Source: an optimization exercise on an open RTL-to-GDS flow (aim: small area). Production flows keep margins and buffers that such runs may drop.
Function was checked by simulation only, so behaviour that the tests miss may differ from the original.
The series may have gaps, and a smaller design here may also do less where the tests do not look.

File: config.mk
export PLATFORM = sky130hd
export DESIGN_NAME = CORDIC_Vectoring_top1
export DESIGN_NICKNAME = CORDIC_Vectoring_top1
export VERILOG_FILES = /design/flow/design.v
export SDC_FILE = /design/flow/constraint.sdc
export NUM_CORES = 4
export LEC_CHECK = 0
export ABC_AREA = 1
export CAP_MARGIN = 20
export CORE_MARGIN = 2
export CORE_UTILIZATION = 40
export CTS_BUF_LIST = sky130_fd_sc_hd__clkbuf_4
export CTS_CLUSTER_DIAMETER = 40
export CTS_CLUSTER_SIZE = 10
export PLACE_DENSITY = 0.6
export SLEW_MARGIN = 20
File: constraint.sdc
create_clock -name core_clock -period 10.0 [get_ports {clk}]
set_input_delay 2.0000 -clock core_clock [delete_from_list [all_inputs] [get_ports {clk}]]
set_output_delay 2.0000 -clock core_clock [all_outputs]
set_load 0.01 [all_outputs]
File: design.v
module absolute_value (
        input [15:0] x,
        input [15:0] y,
        output [15:0] xh,
        output [15:0] zh
    );
    wire sx = x[15], sy = y[15];
    wire [14:0] ax = x[14:0] ^ {15{sx}};
    wire [14:0] ay = y[14:0] ^ {15{sy}};
    wire fix = (x == 16'h8000) ^ (y == 16'h8000);
    wire s0x_s0 = ax[0] ^ ay[0];
    wire s0x_c0 = ax[0] & ay[0];
    wire s0x_s1 = s0x_s0 ^ sx;
    wire s0x_c1 = s0x_s0 & sx;
    wire s0x_s2 = ax[1] ^ ay[1] ^ s0x_c0;
    wire s0x_c2 = (ax[1] & ay[1]) | (ax[1] & s0x_c0) | (ay[1] & s0x_c0);
    wire s0x_s3 = ax[2] ^ ay[2];
    wire s0x_c3 = ax[2] & ay[2];
    wire s0x_s4 = ax[3] ^ ay[3];
    wire s0x_c4 = ax[3] & ay[3];
    wire s0x_s5 = ax[4] ^ ay[4];
    wire s0x_c5 = ax[4] & ay[4];
    wire s0x_s6 = ax[5] ^ ay[5];
    wire s0x_c6 = ax[5] & ay[5];
    wire s0x_s7 = ax[6] ^ ay[6];
    wire s0x_c7 = ax[6] & ay[6];
    wire s0x_s8 = ax[7] ^ ay[7];
    wire s0x_c8 = ax[7] & ay[7];
    wire s0x_s9 = ax[8] ^ ay[8];
    wire s0x_c9 = ax[8] & ay[8];
    wire s0x_s10 = ax[9] ^ ay[9];
    wire s0x_c10 = ax[9] & ay[9];
    wire s0x_s11 = ax[10] ^ ay[10];
    wire s0x_c11 = ax[10] & ay[10];
    wire s0x_s12 = ax[11] ^ ay[11];
    wire s0x_c12 = ax[11] & ay[11];
    wire s0x_s13 = ax[12] ^ ay[12];
    wire s0x_c13 = ax[12] & ay[12];
    wire s0x_s14 = ax[13] ^ ay[13];
    wire s0x_c14 = ax[13] & ay[13];
    wire s0x_s15 = ax[14] ^ ay[14];
    wire s0x_c15 = ax[14] & ay[14];
    wire s0x_s16 = s0x_s1 ^ sy;
    wire s0x_c16 = s0x_s1 & sy;
    wire s0x_s17 = s0x_s2 ^ s0x_c1 ^ s0x_c16;
    wire s0x_c17 = (s0x_s2 & s0x_c1) | (s0x_s2 & s0x_c16) | (s0x_c1 & s0x_c16);
    wire s0x_s18 = s0x_s3 ^ s0x_c2 ^ s0x_c17;
    wire s0x_c18 = (s0x_s3 & s0x_c2) | (s0x_s3 & s0x_c17) | (s0x_c2 & s0x_c17);
    wire s0x_s19 = s0x_s4 ^ s0x_c3 ^ s0x_c18;
    wire s0x_c19 = (s0x_s4 & s0x_c3) | (s0x_s4 & s0x_c18) | (s0x_c3 & s0x_c18);
    wire s0x_s20 = s0x_s5 ^ s0x_c4 ^ s0x_c19;
    wire s0x_c20 = (s0x_s5 & s0x_c4) | (s0x_s5 & s0x_c19) | (s0x_c4 & s0x_c19);
    wire s0x_s21 = s0x_s6 ^ s0x_c5 ^ s0x_c20;
    wire s0x_c21 = (s0x_s6 & s0x_c5) | (s0x_s6 & s0x_c20) | (s0x_c5 & s0x_c20);
    wire s0x_s22 = s0x_s7 ^ s0x_c6 ^ s0x_c21;
    wire s0x_c22 = (s0x_s7 & s0x_c6) | (s0x_s7 & s0x_c21) | (s0x_c6 & s0x_c21);
    wire s0x_s23 = s0x_s8 ^ s0x_c7 ^ s0x_c22;
    wire s0x_c23 = (s0x_s8 & s0x_c7) | (s0x_s8 & s0x_c22) | (s0x_c7 & s0x_c22);
    wire s0x_s24 = s0x_s9 ^ s0x_c8;
    wire s0x_c24 = s0x_s9 & s0x_c8;
    wire s0x_r25 = s0x_s24 ^ s0x_c23;
    wire s0x_t25 = s0x_s24;
    wire s0x_s26 = s0x_s10 ^ s0x_c9 ^ s0x_c24;
    wire s0x_c26 = (s0x_s10 & s0x_c9) | (s0x_s10 & s0x_c24) | (s0x_c9 & s0x_c24);
    wire s0x_r27 = s0x_s26 ^ (s0x_c23 & s0x_t25);
    wire s0x_t27 = s0x_t25 & s0x_s26;
    wire s0x_s28 = s0x_s11 ^ s0x_c10 ^ s0x_c26;
    wire s0x_c28 = (s0x_s11 & s0x_c10) | (s0x_s11 & s0x_c26) | (s0x_c10 & s0x_c26);
    wire s0x_r29 = s0x_s28 ^ (s0x_c23 & s0x_t27);
    wire s0x_t29 = s0x_t27 & s0x_s28;
    wire s0x_s30 = s0x_s12 ^ s0x_c11 ^ s0x_c28;
    wire s0x_c30 = (s0x_s12 & s0x_c11) | (s0x_s12 & s0x_c28) | (s0x_c11 & s0x_c28);
    wire s0x_r31 = s0x_s30 ^ (s0x_c23 & s0x_t29);
    wire s0x_t31 = s0x_t29 & s0x_s30;
    wire s0x_s32 = s0x_s13 ^ s0x_c12 ^ s0x_c30;
    wire s0x_c32 = (s0x_s13 & s0x_c12) | (s0x_s13 & s0x_c30) | (s0x_c12 & s0x_c30);
    wire s0x_r33 = s0x_s32 ^ (s0x_c23 & s0x_t31);
    wire s0x_t33 = s0x_t31 & s0x_s32;
    wire s0x_s34 = s0x_s14 ^ s0x_c13 ^ s0x_c32;
    wire s0x_c34 = (s0x_s14 & s0x_c13) | (s0x_s14 & s0x_c32) | (s0x_c13 & s0x_c32);
    wire s0x_r35 = s0x_s34 ^ (s0x_c23 & s0x_t33);
    wire s0x_t35 = s0x_t33 & s0x_s34;
    wire s0x_s36 = s0x_s15 ^ s0x_c14 ^ s0x_c34;
    wire s0x_c36 = (s0x_s15 & s0x_c14) | (s0x_s15 & s0x_c34) | (s0x_c14 & s0x_c34);
    wire s0x_r37 = s0x_s36 ^ (s0x_c23 & s0x_t35);
    wire s0x_t37 = s0x_t35 & s0x_s36;
    wire s0x_s38 = s0x_c15 ^ 1'b0 ^ s0x_c36;
    wire s0x_c38 = (s0x_c15 & 1'b0) | (s0x_c15 & s0x_c36) | (1'b0 & s0x_c36);
    wire s0x_r39 = s0x_s38 ^ (s0x_c23 & s0x_t37);
    wire s0x_t39 = s0x_t37 & s0x_s38;
    wire [15:0] xsum = {s0x_r39, s0x_r37, s0x_r35, s0x_r33, s0x_r31, s0x_r29, s0x_r27, s0x_r25, s0x_s23, s0x_s22, s0x_s21, s0x_s20, s0x_s19, s0x_s18, s0x_s17, s0x_s16};
    assign xh = xsum ^ {fix, 15'd0};
    wire s0z_s0 = ay[0] ^ ~ax[0];
    wire s0z_c0 = ay[0] & ~ax[0];
    wire s0z_s1 = s0z_s0 ^ sy;
    wire s0z_c1 = s0z_s0 & sy;
    wire s0z_s2 = ay[1] ^ ~ax[1] ^ s0z_c0;
    wire s0z_c2 = (ay[1] & ~ax[1]) | (ay[1] & s0z_c0) | (~ax[1] & s0z_c0);
    wire s0z_s3 = ay[2] ^ ~ax[2];
    wire s0z_c3 = ay[2] & ~ax[2];
    wire s0z_s4 = ay[3] ^ ~ax[3];
    wire s0z_c4 = ay[3] & ~ax[3];
    wire s0z_s5 = ay[4] ^ ~ax[4];
    wire s0z_c5 = ay[4] & ~ax[4];
    wire s0z_s6 = ay[5] ^ ~ax[5];
    wire s0z_c6 = ay[5] & ~ax[5];
    wire s0z_s7 = ay[6] ^ ~ax[6];
    wire s0z_c7 = ay[6] & ~ax[6];
    wire s0z_s8 = ay[7] ^ ~ax[7];
    wire s0z_c8 = ay[7] & ~ax[7];
    wire s0z_s9 = ay[8] ^ ~ax[8];
    wire s0z_c9 = ay[8] & ~ax[8];
    wire s0z_s10 = ay[9] ^ ~ax[9];
    wire s0z_c10 = ay[9] & ~ax[9];
    wire s0z_s11 = ay[10] ^ ~ax[10];
    wire s0z_c11 = ay[10] & ~ax[10];
    wire s0z_s12 = ay[11] ^ ~ax[11];
    wire s0z_c12 = ay[11] & ~ax[11];
    wire s0z_s13 = ay[12] ^ ~ax[12];
    wire s0z_c13 = ay[12] & ~ax[12];
    wire s0z_s14 = ay[13] ^ ~ax[13];
    wire s0z_c14 = ay[13] & ~ax[13];
    wire s0z_s15 = ay[14] ^ ~ax[14];
    wire s0z_c15 = ay[14] & ~ax[14];
    wire s0z_s16 = s0z_s1 ^ ~sx;
    wire s0z_c16 = s0z_s1 & ~sx;
    wire s0z_s17 = s0z_s2 ^ s0z_c1 ^ s0z_c16;
    wire s0z_c17 = (s0z_s2 & s0z_c1) | (s0z_s2 & s0z_c16) | (s0z_c1 & s0z_c16);
    wire s0z_s18 = s0z_s3 ^ s0z_c2 ^ s0z_c17;
    wire s0z_c18 = (s0z_s3 & s0z_c2) | (s0z_s3 & s0z_c17) | (s0z_c2 & s0z_c17);
    wire s0z_s19 = s0z_s4 ^ s0z_c3 ^ s0z_c18;
    wire s0z_c19 = (s0z_s4 & s0z_c3) | (s0z_s4 & s0z_c18) | (s0z_c3 & s0z_c18);
    wire s0z_s20 = s0z_s5 ^ s0z_c4 ^ s0z_c19;
    wire s0z_c20 = (s0z_s5 & s0z_c4) | (s0z_s5 & s0z_c19) | (s0z_c4 & s0z_c19);
    wire s0z_s21 = s0z_s6 ^ s0z_c5 ^ s0z_c20;
    wire s0z_c21 = (s0z_s6 & s0z_c5) | (s0z_s6 & s0z_c20) | (s0z_c5 & s0z_c20);
    wire s0z_s22 = s0z_s7 ^ s0z_c6 ^ s0z_c21;
    wire s0z_c22 = (s0z_s7 & s0z_c6) | (s0z_s7 & s0z_c21) | (s0z_c6 & s0z_c21);
    wire s0z_s23 = s0z_s8 ^ s0z_c7 ^ s0z_c22;
    wire s0z_c23 = (s0z_s8 & s0z_c7) | (s0z_s8 & s0z_c22) | (s0z_c7 & s0z_c22);
    wire s0z_s24 = s0z_s9 ^ s0z_c8;
    wire s0z_c24 = s0z_s9 & s0z_c8;
    wire s0z_r25 = s0z_s24 ^ s0z_c23;
    wire s0z_t25 = s0z_s24;
    wire s0z_s26 = s0z_s10 ^ s0z_c9 ^ s0z_c24;
    wire s0z_c26 = (s0z_s10 & s0z_c9) | (s0z_s10 & s0z_c24) | (s0z_c9 & s0z_c24);
    wire s0z_r27 = s0z_s26 ^ (s0z_c23 & s0z_t25);
    wire s0z_t27 = s0z_t25 & s0z_s26;
    wire s0z_s28 = s0z_s11 ^ s0z_c10 ^ s0z_c26;
    wire s0z_c28 = (s0z_s11 & s0z_c10) | (s0z_s11 & s0z_c26) | (s0z_c10 & s0z_c26);
    wire s0z_r29 = s0z_s28 ^ (s0z_c23 & s0z_t27);
    wire s0z_t29 = s0z_t27 & s0z_s28;
    wire s0z_s30 = s0z_s12 ^ s0z_c11 ^ s0z_c28;
    wire s0z_c30 = (s0z_s12 & s0z_c11) | (s0z_s12 & s0z_c28) | (s0z_c11 & s0z_c28);
    wire s0z_r31 = s0z_s30 ^ (s0z_c23 & s0z_t29);
    wire s0z_t31 = s0z_t29 & s0z_s30;
    wire s0z_s32 = s0z_s13 ^ s0z_c12 ^ s0z_c30;
    wire s0z_c32 = (s0z_s13 & s0z_c12) | (s0z_s13 & s0z_c30) | (s0z_c12 & s0z_c30);
    wire s0z_r33 = s0z_s32 ^ (s0z_c23 & s0z_t31);
    wire s0z_t33 = s0z_t31 & s0z_s32;
    wire s0z_s34 = s0z_s14 ^ s0z_c13 ^ s0z_c32;
    wire s0z_c34 = (s0z_s14 & s0z_c13) | (s0z_s14 & s0z_c32) | (s0z_c13 & s0z_c32);
    wire s0z_r35 = s0z_s34 ^ (s0z_c23 & s0z_t33);
    wire s0z_t35 = s0z_t33 & s0z_s34;
    wire s0z_s36 = s0z_s15 ^ s0z_c14 ^ s0z_c34;
    wire s0z_c36 = (s0z_s15 & s0z_c14) | (s0z_s15 & s0z_c34) | (s0z_c14 & s0z_c34);
    wire s0z_r37 = s0z_s36 ^ (s0z_c23 & s0z_t35);
    wire s0z_t37 = s0z_t35 & s0z_s36;
    wire s0z_s38 = 1'b1 ^ s0z_c15 ^ s0z_c36;
    wire s0z_c38 = (1'b1 & s0z_c15) | (1'b1 & s0z_c36) | (s0z_c15 & s0z_c36);
    wire s0z_r39 = s0z_s38 ^ (s0z_c23 & s0z_t37);
    wire s0z_t39 = s0z_t37 & s0z_s38;
    wire [15:0] zsum = {s0z_r39, s0z_r37, s0z_r35, s0z_r33, s0z_r31, s0z_r29, s0z_r27, s0z_r25, s0z_s23, s0z_s22, s0z_s21, s0z_s20, s0z_s19, s0z_s18, s0z_s17, s0z_s16};
    assign zh = zsum ^ {fix, 15'd0};
endmodule
module vec_block #(
        parameter K = 1
    ) (
        input clk,
        input [21:0] x_in,
        input [21:0] z_in,
        input dprev,
        output d,
        output reg [21:0] x_out,
        output reg [21:0] z_out
    );
    function [21:0] radd(input [21:0] a, input [21:0] b, input cin);
        integer i;
        reg c;
        begin
            c = cin;
            for (i = 0; i < 22; i = i + 1) begin
                radd[i] = a[i] ^ b[i] ^ c;
                c = (a[i] & b[i]) | (c & (a[i] ^ b[i]));
            end
        end
    endfunction
    assign d = z_in[21] ^ dprev;
    wire [21:0] v   = z_in ^ {22{z_in[21]}};
    wire [21:0] xsh = {{K{x_in[21]}}, x_in[21:K]};
    always @(posedge clk) begin
        x_out <= radd(x_in, v >> K, d);
        z_out <= radd(v, ~xsh, 1'b1);
    end
endmodule
module vec_scaling (
        input [21:0] x,
        output [15:0] y
    );
    wire sc_s0 = x[1] ^ x[4] ^ x[5];
    wire sc_c0 = (x[1] & x[4]) | (x[1] & x[5]) | (x[4] & x[5]);
    wire sc_s1 = x[7] ^ x[8];
    wire sc_c1 = x[7] & x[8];
    wire sc_s2 = x[2] ^ x[5] ^ x[6];
    wire sc_c2 = (x[2] & x[5]) | (x[2] & x[6]) | (x[5] & x[6]);
    wire sc_s3 = x[8] ^ x[9] ^ x[11];
    wire sc_c3 = (x[8] & x[9]) | (x[8] & x[11]) | (x[9] & x[11]);
    wire sc_s4 = x[12] ^ x[13];
    wire sc_c4 = x[12] & x[13];
    wire sc_s5 = x[3] ^ x[6] ^ x[7];
    wire sc_c5 = (x[3] & x[6]) | (x[3] & x[7]) | (x[6] & x[7]);
    wire sc_s6 = x[9] ^ x[10] ^ x[12];
    wire sc_c6 = (x[9] & x[10]) | (x[9] & x[12]) | (x[10] & x[12]);
    wire sc_s7 = x[13] ^ x[14] ^ x[16];
    wire sc_c7 = (x[13] & x[14]) | (x[13] & x[16]) | (x[14] & x[16]);
    wire sc_s8 = x[4] ^ x[7] ^ x[8];
    wire sc_c8 = (x[4] & x[7]) | (x[4] & x[8]) | (x[7] & x[8]);
    wire sc_s9 = x[10] ^ x[11] ^ x[13];
    wire sc_c9 = (x[10] & x[11]) | (x[10] & x[13]) | (x[11] & x[13]);
    wire sc_s10 = x[14] ^ x[15] ^ x[17];
    wire sc_c10 = (x[14] & x[15]) | (x[14] & x[17]) | (x[15] & x[17]);
    wire sc_s11 = x[5] ^ x[8] ^ x[9];
    wire sc_c11 = (x[5] & x[8]) | (x[5] & x[9]) | (x[8] & x[9]);
    wire sc_s12 = x[11] ^ x[12] ^ x[14];
    wire sc_c12 = (x[11] & x[12]) | (x[11] & x[14]) | (x[12] & x[14]);
    wire sc_s13 = x[15] ^ x[16] ^ x[18];
    wire sc_c13 = (x[15] & x[16]) | (x[15] & x[18]) | (x[16] & x[18]);
    wire sc_s14 = x[6] ^ x[9] ^ x[10];
    wire sc_c14 = (x[6] & x[9]) | (x[6] & x[10]) | (x[9] & x[10]);
    wire sc_s15 = x[12] ^ x[13] ^ x[15];
    wire sc_c15 = (x[12] & x[13]) | (x[12] & x[15]) | (x[13] & x[15]);
    wire sc_s16 = x[16] ^ x[17] ^ x[19];
    wire sc_c16 = (x[16] & x[17]) | (x[16] & x[19]) | (x[17] & x[19]);
    wire sc_s17 = x[7] ^ x[10] ^ x[11];
    wire sc_c17 = (x[7] & x[10]) | (x[7] & x[11]) | (x[10] & x[11]);
    wire sc_s18 = x[13] ^ x[14] ^ x[16];
    wire sc_c18 = (x[13] & x[14]) | (x[13] & x[16]) | (x[14] & x[16]);
    wire sc_s19 = x[17] ^ x[18] ^ x[20];
    wire sc_c19 = (x[17] & x[18]) | (x[17] & x[20]) | (x[18] & x[20]);
    wire sc_s20 = x[8] ^ x[11] ^ x[12];
    wire sc_c20 = (x[8] & x[11]) | (x[8] & x[12]) | (x[11] & x[12]);
    wire sc_s21 = x[14] ^ x[15] ^ x[17];
    wire sc_c21 = (x[14] & x[15]) | (x[14] & x[17]) | (x[15] & x[17]);
    wire sc_s22 = x[18] ^ x[19] ^ x[21];
    wire sc_c22 = (x[18] & x[19]) | (x[18] & x[21]) | (x[19] & x[21]);
    wire sc_s23 = x[9] ^ x[12] ^ x[13];
    wire sc_c23 = (x[9] & x[12]) | (x[9] & x[13]) | (x[12] & x[13]);
    wire sc_s24 = x[15] ^ x[16] ^ x[18];
    wire sc_c24 = (x[15] & x[16]) | (x[15] & x[18]) | (x[16] & x[18]);
    wire sc_s25 = x[19] ^ x[20] ^ x[21];
    wire sc_c25 = (x[19] & x[20]) | (x[19] & x[21]) | (x[20] & x[21]);
    wire sc_s26 = x[10] ^ x[13] ^ x[14];
    wire sc_c26 = (x[10] & x[13]) | (x[10] & x[14]) | (x[13] & x[14]);
    wire sc_s27 = x[16] ^ x[17] ^ x[19];
    wire sc_c27 = (x[16] & x[17]) | (x[16] & x[19]) | (x[17] & x[19]);
    wire sc_s28 = x[20] ^ x[21] ^ x[21];
    wire sc_c28 = (x[20] & x[21]) | (x[20] & x[21]) | (x[21] & x[21]);
    wire sc_s29 = x[11] ^ x[14] ^ x[15];
    wire sc_c29 = (x[11] & x[14]) | (x[11] & x[15]) | (x[14] & x[15]);
    wire sc_s30 = x[17] ^ x[18] ^ x[20];
    wire sc_c30 = (x[17] & x[18]) | (x[17] & x[20]) | (x[18] & x[20]);
    wire sc_s31 = x[12] ^ x[15] ^ x[16];
    wire sc_c31 = (x[12] & x[15]) | (x[12] & x[16]) | (x[15] & x[16]);
    wire sc_s32 = sc_s0 ^ sc_s1 ^ x[10];
    wire sc_c32 = (sc_s0 & sc_s1) | (sc_s0 & x[10]) | (sc_s1 & x[10]);
    wire sc_s33 = sc_s2 ^ sc_s3 ^ sc_s4;
    wire sc_c33 = (sc_s2 & sc_s3) | (sc_s2 & sc_s4) | (sc_s3 & sc_s4);
    wire sc_s34 = x[15] ^ sc_c0;
    wire sc_c34 = x[15] & sc_c0;
    wire sc_s35 = sc_s5 ^ sc_s6 ^ sc_s7;
    wire sc_c35 = (sc_s5 & sc_s6) | (sc_s5 & sc_s7) | (sc_s6 & sc_s7);
    wire sc_s36 = sc_c2 ^ sc_c3 ^ sc_c4;
    wire sc_c36 = (sc_c2 & sc_c3) | (sc_c2 & sc_c4) | (sc_c3 & sc_c4);
    wire sc_s37 = sc_s8 ^ sc_s9 ^ sc_s10;
    wire sc_c37 = (sc_s8 & sc_s9) | (sc_s8 & sc_s10) | (sc_s9 & sc_s10);
    wire sc_s38 = sc_c5 ^ sc_c6 ^ sc_c7;
    wire sc_c38 = (sc_c5 & sc_c6) | (sc_c5 & sc_c7) | (sc_c6 & sc_c7);
    wire sc_s39 = sc_s11 ^ sc_s12 ^ sc_s13;
    wire sc_c39 = (sc_s11 & sc_s12) | (sc_s11 & sc_s13) | (sc_s12 & sc_s13);
    wire sc_s40 = sc_c8 ^ sc_c9 ^ sc_c10;
    wire sc_c40 = (sc_c8 & sc_c9) | (sc_c8 & sc_c10) | (sc_c9 & sc_c10);
    wire sc_s41 = sc_s14 ^ sc_s15 ^ sc_s16;
    wire sc_c41 = (sc_s14 & sc_s15) | (sc_s14 & sc_s16) | (sc_s15 & sc_s16);
    wire sc_s42 = sc_c11 ^ sc_c12 ^ sc_c13;
    wire sc_c42 = (sc_c11 & sc_c12) | (sc_c11 & sc_c13) | (sc_c12 & sc_c13);
    wire sc_s43 = sc_s17 ^ sc_s18 ^ sc_s19;
    wire sc_c43 = (sc_s17 & sc_s18) | (sc_s17 & sc_s19) | (sc_s18 & sc_s19);
    wire sc_s44 = sc_c14 ^ sc_c15 ^ sc_c16;
    wire sc_c44 = (sc_c14 & sc_c15) | (sc_c14 & sc_c16) | (sc_c15 & sc_c16);
    wire sc_s45 = sc_s20 ^ sc_s21 ^ sc_s22;
    wire sc_c45 = (sc_s20 & sc_s21) | (sc_s20 & sc_s22) | (sc_s21 & sc_s22);
    wire sc_s46 = sc_c17 ^ sc_c18 ^ sc_c19;
    wire sc_c46 = (sc_c17 & sc_c18) | (sc_c17 & sc_c19) | (sc_c18 & sc_c19);
    wire sc_s47 = sc_s23 ^ sc_s24 ^ sc_s25;
    wire sc_c47 = (sc_s23 & sc_s24) | (sc_s23 & sc_s25) | (sc_s24 & sc_s25);
    wire sc_s48 = sc_c20 ^ sc_c21 ^ sc_c22;
    wire sc_c48 = (sc_c20 & sc_c21) | (sc_c20 & sc_c22) | (sc_c21 & sc_c22);
    wire sc_s49 = sc_s26 ^ sc_s27 ^ sc_s28;
    wire sc_c49 = (sc_s26 & sc_s27) | (sc_s26 & sc_s28) | (sc_s27 & sc_s28);
    wire sc_s50 = sc_c23 ^ sc_c24 ^ sc_c25;
    wire sc_c50 = (sc_c23 & sc_c24) | (sc_c23 & sc_c25) | (sc_c24 & sc_c25);
    wire sc_s51 = sc_s29 ^ sc_s30 ^ x[21];
    wire sc_c51 = (sc_s29 & sc_s30) | (sc_s29 & x[21]) | (sc_s30 & x[21]);
    wire sc_s52 = sc_c26 ^ sc_c27 ^ sc_c28;
    wire sc_c52 = (sc_c26 & sc_c27) | (sc_c26 & sc_c28) | (sc_c27 & sc_c28);
    wire sc_s53 = sc_s31 ^ x[18] ^ x[19];
    wire sc_c53 = (sc_s31 & x[18]) | (sc_s31 & x[19]) | (x[18] & x[19]);
    wire sc_s54 = x[21] ^ sc_c29 ^ sc_c30;
    wire sc_c54 = (x[21] & sc_c29) | (x[21] & sc_c30) | (sc_c29 & sc_c30);
    wire sc_s55 = x[13] ^ x[16] ^ x[17];
    wire sc_c55 = (x[13] & x[16]) | (x[13] & x[17]) | (x[16] & x[17]);
    wire sc_s56 = x[19] ^ x[20] ^ sc_c31;
    wire sc_c56 = (x[19] & x[20]) | (x[19] & sc_c31) | (x[20] & sc_c31);
    wire sc_s57 = x[14] ^ x[17] ^ x[18];
    wire sc_c57 = (x[14] & x[17]) | (x[14] & x[18]) | (x[17] & x[18]);
    wire sc_s58 = x[20] ^ x[21] ^ x[21];
    wire sc_c58 = (x[20] & x[21]) | (x[20] & x[21]) | (x[21] & x[21]);
    wire sc_s59 = x[15] ^ x[18] ^ x[19];
    wire sc_c59 = (x[15] & x[18]) | (x[15] & x[19]) | (x[18] & x[19]);
    wire sc_s60 = sc_s32 ^ x[11];
    wire sc_c60 = sc_s32 & x[11];
    wire sc_s61 = sc_s33 ^ sc_s34 ^ sc_c1;
    wire sc_c61 = (sc_s33 & sc_s34) | (sc_s33 & sc_c1) | (sc_s34 & sc_c1);
    wire sc_s62 = sc_s35 ^ sc_s36 ^ sc_c33;
    wire sc_c62 = (sc_s35 & sc_s36) | (sc_s35 & sc_c33) | (sc_s36 & sc_c33);
    wire sc_s63 = sc_s37 ^ sc_s38 ^ sc_c35;
    wire sc_c63 = (sc_s37 & sc_s38) | (sc_s37 & sc_c35) | (sc_s38 & sc_c35);
    wire sc_s64 = sc_s39 ^ sc_s40 ^ sc_c37;
    wire sc_c64 = (sc_s39 & sc_s40) | (sc_s39 & sc_c37) | (sc_s40 & sc_c37);
    wire sc_s65 = sc_s41 ^ sc_s42 ^ sc_c39;
    wire sc_c65 = (sc_s41 & sc_s42) | (sc_s41 & sc_c39) | (sc_s42 & sc_c39);
    wire sc_s66 = sc_s43 ^ sc_s44 ^ sc_c41;
    wire sc_c66 = (sc_s43 & sc_s44) | (sc_s43 & sc_c41) | (sc_s44 & sc_c41);
    wire sc_s67 = sc_s45 ^ sc_s46 ^ sc_c43;
    wire sc_c67 = (sc_s45 & sc_s46) | (sc_s45 & sc_c43) | (sc_s46 & sc_c43);
    wire sc_s68 = sc_s47 ^ sc_s48 ^ sc_c45;
    wire sc_c68 = (sc_s47 & sc_s48) | (sc_s47 & sc_c45) | (sc_s48 & sc_c45);
    wire sc_s69 = sc_s49 ^ sc_s50 ^ sc_c47;
    wire sc_c69 = (sc_s49 & sc_s50) | (sc_s49 & sc_c47) | (sc_s50 & sc_c47);
    wire sc_s70 = sc_s51 ^ sc_s52 ^ sc_c49;
    wire sc_c70 = (sc_s51 & sc_s52) | (sc_s51 & sc_c49) | (sc_s52 & sc_c49);
    wire sc_s71 = sc_s53 ^ sc_s54 ^ sc_c51;
    wire sc_c71 = (sc_s53 & sc_s54) | (sc_s53 & sc_c51) | (sc_s54 & sc_c51);
    wire sc_s72 = sc_s55 ^ sc_s56 ^ sc_c53;
    wire sc_c72 = (sc_s55 & sc_s56) | (sc_s55 & sc_c53) | (sc_s56 & sc_c53);
    wire sc_s73 = sc_s57 ^ sc_s58 ^ sc_c55;
    wire sc_c73 = (sc_s57 & sc_s58) | (sc_s57 & sc_c55) | (sc_s58 & sc_c55);
    wire sc_s74 = sc_s59 ^ x[21] ^ sc_c57;
    wire sc_c74 = (sc_s59 & x[21]) | (sc_s59 & sc_c57) | (x[21] & sc_c57);
    wire sc_s75 = x[16] ^ x[19] ^ x[20];
    wire sc_c75 = (x[16] & x[19]) | (x[16] & x[20]) | (x[19] & x[20]);
    wire sc_s76 = x[17] ^ x[20] ^ x[21];
    wire sc_c76 = (x[17] & x[20]) | (x[17] & x[21]) | (x[20] & x[21]);
    wire sc_s77 = sc_s60 ^ x[12];
    wire sc_c77 = sc_s60 & x[12];
    wire sc_s78 = sc_s61 ^ sc_c32 ^ sc_c60;
    wire sc_c78 = (sc_s61 & sc_c32) | (sc_s61 & sc_c60) | (sc_c32 & sc_c60);
    wire sc_s79 = sc_s62 ^ sc_c34 ^ sc_c61;
    wire sc_c79 = (sc_s62 & sc_c34) | (sc_s62 & sc_c61) | (sc_c34 & sc_c61);
    wire sc_s80 = sc_s63 ^ sc_c36 ^ sc_c62;
    wire sc_c80 = (sc_s63 & sc_c36) | (sc_s63 & sc_c62) | (sc_c36 & sc_c62);
    wire sc_s81 = sc_s64 ^ sc_c38 ^ sc_c63;
    wire sc_c81 = (sc_s64 & sc_c38) | (sc_s64 & sc_c63) | (sc_c38 & sc_c63);
    wire sc_s82 = sc_s65 ^ sc_c40 ^ sc_c64;
    wire sc_c82 = (sc_s65 & sc_c40) | (sc_s65 & sc_c64) | (sc_c40 & sc_c64);
    wire sc_s83 = sc_s66 ^ sc_c42 ^ sc_c65;
    wire sc_c83 = (sc_s66 & sc_c42) | (sc_s66 & sc_c65) | (sc_c42 & sc_c65);
    wire sc_s84 = sc_s67 ^ sc_c44 ^ sc_c66;
    wire sc_c84 = (sc_s67 & sc_c44) | (sc_s67 & sc_c66) | (sc_c44 & sc_c66);
    wire sc_s85 = sc_s68 ^ sc_c46 ^ sc_c67;
    wire sc_c85 = (sc_s68 & sc_c46) | (sc_s68 & sc_c67) | (sc_c46 & sc_c67);
    wire sc_s86 = sc_s69 ^ sc_c48 ^ sc_c68;
    wire sc_c86 = (sc_s69 & sc_c48) | (sc_s69 & sc_c68) | (sc_c48 & sc_c68);
    wire sc_s87 = sc_s70 ^ sc_c50 ^ sc_c69;
    wire sc_c87 = (sc_s70 & sc_c50) | (sc_s70 & sc_c69) | (sc_c50 & sc_c69);
    wire sc_s88 = sc_s71 ^ sc_c52 ^ sc_c70;
    wire sc_c88 = (sc_s71 & sc_c52) | (sc_s71 & sc_c70) | (sc_c52 & sc_c70);
    wire sc_s89 = sc_s72 ^ sc_c54 ^ sc_c71;
    wire sc_c89 = (sc_s72 & sc_c54) | (sc_s72 & sc_c71) | (sc_c54 & sc_c71);
    wire sc_s90 = sc_s73 ^ sc_c56 ^ sc_c72;
    wire sc_c90 = (sc_s73 & sc_c56) | (sc_s73 & sc_c72) | (sc_c56 & sc_c72);
    wire sc_s91 = sc_s74 ^ sc_c58 ^ sc_c73;
    wire sc_c91 = (sc_s74 & sc_c58) | (sc_s74 & sc_c73) | (sc_c58 & sc_c73);
    wire sc_s92 = sc_s75 ^ sc_c59 ^ sc_c74;
    wire sc_c92 = (sc_s75 & sc_c59) | (sc_s75 & sc_c74) | (sc_c59 & sc_c74);
    wire sc_s93 = sc_s76 ^ x[21] ^ sc_c75;
    wire sc_c93 = (sc_s76 & x[21]) | (sc_s76 & sc_c75) | (x[21] & sc_c75);
    wire sc_s94 = x[18] ^ x[21] ^ sc_c76;
    wire sc_c94 = (x[18] & x[21]) | (x[18] & sc_c76) | (x[21] & sc_c76);
    wire sc_s95 = sc_s77 ^ x[14];
    wire sc_c95 = sc_s77 & x[14];
    wire sc_s96 = sc_s78 ^ sc_c77 ^ sc_c95;
    wire sc_c96 = (sc_s78 & sc_c77) | (sc_s78 & sc_c95) | (sc_c77 & sc_c95);
    wire sc_s97 = sc_s79 ^ sc_c78 ^ sc_c96;
    wire sc_c97 = (sc_s79 & sc_c78) | (sc_s79 & sc_c96) | (sc_c78 & sc_c96);
    wire sc_s98 = sc_s80 ^ sc_c79 ^ sc_c97;
    wire sc_c98 = (sc_s80 & sc_c79) | (sc_s80 & sc_c97) | (sc_c79 & sc_c97);
    wire sc_s99 = sc_s81 ^ sc_c80 ^ sc_c98;
    wire sc_c99 = (sc_s81 & sc_c80) | (sc_s81 & sc_c98) | (sc_c80 & sc_c98);
    wire sc_s100 = sc_s82 ^ sc_c81 ^ sc_c99;
    wire sc_c100 = (sc_s82 & sc_c81) | (sc_s82 & sc_c99) | (sc_c81 & sc_c99);
    wire sc_s101 = sc_s83 ^ sc_c82 ^ sc_c100;
    wire sc_c101 = (sc_s83 & sc_c82) | (sc_s83 & sc_c100) | (sc_c82 & sc_c100);
    wire sc_s102 = sc_s84 ^ sc_c83 ^ sc_c101;
    wire sc_c102 = (sc_s84 & sc_c83) | (sc_s84 & sc_c101) | (sc_c83 & sc_c101);
    wire sc_s103 = sc_s85 ^ sc_c84 ^ sc_c102;
    wire sc_c103 = (sc_s85 & sc_c84) | (sc_s85 & sc_c102) | (sc_c84 & sc_c102);
    wire sc_s104 = sc_s86 ^ sc_c85 ^ sc_c103;
    wire sc_c104 = (sc_s86 & sc_c85) | (sc_s86 & sc_c103) | (sc_c85 & sc_c103);
    wire sc_s105 = sc_s87 ^ sc_c86;
    wire sc_c105 = sc_s87 & sc_c86;
    wire sc_r106 = sc_s105 ^ sc_c104;
    wire sc_t106 = sc_s105;
    wire sc_s107 = sc_s88 ^ sc_c87 ^ sc_c105;
    wire sc_c107 = (sc_s88 & sc_c87) | (sc_s88 & sc_c105) | (sc_c87 & sc_c105);
    wire sc_r108 = sc_s107 ^ (sc_c104 & sc_t106);
    wire sc_t108 = sc_t106 & sc_s107;
    wire sc_s109 = sc_s89 ^ sc_c88 ^ sc_c107;
    wire sc_c109 = (sc_s89 & sc_c88) | (sc_s89 & sc_c107) | (sc_c88 & sc_c107);
    wire sc_r110 = sc_s109 ^ (sc_c104 & sc_t108);
    wire sc_t110 = sc_t108 & sc_s109;
    wire sc_s111 = sc_s90 ^ sc_c89 ^ sc_c109;
    wire sc_c111 = (sc_s90 & sc_c89) | (sc_s90 & sc_c109) | (sc_c89 & sc_c109);
    wire sc_r112 = sc_s111 ^ (sc_c104 & sc_t110);
    wire sc_t112 = sc_t110 & sc_s111;
    wire sc_s113 = sc_s91 ^ sc_c90 ^ sc_c111;
    wire sc_c113 = (sc_s91 & sc_c90) | (sc_s91 & sc_c111) | (sc_c90 & sc_c111);
    wire sc_r114 = sc_s113 ^ (sc_c104 & sc_t112);
    wire sc_t114 = sc_t112 & sc_s113;
    wire sc_s115 = sc_s92 ^ sc_c91 ^ sc_c113;
    wire sc_c115 = (sc_s92 & sc_c91) | (sc_s92 & sc_c113) | (sc_c91 & sc_c113);
    wire sc_r116 = sc_s115 ^ (sc_c104 & sc_t114);
    wire sc_t116 = sc_t114 & sc_s115;
    wire sc_s117 = sc_s93 ^ sc_c92 ^ sc_c115;
    wire sc_c117 = (sc_s93 & sc_c92) | (sc_s93 & sc_c115) | (sc_c92 & sc_c115);
    wire sc_r118 = sc_s117 ^ (sc_c104 & sc_t116);
    wire sc_t118 = sc_t116 & sc_s117;
    wire sc_s119 = sc_s94 ^ sc_c93 ^ sc_c117;
    wire sc_c119 = (sc_s94 & sc_c93) | (sc_s94 & sc_c117) | (sc_c93 & sc_c117);
    wire sc_r120 = sc_s119 ^ (sc_c104 & sc_t118);
    wire sc_t120 = sc_t118 & sc_s119;
    wire sc_s121 = x[19] ^ sc_c94 ^ sc_c119;
    wire sc_c121 = (x[19] & sc_c94) | (x[19] & sc_c119) | (sc_c94 & sc_c119);
    wire sc_r122 = sc_s121 ^ (sc_c104 & sc_t120);
    wire sc_t122 = sc_t120 & sc_s121;
    wire sc_s123 = x[20] ^ x[21] ^ sc_c121;
    wire sc_c123 = (x[20] & x[21]) | (x[20] & sc_c121) | (x[21] & sc_c121);
    wire sc_r124 = sc_s123 ^ (sc_c104 & sc_t122);
    wire sc_t124 = sc_t122 & sc_s123;
    wire sc_s125 = x[21] ^ x[21] ^ sc_c123;
    wire sc_c125 = (x[21] & x[21]) | (x[21] & sc_c123) | (x[21] & sc_c123);
    wire sc_r126 = sc_s125 ^ (sc_c104 & sc_t124);
    wire sc_t126 = sc_t124 & sc_s125;
    wire sc_s127 = 1'b0 ^ 1'b0 ^ sc_c125;
    wire sc_c127 = (1'b0 & 1'b0) | (1'b0 & sc_c125) | (1'b0 & sc_c125);
    wire sc_r128 = sc_s127 ^ (sc_c104 & sc_t126);
    wire sc_t128 = sc_t126 & sc_s127;
    wire [21:0] sum = {sc_r128, sc_r126, sc_r124, sc_r122, sc_r120, sc_r118, sc_r116, sc_r114, sc_r112, sc_r110, sc_r108, sc_r106, sc_s104, sc_s103, sc_s102, sc_s101, sc_s100, sc_s99, sc_s98, sc_s97, sc_s96, sc_s95};
    assign y = sum[21:6];
endmodule
module vec_angle_calc (
        input clk,
        input nreset,
        input [15:0] ei,           
        input qvld,                
        input [1:0] quad_in,
        input [15:1] dir,          
        output reg [15:0] angle_out
    );
    genvar k;
    reg [1:0] qr [0:15];
    always @(posedge clk or negedge nreset)
        if (~nreset) qr[0] <= 2'b00;
        else if (qvld) qr[0] <= quad_in;
    generate
        for (k = 1; k <= 15; k = k + 1) begin : g_qr
            always @(posedge clk or negedge nreset)
                if (~nreset) qr[k] <= 2'b00;
                else if (ei[k-1]) qr[k] <= qr[k-1];
        end
    endgenerate
    reg [1:0] w0;
    always @(posedge clk or negedge nreset)
        if (~nreset) w0 <= 2'b01;
        else if (ei[0]) w0 <= {1'b1, qr[0][1] ^ qr[0][0]};
    wire [15:0] wq [0:13];
    assign wq[0] = {14'd0, w0};
    generate
        for (k = 1; k <= 13; k = k + 1) begin : g_w
            reg [k+1:0] w;
            always @(posedge clk or negedge nreset)
                if (~nreset) w <= 1;
                else if (ei[k]) w <= {wq[k-1][k:0], dir[k] ^ qr[k][1] ^ qr[k][0]};
            assign wq[k] = w;
        end
    endgenerate
    reg [14:0] w14;
    always @(posedge clk or negedge nreset)
        if (~nreset) w14 <= 15'd1;
        else if (ei[14]) w14 <= wq[13][14:0];
    wire [15:0] phi;
    vec_angle_decode dec (.w(w14), .phi(phi));
    wire [1:0] qf = qr[15];
    always @(posedge clk or negedge nreset)
        if (~nreset) angle_out <= 16'd0;
        else if (ei[15]) angle_out <= {(qf == 2'b00) ? phi[15] : qf[1], phi[14:0]};
endmodule
module vec_angle_decode (
        input [14:0] w,
        output [15:0] phi
    );
    wire [13:0] p, e, f;
    assign p[0] = w[14];
    assign f[0] = w[14];
    assign e[0] = p[0] & w[13];
    assign p[1] = p[0] | w[13];
    assign f[1] = ~p[0] & w[13];
    assign e[1] = p[1] & w[12];
    assign p[2] = p[1] | w[12];
    assign f[2] = ~p[1] & w[12];
    assign e[2] = p[2] & w[11];
    assign p[3] = p[2] | w[11];
    assign f[3] = ~p[2] & w[11];
    assign e[3] = p[3] & w[10];
    assign p[4] = p[3] | w[10];
    assign f[4] = ~p[3] & w[10];
    assign e[4] = p[4] & w[9];
    assign p[5] = p[4] | w[9];
    assign f[5] = ~p[4] & w[9];
    assign e[5] = p[5] & w[8];
    assign p[6] = p[5] | w[8];
    assign f[6] = ~p[5] & w[8];
    assign e[6] = p[6] & w[7];
    assign p[7] = p[6] | w[7];
    assign f[7] = ~p[6] & w[7];
    assign e[7] = p[7] & w[6];
    assign p[8] = p[7] | w[6];
    assign f[8] = ~p[7] & w[6];
    assign e[8] = p[8] & w[5];
    assign p[9] = p[8] | w[5];
    assign f[9] = ~p[8] & w[5];
    assign e[9] = p[9] & w[4];
    assign p[10] = p[9] | w[4];
    assign f[10] = ~p[9] & w[4];
    assign e[10] = p[10] & w[3];
    assign p[11] = p[10] | w[3];
    assign f[11] = ~p[10] & w[3];
    assign e[11] = p[11] & w[2];
    assign p[12] = p[11] | w[2];
    assign f[12] = ~p[11] & w[2];
    assign e[12] = p[12] & w[1];
    assign p[13] = p[12] | w[1];
    assign f[13] = ~p[12] & w[1];
    assign e[13] = p[13] & w[0];
    wire cb0 = f[0] | f[1] | f[2] | f[4] | f[6] | f[7] | f[12] | f[13];
    wire cb1 = f[3] | f[5] | f[7] | f[8] | f[9] | f[10] | f[12];
    wire cb2 = f[2] | f[5] | f[7] | f[8] | f[9];
    wire cb3 = f[2] | f[7] | f[8] | f[11];
    wire cb4 = f[2] | f[4] | f[7] | f[10];
    wire cb5 = f[3] | f[9];
    wire cb6 = f[6] | f[8];
    wire cb7 = f[5] | f[7];
    wire cb8 = f[0] | f[1] | f[4] | f[6];
    wire cb9 = f[0] | f[1] | f[3] | f[5];
    wire cb10 = f[0] | f[1] | f[2] | f[4];
    wire cb11 = f[3];
    wire cb12 = f[2];
    wire cb13 = f[1];
    wire cb14 = f[0];
    wire dc_s0 = cb1 ^ ~e[2] ^ ~e[3];
    wire dc_c0 = (cb1 & ~e[2]) | (cb1 & ~e[3]) | (~e[2] & ~e[3]);
    wire dc_s1 = ~e[4] ^ ~e[5];
    wire dc_c1 = ~e[4] & ~e[5];
    wire dc_s2 = cb2 ^ ~e[2] ^ ~e[4];
    wire dc_c2 = (cb2 & ~e[2]) | (cb2 & ~e[4]) | (~e[2] & ~e[4]);
    wire dc_s3 = ~e[6] ^ ~e[10];
    wire dc_c3 = ~e[6] & ~e[10];
    wire dc_s4 = cb3 ^ ~e[1] ^ ~e[5];
    wire dc_c4 = (cb3 & ~e[1]) | (cb3 & ~e[5]) | (~e[1] & ~e[5]);
    wire dc_s5 = cb4 ^ ~e[2];
    wire dc_c5 = cb4 & ~e[2];
    wire dc_s6 = cb5 ^ ~e[2];
    wire dc_c6 = cb5 & ~e[2];
    wire dc_s7 = cb6 ^ ~e[1];
    wire dc_c7 = cb6 & ~e[1];
    wire dc_s8 = cb7 ^ ~e[1];
    wire dc_c8 = cb7 & ~e[1];
    wire dc_s9 = cb8 ^ ~e[1];
    wire dc_c9 = cb8 & ~e[1];
    wire dc_s10 = dc_s0 ^ dc_s1 ^ ~e[7];
    wire dc_c10 = (dc_s0 & dc_s1) | (dc_s0 & ~e[7]) | (dc_s1 & ~e[7]);
    wire dc_s11 = dc_s2 ^ dc_s3 ^ ~e[12];
    wire dc_c11 = (dc_s2 & dc_s3) | (dc_s2 & ~e[12]) | (dc_s3 & ~e[12]);
    wire dc_s12 = 1'b1 ^ dc_c0;
    wire dc_c12 = 1'b1 & dc_c0;
    wire dc_s13 = dc_s4 ^ ~e[9] ^ ~e[11];
    wire dc_c13 = (dc_s4 & ~e[9]) | (dc_s4 & ~e[11]) | (~e[9] & ~e[11]);
    wire dc_s14 = 1'b1 ^ dc_c2 ^ dc_c3;
    wire dc_c14 = (1'b1 & dc_c2) | (1'b1 & dc_c3) | (dc_c2 & dc_c3);
    wire dc_s15 = dc_s5 ^ ~e[4] ^ ~e[8];
    wire dc_c15 = (dc_s5 & ~e[4]) | (dc_s5 & ~e[8]) | (~e[4] & ~e[8]);
    wire dc_s16 = ~e[10] ^ 1'b1 ^ dc_c4;
    wire dc_c16 = (~e[10] & 1'b1) | (~e[10] & dc_c4) | (1'b1 & dc_c4);
    wire dc_s17 = dc_s6 ^ ~e[3] ^ ~e[7];
    wire dc_c17 = (dc_s6 & ~e[3]) | (dc_s6 & ~e[7]) | (~e[3] & ~e[7]);
    wire dc_s18 = ~e[9] ^ 1'b1 ^ dc_c5;
    wire dc_c18 = (~e[9] & 1'b1) | (~e[9] & dc_c5) | (1'b1 & dc_c5);
    wire dc_s19 = dc_s7 ^ ~e[2] ^ ~e[6];
    wire dc_c19 = (dc_s7 & ~e[2]) | (dc_s7 & ~e[6]) | (~e[2] & ~e[6]);
    wire dc_s20 = ~e[8] ^ 1'b1 ^ dc_c6;
    wire dc_c20 = (~e[8] & 1'b1) | (~e[8] & dc_c6) | (1'b1 & dc_c6);
    wire dc_s21 = dc_s8 ^ ~e[2] ^ ~e[5];
    wire dc_c21 = (dc_s8 & ~e[2]) | (dc_s8 & ~e[5]) | (~e[2] & ~e[5]);
    wire dc_s22 = ~e[7] ^ 1'b1 ^ dc_c7;
    wire dc_c22 = (~e[7] & 1'b1) | (~e[7] & dc_c7) | (1'b1 & dc_c7);
    wire dc_s23 = dc_s9 ^ ~e[2] ^ ~e[4];
    wire dc_c23 = (dc_s9 & ~e[2]) | (dc_s9 & ~e[4]) | (~e[2] & ~e[4]);
    wire dc_s24 = ~e[6] ^ 1'b1 ^ dc_c8;
    wire dc_c24 = (~e[6] & 1'b1) | (~e[6] & dc_c8) | (1'b1 & dc_c8);
    wire dc_s25 = cb9 ^ ~e[2] ^ ~e[3];
    wire dc_c25 = (cb9 & ~e[2]) | (cb9 & ~e[3]) | (~e[2] & ~e[3]);
    wire dc_s26 = ~e[5] ^ dc_c9;
    wire dc_c26 = ~e[5] & dc_c9;
    wire dc_s27 = cb10 ^ ~e[1];
    wire dc_c27 = cb10 & ~e[1];
    wire dc_s28 = dc_s10 ^ ~e[11];
    wire dc_c28 = dc_s10 & ~e[11];
    wire dc_s29 = dc_s11 ^ dc_s12 ^ dc_c1;
    wire dc_c29 = (dc_s11 & dc_s12) | (dc_s11 & dc_c1) | (dc_s12 & dc_c1);
    wire dc_s30 = dc_s13 ^ dc_s14 ^ dc_c11;
    wire dc_c30 = (dc_s13 & dc_s14) | (dc_s13 & dc_c11) | (dc_s14 & dc_c11);
    wire dc_s31 = dc_s15 ^ dc_s16 ^ dc_c13;
    wire dc_c31 = (dc_s15 & dc_s16) | (dc_s15 & dc_c13) | (dc_s16 & dc_c13);
    wire dc_s32 = dc_s17 ^ dc_s18 ^ dc_c15;
    wire dc_c32 = (dc_s17 & dc_s18) | (dc_s17 & dc_c15) | (dc_s18 & dc_c15);
    wire dc_s33 = dc_s19 ^ dc_s20 ^ dc_c17;
    wire dc_c33 = (dc_s19 & dc_s20) | (dc_s19 & dc_c17) | (dc_s20 & dc_c17);
    wire dc_s34 = dc_s21 ^ dc_s22 ^ dc_c19;
    wire dc_c34 = (dc_s21 & dc_s22) | (dc_s21 & dc_c19) | (dc_s22 & dc_c19);
    wire dc_s35 = dc_s23 ^ dc_s24 ^ dc_c21;
    wire dc_c35 = (dc_s23 & dc_s24) | (dc_s23 & dc_c21) | (dc_s24 & dc_c21);
    wire dc_s36 = dc_s25 ^ dc_s26 ^ dc_c23;
    wire dc_c36 = (dc_s25 & dc_s26) | (dc_s25 & dc_c23) | (dc_s26 & dc_c23);
    wire dc_s37 = dc_s27 ^ ~e[4] ^ dc_c25;
    wire dc_c37 = (dc_s27 & ~e[4]) | (dc_s27 & dc_c25) | (~e[4] & dc_c25);
    wire dc_s38 = cb11 ^ ~e[3];
    wire dc_c38 = cb11 & ~e[3];
    wire dc_s39 = cb12 ^ ~e[2];
    wire dc_c39 = cb12 & ~e[2];
    wire dc_s40 = cb13 ^ ~e[1];
    wire dc_c40 = cb13 & ~e[1];
    wire dc_s41 = cb14 ^ ~e[0];
    wire dc_c41 = cb14 & ~e[0];
    wire dc_s42 = dc_s28 ^ ~e[13];
    wire dc_c42 = dc_s28 & ~e[13];
    wire dc_s43 = dc_s29 ^ dc_c10 ^ dc_c28;
    wire dc_c43 = (dc_s29 & dc_c10) | (dc_s29 & dc_c28) | (dc_c10 & dc_c28);
    wire dc_s44 = dc_s30 ^ dc_c12 ^ dc_c29;
    wire dc_c44 = (dc_s30 & dc_c12) | (dc_s30 & dc_c29) | (dc_c12 & dc_c29);
    wire dc_s45 = dc_s31 ^ dc_c14 ^ dc_c30;
    wire dc_c45 = (dc_s31 & dc_c14) | (dc_s31 & dc_c30) | (dc_c14 & dc_c30);
    wire dc_s46 = dc_s32 ^ dc_c16 ^ dc_c31;
    wire dc_c46 = (dc_s32 & dc_c16) | (dc_s32 & dc_c31) | (dc_c16 & dc_c31);
    wire dc_s47 = dc_s33 ^ dc_c18 ^ dc_c32;
    wire dc_c47 = (dc_s33 & dc_c18) | (dc_s33 & dc_c32) | (dc_c18 & dc_c32);
    wire dc_s48 = dc_s34 ^ dc_c20 ^ dc_c33;
    wire dc_c48 = (dc_s34 & dc_c20) | (dc_s34 & dc_c33) | (dc_c20 & dc_c33);
    wire dc_s49 = dc_s35 ^ dc_c22 ^ dc_c34;
    wire dc_c49 = (dc_s35 & dc_c22) | (dc_s35 & dc_c34) | (dc_c22 & dc_c34);
    wire dc_s50 = dc_s36 ^ dc_c24 ^ dc_c35;
    wire dc_c50 = (dc_s36 & dc_c24) | (dc_s36 & dc_c35) | (dc_c24 & dc_c35);
    wire dc_s51 = dc_s37 ^ dc_c26 ^ dc_c36;
    wire dc_c51 = (dc_s37 & dc_c26) | (dc_s37 & dc_c36) | (dc_c26 & dc_c36);
    wire dc_s52 = dc_s38 ^ dc_c27 ^ dc_c37;
    wire dc_c52 = (dc_s38 & dc_c27) | (dc_s38 & dc_c37) | (dc_c27 & dc_c37);
    wire dc_s53 = dc_s39 ^ 1'b1 ^ dc_c38;
    wire dc_c53 = (dc_s39 & 1'b1) | (dc_s39 & dc_c38) | (1'b1 & dc_c38);
    wire dc_s54 = dc_s40 ^ 1'b1 ^ dc_c39;
    wire dc_c54 = (dc_s40 & 1'b1) | (dc_s40 & dc_c39) | (1'b1 & dc_c39);
    wire dc_s55 = dc_s41 ^ 1'b1 ^ dc_c40;
    wire dc_c55 = (dc_s41 & 1'b1) | (dc_s41 & dc_c40) | (1'b1 & dc_c40);
    wire dc_s56 = cb0 ^ 1'b0;
    wire dc_c56 = cb0 & 1'b0;
    wire dc_s57 = dc_s42 ^ 1'b1 ^ dc_c56;
    wire dc_c57 = (dc_s42 & 1'b1) | (dc_s42 & dc_c56) | (1'b1 & dc_c56);
    wire dc_s58 = dc_s43 ^ dc_c42 ^ dc_c57;
    wire dc_c58 = (dc_s43 & dc_c42) | (dc_s43 & dc_c57) | (dc_c42 & dc_c57);
    wire dc_s59 = dc_s44 ^ dc_c43 ^ dc_c58;
    wire dc_c59 = (dc_s44 & dc_c43) | (dc_s44 & dc_c58) | (dc_c43 & dc_c58);
    wire dc_s60 = dc_s45 ^ dc_c44 ^ dc_c59;
    wire dc_c60 = (dc_s45 & dc_c44) | (dc_s45 & dc_c59) | (dc_c44 & dc_c59);
    wire dc_s61 = dc_s46 ^ dc_c45 ^ dc_c60;
    wire dc_c61 = (dc_s46 & dc_c45) | (dc_s46 & dc_c60) | (dc_c45 & dc_c60);
    wire dc_s62 = dc_s47 ^ dc_c46 ^ dc_c61;
    wire dc_c62 = (dc_s47 & dc_c46) | (dc_s47 & dc_c61) | (dc_c46 & dc_c61);
    wire dc_s63 = dc_s48 ^ dc_c47 ^ dc_c62;
    wire dc_c63 = (dc_s48 & dc_c47) | (dc_s48 & dc_c62) | (dc_c47 & dc_c62);
    wire dc_s64 = dc_s49 ^ dc_c48;
    wire dc_c64 = dc_s49 & dc_c48;
    wire dc_r65 = dc_s64 ^ dc_c63;
    wire dc_t65 = dc_s64;
    wire dc_s66 = dc_s50 ^ dc_c49 ^ dc_c64;
    wire dc_c66 = (dc_s50 & dc_c49) | (dc_s50 & dc_c64) | (dc_c49 & dc_c64);
    wire dc_r67 = dc_s66 ^ (dc_c63 & dc_t65);
    wire dc_t67 = dc_t65 & dc_s66;
    wire dc_s68 = dc_s51 ^ dc_c50 ^ dc_c66;
    wire dc_c68 = (dc_s51 & dc_c50) | (dc_s51 & dc_c66) | (dc_c50 & dc_c66);
    wire dc_r69 = dc_s68 ^ (dc_c63 & dc_t67);
    wire dc_t69 = dc_t67 & dc_s68;
    wire dc_s70 = dc_s52 ^ dc_c51 ^ dc_c68;
    wire dc_c70 = (dc_s52 & dc_c51) | (dc_s52 & dc_c68) | (dc_c51 & dc_c68);
    wire dc_r71 = dc_s70 ^ (dc_c63 & dc_t69);
    wire dc_t71 = dc_t69 & dc_s70;
    wire dc_s72 = dc_s53 ^ dc_c52 ^ dc_c70;
    wire dc_c72 = (dc_s53 & dc_c52) | (dc_s53 & dc_c70) | (dc_c52 & dc_c70);
    wire dc_r73 = dc_s72 ^ (dc_c63 & dc_t71);
    wire dc_t73 = dc_t71 & dc_s72;
    wire dc_s74 = dc_s54 ^ dc_c53 ^ dc_c72;
    wire dc_c74 = (dc_s54 & dc_c53) | (dc_s54 & dc_c72) | (dc_c53 & dc_c72);
    wire dc_r75 = dc_s74 ^ (dc_c63 & dc_t73);
    wire dc_t75 = dc_t73 & dc_s74;
    wire dc_s76 = dc_s55 ^ dc_c54 ^ dc_c74;
    wire dc_c76 = (dc_s55 & dc_c54) | (dc_s55 & dc_c74) | (dc_c54 & dc_c74);
    wire dc_r77 = dc_s76 ^ (dc_c63 & dc_t75);
    wire dc_t77 = dc_t75 & dc_s76;
    wire dc_s78 = dc_c41 ^ dc_c55 ^ dc_c76;
    wire dc_c78 = (dc_c41 & dc_c55) | (dc_c41 & dc_c76) | (dc_c55 & dc_c76);
    wire dc_r79 = dc_s78 ^ (dc_c63 & dc_t77);
    wire dc_t79 = dc_t77 & dc_s78;
    wire [15:0] sum = {dc_r79, dc_r77, dc_r75, dc_r73, dc_r71, dc_r69, dc_r67, dc_r65, dc_s63, dc_s62, dc_s61, dc_s60, dc_s59, dc_s58, dc_s57, dc_s56};
    assign phi = sum;
endmodule
module CORDIC_Vectoring_top1 #(
        parameter DATA_WIDTH = 16,
        parameter CORDIC_WIDTH = 22,
        parameter CORDIC_STAGES = 16,
        parameter ANGLE_WIDTH = 16
    ) (
        input clk,
        input nreset,
        input vec_en,
        input signed [DATA_WIDTH-1:0] x_vec_in,
        input signed [DATA_WIDTH-1:0] y_vec_in,
        input angle_calc_enable_in,
        output signed [DATA_WIDTH-1:0] x_vec_out,
        output output_valid_o,
        output [CORDIC_STAGES-1:0] micro_angle_o,
        output [1:0] quad_out,
        output vec_microRot_out_start,
        output signed [ANGLE_WIDTH-1:0] angle_out
    );
    function [21:0] radd(input [21:0] a, input [21:0] b, input cin);
        integer i;
        reg c;
        begin
            c = cin;
            for (i = 0; i < 22; i = i + 1) begin
                radd[i] = a[i] ^ b[i] ^ c;
                c = (a[i] & b[i]) | (c & (a[i] ^ b[i]));
            end
        end
    endfunction
    reg [17:1] vld;
    always @(posedge clk or negedge nreset)
        if (~nreset) vld <= 17'd0;
        else         vld <= {vld[16:1], vec_en};
    assign vec_microRot_out_start = vld[1];
    assign output_valid_o = vld[17];
    reg [1:0] quad;
    wire [1:0] quad_in = {y_vec_in[15], x_vec_in[15]};
    always @(posedge clk or negedge nreset)
        if (~nreset)     quad <= 2'b00;
        else if (vec_en) quad <= quad_in;
    assign quad_out = vec_en ? quad_in : quad;
    wire [15:0] x1n, z1n;
    absolute_value stage0 (.x(x_vec_in), .y(y_vec_in), .xh(x1n), .zh(z1n));
    reg [15:0] x1h, z1h;
    always @(posedge clk) begin
        x1h <= x1n;
        z1h <= z1n;
    end
    reg  [15:1] mr;                  
    wire [15:0] dprev = {mr, 1'b0};  
    wire [21:0] xs [1:15];
    wire [21:0] zs [1:15];
    wire [15:1] d;
    assign xs[1] = {x1h, 6'd0};
    assign zs[1] = {z1h, 6'd0};
    genvar k;
    generate
        for (k = 1; k <= 14; k = k + 1) begin : g_stage
            vec_block #(.K(k)) stage (
                .clk(clk), .x_in(xs[k]), .z_in(zs[k]), .dprev(dprev[k-1]),
                .d(d[k]), .x_out(xs[k+1]), .z_out(zs[k+1]));
        end
    endgenerate
    wire [21:0] v15 = zs[15] ^ {22{zs[15][21]}};
    assign d[15] = zs[15][21] ^ mr[14];
    reg [21:0] x16;
    always @(posedge clk)
        x16 <= radd(xs[15], v15 >> 15, d[15]);
    always @(posedge clk or negedge nreset)
        if (~nreset) mr <= 15'd0;
        else begin : upd_mr
            integer i;
            for (i = 1; i <= 15; i = i + 1)
                if (vld[i]) mr[i] <= d[i];
        end
    assign micro_angle_o = {mr, 1'b0};
    wire [15:0] xsc;
    vec_scaling scale (.x(x16), .y(xsc));
    reg [15:0] xo;
    always @(posedge clk or negedge nreset)
        if (~nreset)      xo <= 16'd0;
        else if (vld[16]) xo <= xsc;
    assign x_vec_out = xo;
    wire ace = angle_calc_enable_in;
    vec_angle_calc angle (
        .clk(clk), .nreset(nreset), .ei(ace ? vld[16:1] : 16'd0), .qvld(ace & vec_en),
        .quad_in(quad_in), .dir(mr), .angle_out(angle_out));
endmodule
File: flow/run.sh
#!/bin/bash
# Standard synthesis, then a re-optimisation of its combinational logic around the
# full adders (netopt.py + resynth.ys), then the standard layout flow.
set -euo pipefail
LIB=$FLOW_HOME/platforms/sky130hd/lib/sky130_fd_sc_hd__tt_025C_1v80.lib
R=orfs/results/sky130hd/CORDIC_Vectoring_top1/base
bash standard.sh synth > standard_synth.log 2>&1
cp $R/1_2_yosys.v standard_1_2_yosys.v
python3 flow/netopt.py $LIB standard_1_2_yosys.v netopt.v > netopt.log 2>&1
sed -e "s#LIBFILE#$LIB#g" -e "s#FLOWHOME#$FLOW_HOME#g" -e "s#FLOWDIR#$PWD/flow#g" flow/resynth.ys > resynth.ys
yosys -s resynth.ys > resynth.log 2>&1
cp resynth.v $R/1_2_yosys.v
touch $R/1_2_yosys.v
rm -f $R/1_synth.odb
bash standard.sh synth > standard_synth2.log 2>&1
bash standard.sh BUFFER_PORTS_ARGS="-buffer_cell sky130_fd_sc_hd__buf_1" CTS_ARGS="-sink_clustering_enable -repair_clock_nets -sink_clustering_size 10 -sink_clustering_max_diameter 40 -buf_list sky130_fd_sc_hd__clkbuf_4 -dont_use_dummy_load" finish > standard_finish.log 2>&1
File: flow/abc_amap.script
strash; dch; amap; topo
File: flow/netopt.py
#!/usr/bin/env python3
"""Rewrite a mapped Yosys netlist for re-synthesis of its combinational glue:
keeps flip-flops, full/half adders and tie cells as instances, turns every other
cell into an assign from its liberty function, and flips the polarity of full
adders (FA(~a,~b,~c) = ~FA(a,b,c)) where that removes inverters between adders,
flip-flops and ports.  Usage: netopt.py LIB IN.v OUT.v"""
import re, sys, collections

lib_path, in_path, out_path = sys.argv[1:4]

# ---- liberty: output pin functions
lib = open(lib_path).read()
funcs = {}
for m in re.finditer(r'\n\s*cell\s*\(\s*"?(\w+)"?\s*\)\s*\{', lib):
    start = m.end(); depth = 1; i = start
    while depth:
        c = lib[i]
        if c == '{': depth += 1
        elif c == '}': depth -= 1
        i += 1
    body = lib[start:i]
    outs = {}
    for pm in re.finditer(r'\n\s*pin\s*\(\s*"?(\w+)"?\s*\)\s*\{', body):
        s2 = pm.end(); d = 1; j = s2
        while d:
            c = body[j]
            if c == '{': d += 1
            elif c == '}': d -= 1
            j += 1
        pb = body[s2:j]
        if re.search(r'direction\s*:\s*"?output', pb):
            f = re.search(r'\n\s*function\s*:\s*"([^"]*)"', pb)
            if f: outs[pm.group(1)] = f.group(1)
    funcs[m.group(1)] = outs

KEEP = re.compile(r'sky130_fd_sc_hd__(df|edf|sdf|fa_|ha_|conb|dl)')

txt = open(in_path).read()
mod_start = txt.index('module ')
hdr_end = txt.index(';', mod_start) + 1
header = txt[mod_start:hdr_end]
body = txt[hdr_end:txt.rindex('endmodule')]

port_decl = []
for m in re.finditer(r'^\s*(input|output|inout)\b[^;]*;', body, re.M):
    port_decl.append(m.group(0).strip())

NET = r'(\\\S+\s|[A-Za-z_][\w$]*(?:\s*\[\d+\])?|\d+\'[bh][0-9a-fA-Fxz]+)'
insts = []
for m in re.finditer(r'^\s*(sky130_fd_sc_hd__\w+)\s+(\\\S+\s|\S+)\s*\((.*?)\);', body, re.M | re.S):
    pins = {p: n.strip() for p, n in re.findall(r'\.(\w+)\(\s*' + NET + r'\s*\)', m.group(3))}
    insts.append([m.group(1), m.group(2).strip(), pins])
assigns = re.findall(r'^\s*assign\s+(.*?)\s*=\s*(.*?);', body, re.M)

def norm(n):
    n = n.strip()
    return n

# drivers / loads
driver = {}
loads = collections.defaultdict(list)
for idx, (t, name, pins) in enumerate(insts):
    outs = funcs.get(t, {})
    for p, n in pins.items():
        if p in outs or p in ('Q', 'Q_N', 'HI', 'LO', 'SUM', 'COUT'):
            driver[n] = (idx, p)
        else:
            loads[n].append((idx, p))

def is_inv(t):
    return re.match(r'sky130_fd_sc_hd__(clk)?inv_\d+$', t) is not None
def is_fa(t):
    return t.startswith('sky130_fd_sc_hd__fa_')
def kept(t):
    return KEEP.match(t) is not None

# ---- FA flip optimisation
# edges between kept cells / ports through inverter-only chains: (drv, load, parity)
edges = []
def walk(net, parity, src):
    for (li, lp) in loads.get(net, []):
        t = insts[li][0]
        if is_inv(t):
            walk(insts[li][2]['Y'], parity ^ 1, src)
        elif kept(t):
            edges.append((src, li, parity))
for idx, (t, name, pins) in enumerate(insts):
    if kept(t):
        for p in ('Q', 'SUM', 'COUT'):
            if p in pins:
                walk(pins[p], 0, idx)
flip = collections.defaultdict(int)
fa_ids = [i for i, x in enumerate(insts) if is_fa(x[0])]
adj = collections.defaultdict(list)
for (a, b, p) in edges:
    adj[a].append((b, p)); adj[b].append((a, p))
def cost_local(i):
    return sum((p ^ flip[i] ^ flip[j]) for (j, p) in adj[i] if j != i)
changed = True; it = 0
while changed and it < 50:
    changed = False; it += 1
    for i in fa_ids:
        c0 = cost_local(i); flip[i] ^= 1; c1 = cost_local(i)
        if c1 < c0: changed = True
        else: flip[i] ^= 1
tot = sum((p ^ flip[a] ^ flip[b]) for (a, b, p) in edges)
sys.stderr.write("netopt: %d FA, %d flipped, %d edges, inverting edges %d -> %d\n" % (
    len(fa_ids), sum(flip[i] for i in fa_ids), len(edges), sum(p for (_, _, p) in edges), tot))

# ---- write
out = [header]
out += ['  ' + d for d in port_decl]
nets = set()
for t, name, pins in insts:
    nets.update(pins.values())
for a, b in assigns:
    nets.add(a.strip()); nets.add(b.strip())
portnames = set()
for d in port_decl:
    for w in re.sub(r'^(input|output|inout)\s*(\[\d+:\d+\])?', '', d).rstrip(';').split(','):
        portnames.add(w.strip())
def base(n):
    return re.sub(r'\s*\[\d+\]$', '', n) if not n.startswith('\\') else n
decl = set()
for n in nets:
    if "'" in n: continue
    b = base(n)
    if b in portnames: continue
    decl.add(n if n.startswith('\\') else b)
for n in sorted(decl):
    out.append('  wire %s ;' % n if n.startswith('\\') else '  wire %s;' % n)
k = 0
def tok_sub(fn, pins):
    def rep(m):
        return '(' + pins[m.group(0)] + ' )'
    e = re.sub(r'[A-Za-z_]\w*', rep, fn)
    return e.replace('!', '~')
for idx, (t, name, pins) in enumerate(insts):
    if kept(t):
        pins = dict(pins)
        if is_fa(t) and flip[idx]:
            for p in ('A', 'B', 'CIN'):
                nn = '\\nopt_i%d ' % k; k += 1
                out.append('  wire %s;' % nn)
                out.append('  assign %s = ~%s ;' % (nn, pins[p]))
                pins[p] = nn
            for p in ('SUM', 'COUT'):
                nn = '\\nopt_o%d ' % k; k += 1
                out.append('  wire %s;' % nn)
                out.append('  assign %s = ~%s ;' % (pins[p], nn))
                pins[p] = nn
        out.append('  %s %s (%s);' % (t, name if not name.startswith('\\') else name + ' ',
                   ', '.join('.%s(%s )' % (p, n) for p, n in pins.items())))
    else:
        for p, fn in funcs[t].items():
            if p in pins:
                out.append('  assign %s = %s;' % (pins[p] + ' ' if pins[p].startswith('\\') else pins[p],
                                                  tok_sub(fn, pins)))
for a, b in assigns:
    out.append('  assign %s = %s;' % (a, b))
out.append('endmodule')
open(out_path, 'w').write('\n'.join(out) + '\n')
File: flow/resynth.ys
# Re-synthesis of the combinational glue of the standard synthesis netlist
# (netopt.v, written by netopt.py). Flip-flops, adders and tie cells stay as they are.
read_liberty -lib LIBFILE
read_verilog netopt.v
hierarchy -top CORDIC_Vectoring_top1
proc
opt -purge
techmap
opt -fast -purge
abc -script FLOWDIR/abc_amap.script -liberty LIBFILE -dont_use sky130_fd_sc_hd__probe_p_8 -dont_use sky130_fd_sc_hd__probec_p_8 -dont_use sky130_fd_sc_hd__lpflow_bleeder_1 -dont_use sky130_fd_sc_hd__lpflow_clkbufkapwr_1 -dont_use sky130_fd_sc_hd__lpflow_clkbufkapwr_16 -dont_use sky130_fd_sc_hd__lpflow_clkbufkapwr_2 -dont_use sky130_fd_sc_hd__lpflow_clkbufkapwr_4 -dont_use sky130_fd_sc_hd__lpflow_clkbufkapwr_8 -dont_use sky130_fd_sc_hd__lpflow_clkinvkapwr_1 -dont_use sky130_fd_sc_hd__lpflow_clkinvkapwr_16 -dont_use sky130_fd_sc_hd__lpflow_clkinvkapwr_2 -dont_use sky130_fd_sc_hd__lpflow_clkinvkapwr_4 -dont_use sky130_fd_sc_hd__lpflow_clkinvkapwr_8 -dont_use sky130_fd_sc_hd__lpflow_decapkapwr_12 -dont_use sky130_fd_sc_hd__lpflow_decapkapwr_3 -dont_use sky130_fd_sc_hd__lpflow_decapkapwr_4 -dont_use sky130_fd_sc_hd__lpflow_decapkapwr_6 -dont_use sky130_fd_sc_hd__lpflow_decapkapwr_8 -dont_use sky130_fd_sc_hd__lpflow_inputiso0n_1 -dont_use sky130_fd_sc_hd__lpflow_inputiso0p_1 -dont_use sky130_fd_sc_hd__lpflow_inputiso1n_1 -dont_use sky130_fd_sc_hd__lpflow_inputiso1p_1 -dont_use sky130_fd_sc_hd__lpflow_inputisolatch_1 -dont_use sky130_fd_sc_hd__lpflow_isobufsrc_1 -dont_use sky130_fd_sc_hd__lpflow_isobufsrc_16 -dont_use sky130_fd_sc_hd__lpflow_isobufsrc_2 -dont_use sky130_fd_sc_hd__lpflow_isobufsrc_4 -dont_use sky130_fd_sc_hd__lpflow_isobufsrc_8 -dont_use sky130_fd_sc_hd__lpflow_isobufsrckapwr_16 -dont_use sky130_fd_sc_hd__lpflow_lsbuf_lh_hl_isowell_tap_1 -dont_use sky130_fd_sc_hd__lpflow_lsbuf_lh_hl_isowell_tap_2 -dont_use sky130_fd_sc_hd__lpflow_lsbuf_lh_hl_isowell_tap_4 -dont_use sky130_fd_sc_hd__lpflow_lsbuf_lh_isowell_4 -dont_use sky130_fd_sc_hd__lpflow_lsbuf_lh_isowell_tap_1 -dont_use sky130_fd_sc_hd__lpflow_lsbuf_lh_isowell_tap_2 -dont_use sky130_fd_sc_hd__lpflow_lsbuf_lh_isowell_tap_4  -D 10000
setundef -zero
splitnets
opt_clean -purge
hilomap -singleton -hicell sky130_fd_sc_hd__conb_1 HI -locell sky130_fd_sc_hd__conb_1 LO
insbuf -buf sky130_fd_sc_hd__buf_4 A X
opt_clean -purge
tee -o resynth_stat.txt stat -liberty LIBFILE
write_verilog -noattr -nohex -nodec resynth.v
File: standard.sh
#!/bin/bash
# synth_recipe.tcl (not shown) runs the flow's synth.tcl, then flattens the netlist and writes it again
# the make line also repeats each setting of config.mk as NAME=value (left out here)
make -C /OpenROAD-flow-scripts/flow DESIGN_CONFIG=/design/flow/config.mk WORK_HOME=/design/flow/orfs CLKGATE_MAP_FILE= SYNTH_SCRIPT=/design/flow/synth_recipe.tcl "${@:-finish}"
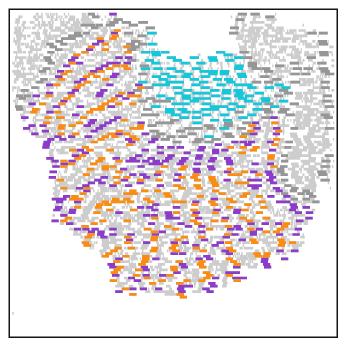
(run_1/ff_map.png)
Drawn at 1 px/um. Other sequential cells in the stronger grey, the rest of the logic in the fainter grey.
Key: purple = g_stage.stage.x_out [flops 302]; orange = g_stage.stage.z_out [flops 287]; cyan = angle.g_w.w [flops 117]
Another 168 sequential cells are not coloured.

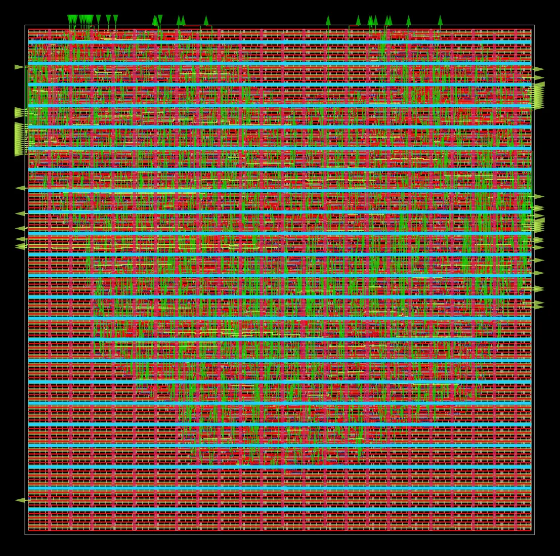
(run_1/top_view.png)
Die ar.: 0.107 mm^2
post-route insts no fill: 5062
I/O Pins: 88

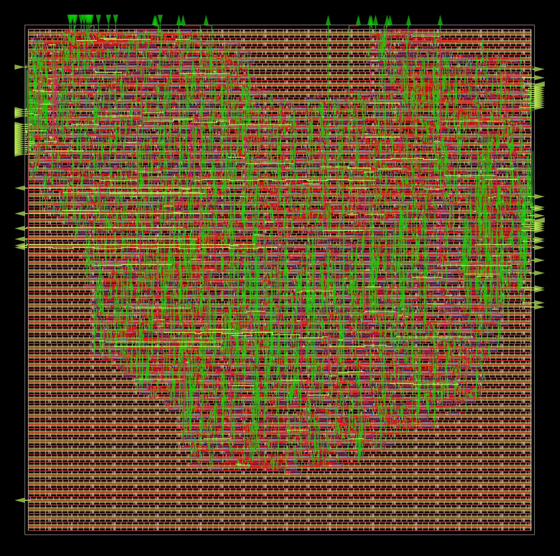
(run_1/routed.png)
DR top layer: met4
All-Layer GR Usage: 14.6%
final WL: 73900 um

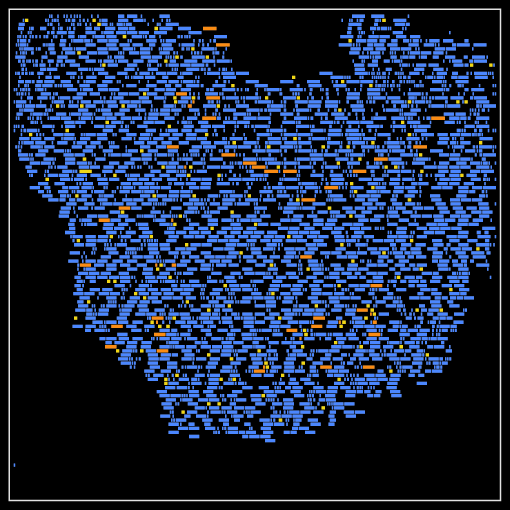
(run_1/sizing.png)
Drawn at 1.5 px/um.
Key: yellow = x3 and x4 [cells 155, share 4.2%]; blue = x1 and smaller [cells 3475, share 95%]; orange = x2 [cells 47, share 1.3%]

==> flow_summary.ini, run 1 <==
[worst_setup_path]
path_depth = 27
required_ns = 10.81
worst_setup_path_start_kind = flip-flop
crit_start = g_stage[9].stage.z_out[21]$_DFF_P_
cp_common_cell = fa_1
crit_family = adder cells
end_kind = flip-flop
rrSetupSlack_ns = 0.31
r2r-start = g_stage[9].stage.z_out[21]$_DFF_P_
critPathCapture = g_stage[10].stage.z_out[21]$_DFF_P_
crit_buf_inv = 2
worst-r2r-cell-count = 27

[finish]
seq_cells = 874
top_regs = g_stage.stage.x_out (302), g_stage.stage.z_out (287), angle.g_w.w (117)
final_common_cell = dfxtp_1
post-route-cell-area_mm2 = 0.0448
regMostFlops = g_stage.stage.x_out
num-nets-final = 4546
fillCellCount = 9690
num_antenna_cells = 5
largest_reg_flops = 302
final_util_pct = 43.3
sh_seq_area_pct = 41.7
inverters_excl_clock = 531
dominant_cells = multi-input gates
buf_share_pct = 1.28
regArea_mm2 = 0.0187
multi_input_area_share_pct = 46.6
most-common-layout-cells = dfxtp_1, fa_1, clkinv_1, nor2_1, nand2_1

[timing]
tightestPinTransition_ns = 1.03
holdWs_ns = 0.365
hold_viol_final = 0
period_needed_ns = 9.69
slew_headroom_pct = 30.9
drv_slew = 0
finalSetupViolCount = 0

[run_status]
outcome = no timing/DRC/antenna violations

[clocking]
cts_made_buffers = 120
cts_tree = yes
cts_max_level = 3
cts_root_buffer = clkbuf_4
postCtsHoldBufs = 0
clk_path_buf_depth = 3
cts_resized = 0

[route]
routed-wl-met3_um = 3030
ant_nets = 0
drtIter0Drc = 810
avgRoutedWirePerCell_um = 14.6

[min_path]
min_from = vld[10]$_DFF_PN0_
hold_path_class = flip-flop to flip-flop

[synth]
syn-num-nets = 4319

[global_routing]
grt_pass1_vias = 24900
grt_use_met2_pct = 26.6
grt_max_degree = 68

[placement]
dp_hpwl_um = 60900
post-place-cells = 4937
port-buffer-count = 86
place_area_mm2 = 0.0438

[floorplanning]
taps = 1380
fp-row-count = 118

[run]
maxCapViolations = 0
==> inputs of run 2 (changes only) <==
==> flow/abc_amap.script (replaced) <==
strash; dch -f; amap -m; topo
--- a/flow/resynth.ys
+++ b/flow/resynth.ys
@@ -12,7 +12,7 @@
 splitnets
 opt_clean -purge
 hilomap -singleton -hicell sky130_fd_sc_hd__conb_1 HI -locell sky130_fd_sc_hd__conb_1 LO
-insbuf -buf sky130_fd_sc_hd__buf_4 A X
+insbuf -buf sky130_fd_sc_hd__buf_1 A X
 opt_clean -purge
 tee -o resynth_stat.txt stat -liberty LIBFILE
 write_verilog -noattr -nohex -nodec resynth.v
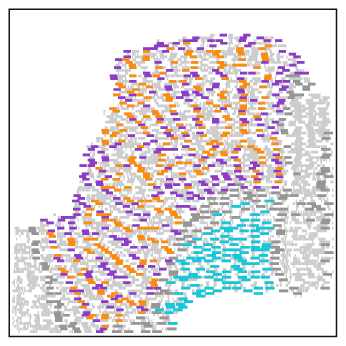
(run_2/ff_map.png)
Drawn at 1 px/um. Other sequential cells in the stronger grey, the rest of the logic in the fainter grey.
Key: cyan = angle.g_w.w [flops 117]; orange = g_stage.stage.z_out [flops 287]; purple = g_stage.stage.x_out [flops 302]
Another 168 sequential cells are not coloured.

==> flow_summary.ini, run 2 <==
[finish]
areaGrowthSynthToFinish_pct = 7.75
final_util_pct = 43.6
final.clkbuf_count = 119
multiInputGateArea_mm2 = 0.0212
dominant_cells = multi-input gates
fillCellCount = 9547
buffers = 116
sh_seq_area_pct = 41.9
regMostFlops = g_stage.stage.x_out
layout-drive-gt1-share_pct = 5.85
num-nets-final = 4426
most-common-layout-cells = dfxtp_1, fa_1, clkinv_1, nor2_1
largest_reg_flops = 302
comb.multi_input.count = 2038
num_antenna_cells = 2
multi_input_area_share_pct = 47.5
post-route-cell-area_mm2 = 0.0446
buf_share_pct = 1.25
final_common_cell = dfxtp_1
final-clk-cell-share_pct = 2.00
inverters_excl_clock = 410
regArea_mm2 = 0.0187
final_cells = 4927
top_regs = g_stage.stage.x_out (302), g_stage.stage.z_out (287), angle.g_w.w (117)
seq_cells = 874

[global_routing]
grtUsageMet1_pct = 16.8
antenna_found_initial = 4
grt_max_degree = 83
grt_busiest_layer = met2
overflow = 0
grtUsageMet3_pct = 2.73
grt_use_met2_pct = 26.1
grt_pass1_wl_um = 123000
track_usage_pct = 14.4
grt_pass1_vias = 24500

[floorplanning]
ios = 88
start_util_pct = 40.5
core-area_mm2 = 0.102
fp-row-count = 117
taps = 1368
die_h_um = 326
die_x_um = 326
die-area_mm2 = 0.106

[worst_setup_path]
crit_family = adder cells
worstPathMaxFanout = 4
worst_setup_path_start_kind = flip-flop
crit_start = g_stage[10].stage.z_out[21]$_DFF_P_
required_ns = 10.84
rrSetupSlack_ns = 0.42
path_depth = 27
cp_slowest_cell = fa_1
arrival_ns = 10.42
reg2reg_to = g_stage[11].stage.z_out[21]$_DFF_P_
critPathCapture = g_stage[11].stage.z_out[21]$_DFF_P_
end_kind = flip-flop
crit_path_max_incr_delay_ns = 0.45
worst-r2r-cell-count = 27
path_class = flip-flop to flip-flop
r2r-start = g_stage[10].stage.z_out[21]$_DFF_P_
crit_buf_inv = 2
cp_common_cell = fa_1

[min_path]
min_from = vld[8]$_DFF_PN0_
min_to = vld[9]$_DFF_PN0_
min_path_cells = 0
hold_path_class = flip-flop to flip-flop

[route]
dr.pass1.iters = 5
wl_met1_um = 29400
vias = 22600
wl_um = 71300
drc = 0
avgRoutedWirePerCell_um = 14.5
vias_per_cell = 4.59
routed-wl-met3_um = 2730
wl_met2_um = 36800
drtIter0Drc = 758
ant_nets = 0
routed.top_layer = met5

[placement]
dp_hpwl_um = 58500
pre_cts_ws_ns = 0.171
port-buffer-count = 86
place_area_mm2 = 0.0436
gp_congestion = 0.829
post-place-cells = 4806

[timing]
fin_ws_ns = 0.418
fmax_mhz = 104
grt_setup_unrepaired = false
finalSetupViolCount = 0
fin_crit_sh_pct = 95.8
hold_viol_final = 0
tightestPinTransition_ns = 1.09
drv_slew = 0
fin_skew_ns = 0.116
slew_headroom_pct = 26.9
period_needed_ns = 9.58
holdWs_ns = 0.371
fin_tns_setup_ns = 0

[run]
maxCapViolations = 0

[synth]
syn_avg_cell_area_um2 = 12.4
syn_area_mm2 = 0.0414
yosysWarningCount = 17
syn-num-nets = 4203
syn_inst = 3336

[clocking]
cts_made_buffers = 119
post_cts_buffers = 0
clk_path_buf_depth = 3
cts_root_buffer = clkbuf_4
postCtsHoldBufs = 0
clkSinkCount = 874
cts_tree = yes
cts_max_level = 3
cts_resized = 0
clock_latency_ns = 0.97
path_clk_slew_ns = 0.10

[run_status]
outcome = no timing/DRC/antenna violations
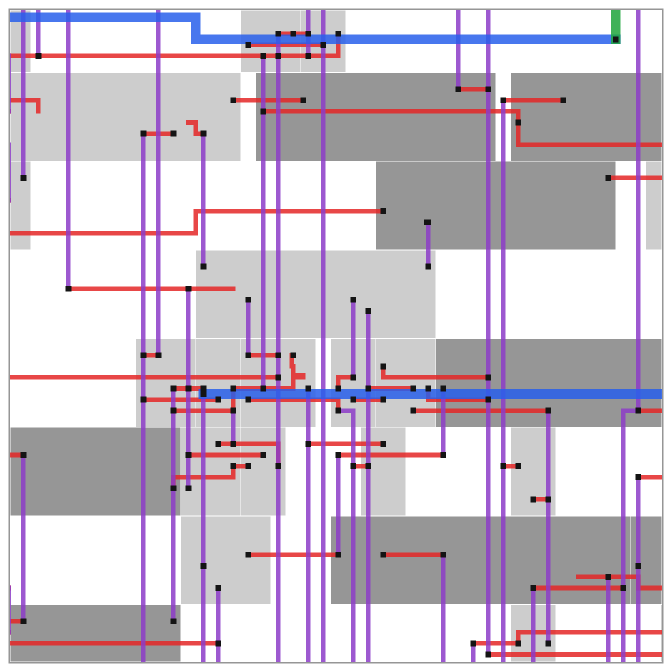
(run_2/closeup.png)
Window x 153 to 173, y 88 to 108 um. Cells in grey, sequential cells in the stronger grey; small squares are vias.
Key: purple = M2; blue = M3; red = M1; green = M4
Netlist names of flops here include g_stage.stage.z_out (2), g_stage.stage.x_out (2). Sequential cells in the window: 7. Most frequent: nor2_1 (5), a21oi_1 (4), dfxtp_1 (4). 22 logic cells have their middle in the window.

==> inputs of run 3 (changes only) <==
--- a/flow/netopt.py
+++ b/flow/netopt.py
@@ -1,6 +1,6 @@
 #!/usr/bin/env python3
 """Rewrite a mapped Yosys netlist for re-synthesis of its combinational glue:
-keeps flip-flops, full/half adders and tie cells as instances, turns every other
+keeps flip-flops, full adders and tie cells as instances (half adders are re-mapped), turns every other
 cell into an assign from its liberty function, and flips the polarity of full
 adders (FA(~a,~b,~c) = ~FA(a,b,c)) where that removes inverters between adders,
 flip-flops and ports.  Usage: netopt.py LIB IN.v OUT.v"""
@@ -33,7 +33,7 @@
             if f: outs[pm.group(1)] = f.group(1)
     funcs[m.group(1)] = outs
 
-KEEP = re.compile(r'sky130_fd_sc_hd__(df|edf|sdf|fa_|ha_|conb|dl)')
+KEEP = re.compile(r'sky130_fd_sc_hd__(df|edf|sdf|fa_|conb|dl)')
 
 txt = open(in_path).read()
 mod_start = txt.index('module ')
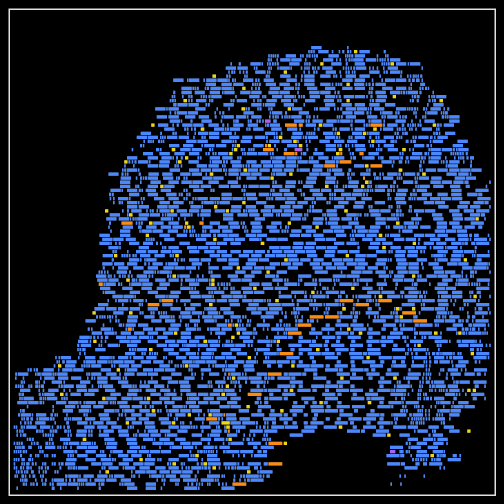
(run_3/sizing.png)
Drawn at 1.5 px/um.
Key: blue = x1 and smaller [cells 3615, share 95%]; yellow = x3 and x4 [cells 148, share 3.9%]; orange = x2 [cells 40, share 1.1%]; purple = x6 and larger [cells 3, share 0.079%]

==> flow_summary.ini, run 3 <==
[timing]
slew_headroom_pct = 26.3
finalSetupViolCount = 0
fin_tns_setup_ns = 0
fin_ws_ns = 0.365
tightestPinTransition_ns = 1.09
fmax_mhz = 104
fin_skew_ns = 0.116
hold_viol_final = 0
period_needed_ns = 9.64
drv_slew = 0
fin_crit_sh_pct = 96.4
holdWs_ns = 0.388

[finish]
areaGrowthSynthToFinish_pct = 7.78
dominant_cells = multi-input gates
most-common-layout-cells = dfxtp_1, fa_1, nor2_1, clkinv_1
largest_reg_flops = 302
regArea_mm2 = 0.0187
sh_seq_area_pct = 42.6
num_antenna_cells = 3
comb.multi_input.count = 2266
layout-drive-gt1-share_pct = 5.02
multi_input_area_share_pct = 46.5
num-nets-final = 4451
seq_cells = 874
post-route-cell-area_mm2 = 0.0438
multiInputGateArea_mm2 = 0.0204
top_regs = g_stage.stage.x_out (302), g_stage.stage.z_out (287), angle.g_w.w (117)
fillCellCount = 9509
buf_share_pct = 1.28
final_cells = 5166
final-clk-cell-share_pct = 2.05
final.clkbuf_count = 120
final_util_pct = 43.7
final_common_cell = dfxtp_1
regMostFlops = g_stage.stage.x_out
inverters_excl_clock = 431
buffers = 115

[placement]
gp_congestion = 0.864
dp_hpwl_um = 59800
port-buffer-count = 86
place_area_mm2 = 0.0429
pre_cts_ws_ns = 0.173
post-place-cells = 5043

[global_routing]
grt_busiest_layer = met2
grtUsageMet3_pct = 2.60
antenna_found_initial = 5
track_usage_pct = 14.9
overflow = 0
grtUsageMet1_pct = 17.5
grt_pass1_vias = 24900
grt_use_met2_pct = 27.2
grt_max_degree = 83
grt_pass1_wl_um = 124000

[synth]
syn_area_mm2 = 0.0407
syn_avg_cell_area_um2 = 11.3
yosysWarningCount = 17
syn_inst = 3588
syn-num-nets = 4231

[worst_setup_path]
crit_family = adder cells
worst_setup_path_start_kind = flip-flop
worst-r2r-cell-count = 25
crit_start = g_stage[11].stage.z_out[21]$_DFF_P_
rrSetupSlack_ns = 0.36
crit_path_max_incr_delay_ns = 0.45
cp_common_cell = fa_1
end_kind = flip-flop
critPathCapture = g_stage[12].stage.z_out[21]$_DFF_P_
reg2reg_to = g_stage[12].stage.z_out[21]$_DFF_P_
required_ns = 10.80
worstPathMaxFanout = 5
crit_buf_inv = 1
path_depth = 25
arrival_ns = 10.44
path_class = flip-flop to flip-flop
cp_slowest_cell = fa_1
r2r-start = g_stage[11].stage.z_out[21]$_DFF_P_

[clocking]
cts_max_level = 3
clk_path_buf_depth = 3
postCtsHoldBufs = 0
cts_tree = yes
clkSinkCount = 874
clock_latency_ns = 0.96
path_clk_slew_ns = 0.10
post_cts_buffers = 0
cts_root_buffer = clkbuf_4
cts_resized = 0
cts_made_buffers = 120

[run]
maxCapViolations = 0

[floorplanning]
die-area_mm2 = 0.104
die_x_um = 323
fp-row-count = 116
core-area_mm2 = 0.100
taps = 1357
start_util_pct = 40.5
die_h_um = 323
ios = 88

[route]
drc = 0
vias = 23700
vias_per_cell = 4.59
drtIter0Drc = 987
dr.pass1.iters = 7
ant_nets = 0
routed.top_layer = met4
wl_um = 73000
wl_met1_um = 30400

[min_path]
min_path_cells = 0
min_to = vld[16]$_DFF_PN0_
hold_path_class = flip-flop to flip-flop
min_from = vld[15]$_DFF_PN0_

[run_status]
outcome = no timing/DRC/antenna violations
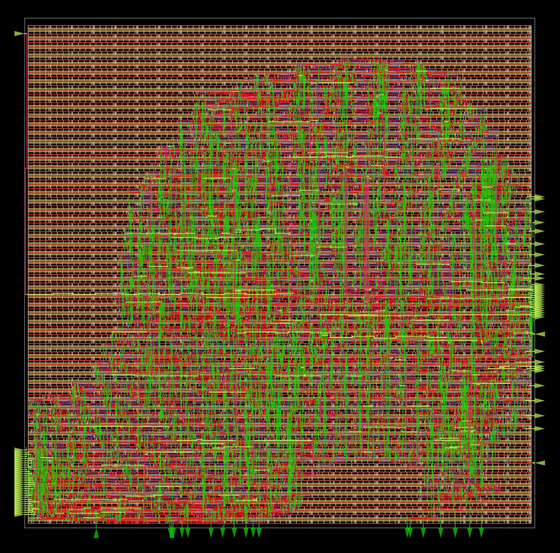
(run_3/routed.png)
DR WL met2: 37500 um
met3 WL: 2710 um
DR WL/cell: 14.1 um

==> re-timing with driven ports <==
No port has a modelled driver above. Below, the same layouts with a new extraction and two added sets of constraints.
Step 1 assumes that a clkbuf_16 drives the clock port and a buf_2 every other input.
Step 2 also shifts input and output timing later by t, the mid clock arrival at the registers, as if the neighbouring blocks saw the same clock.
a / b / c = ideal / step 1 / step 2; a / b = the first two.
| run | t (ns) | setup WS [ns] | clock arrival spread, ns |
|---|---|---|---|
| run 1 | 0.964 | 0.309 / 0.309 / 0.309 | 0.124 / 0.124 |
| run 2 | 0.955 | 0.418 / 0.418 / 0.418 | 0.165 / 0.166 |
| run 3 | 0.961 | 0.365 / 0.365 / 0.365 | 0.118 / 0.118 |
After both steps setup and hold are still met in every run listed.
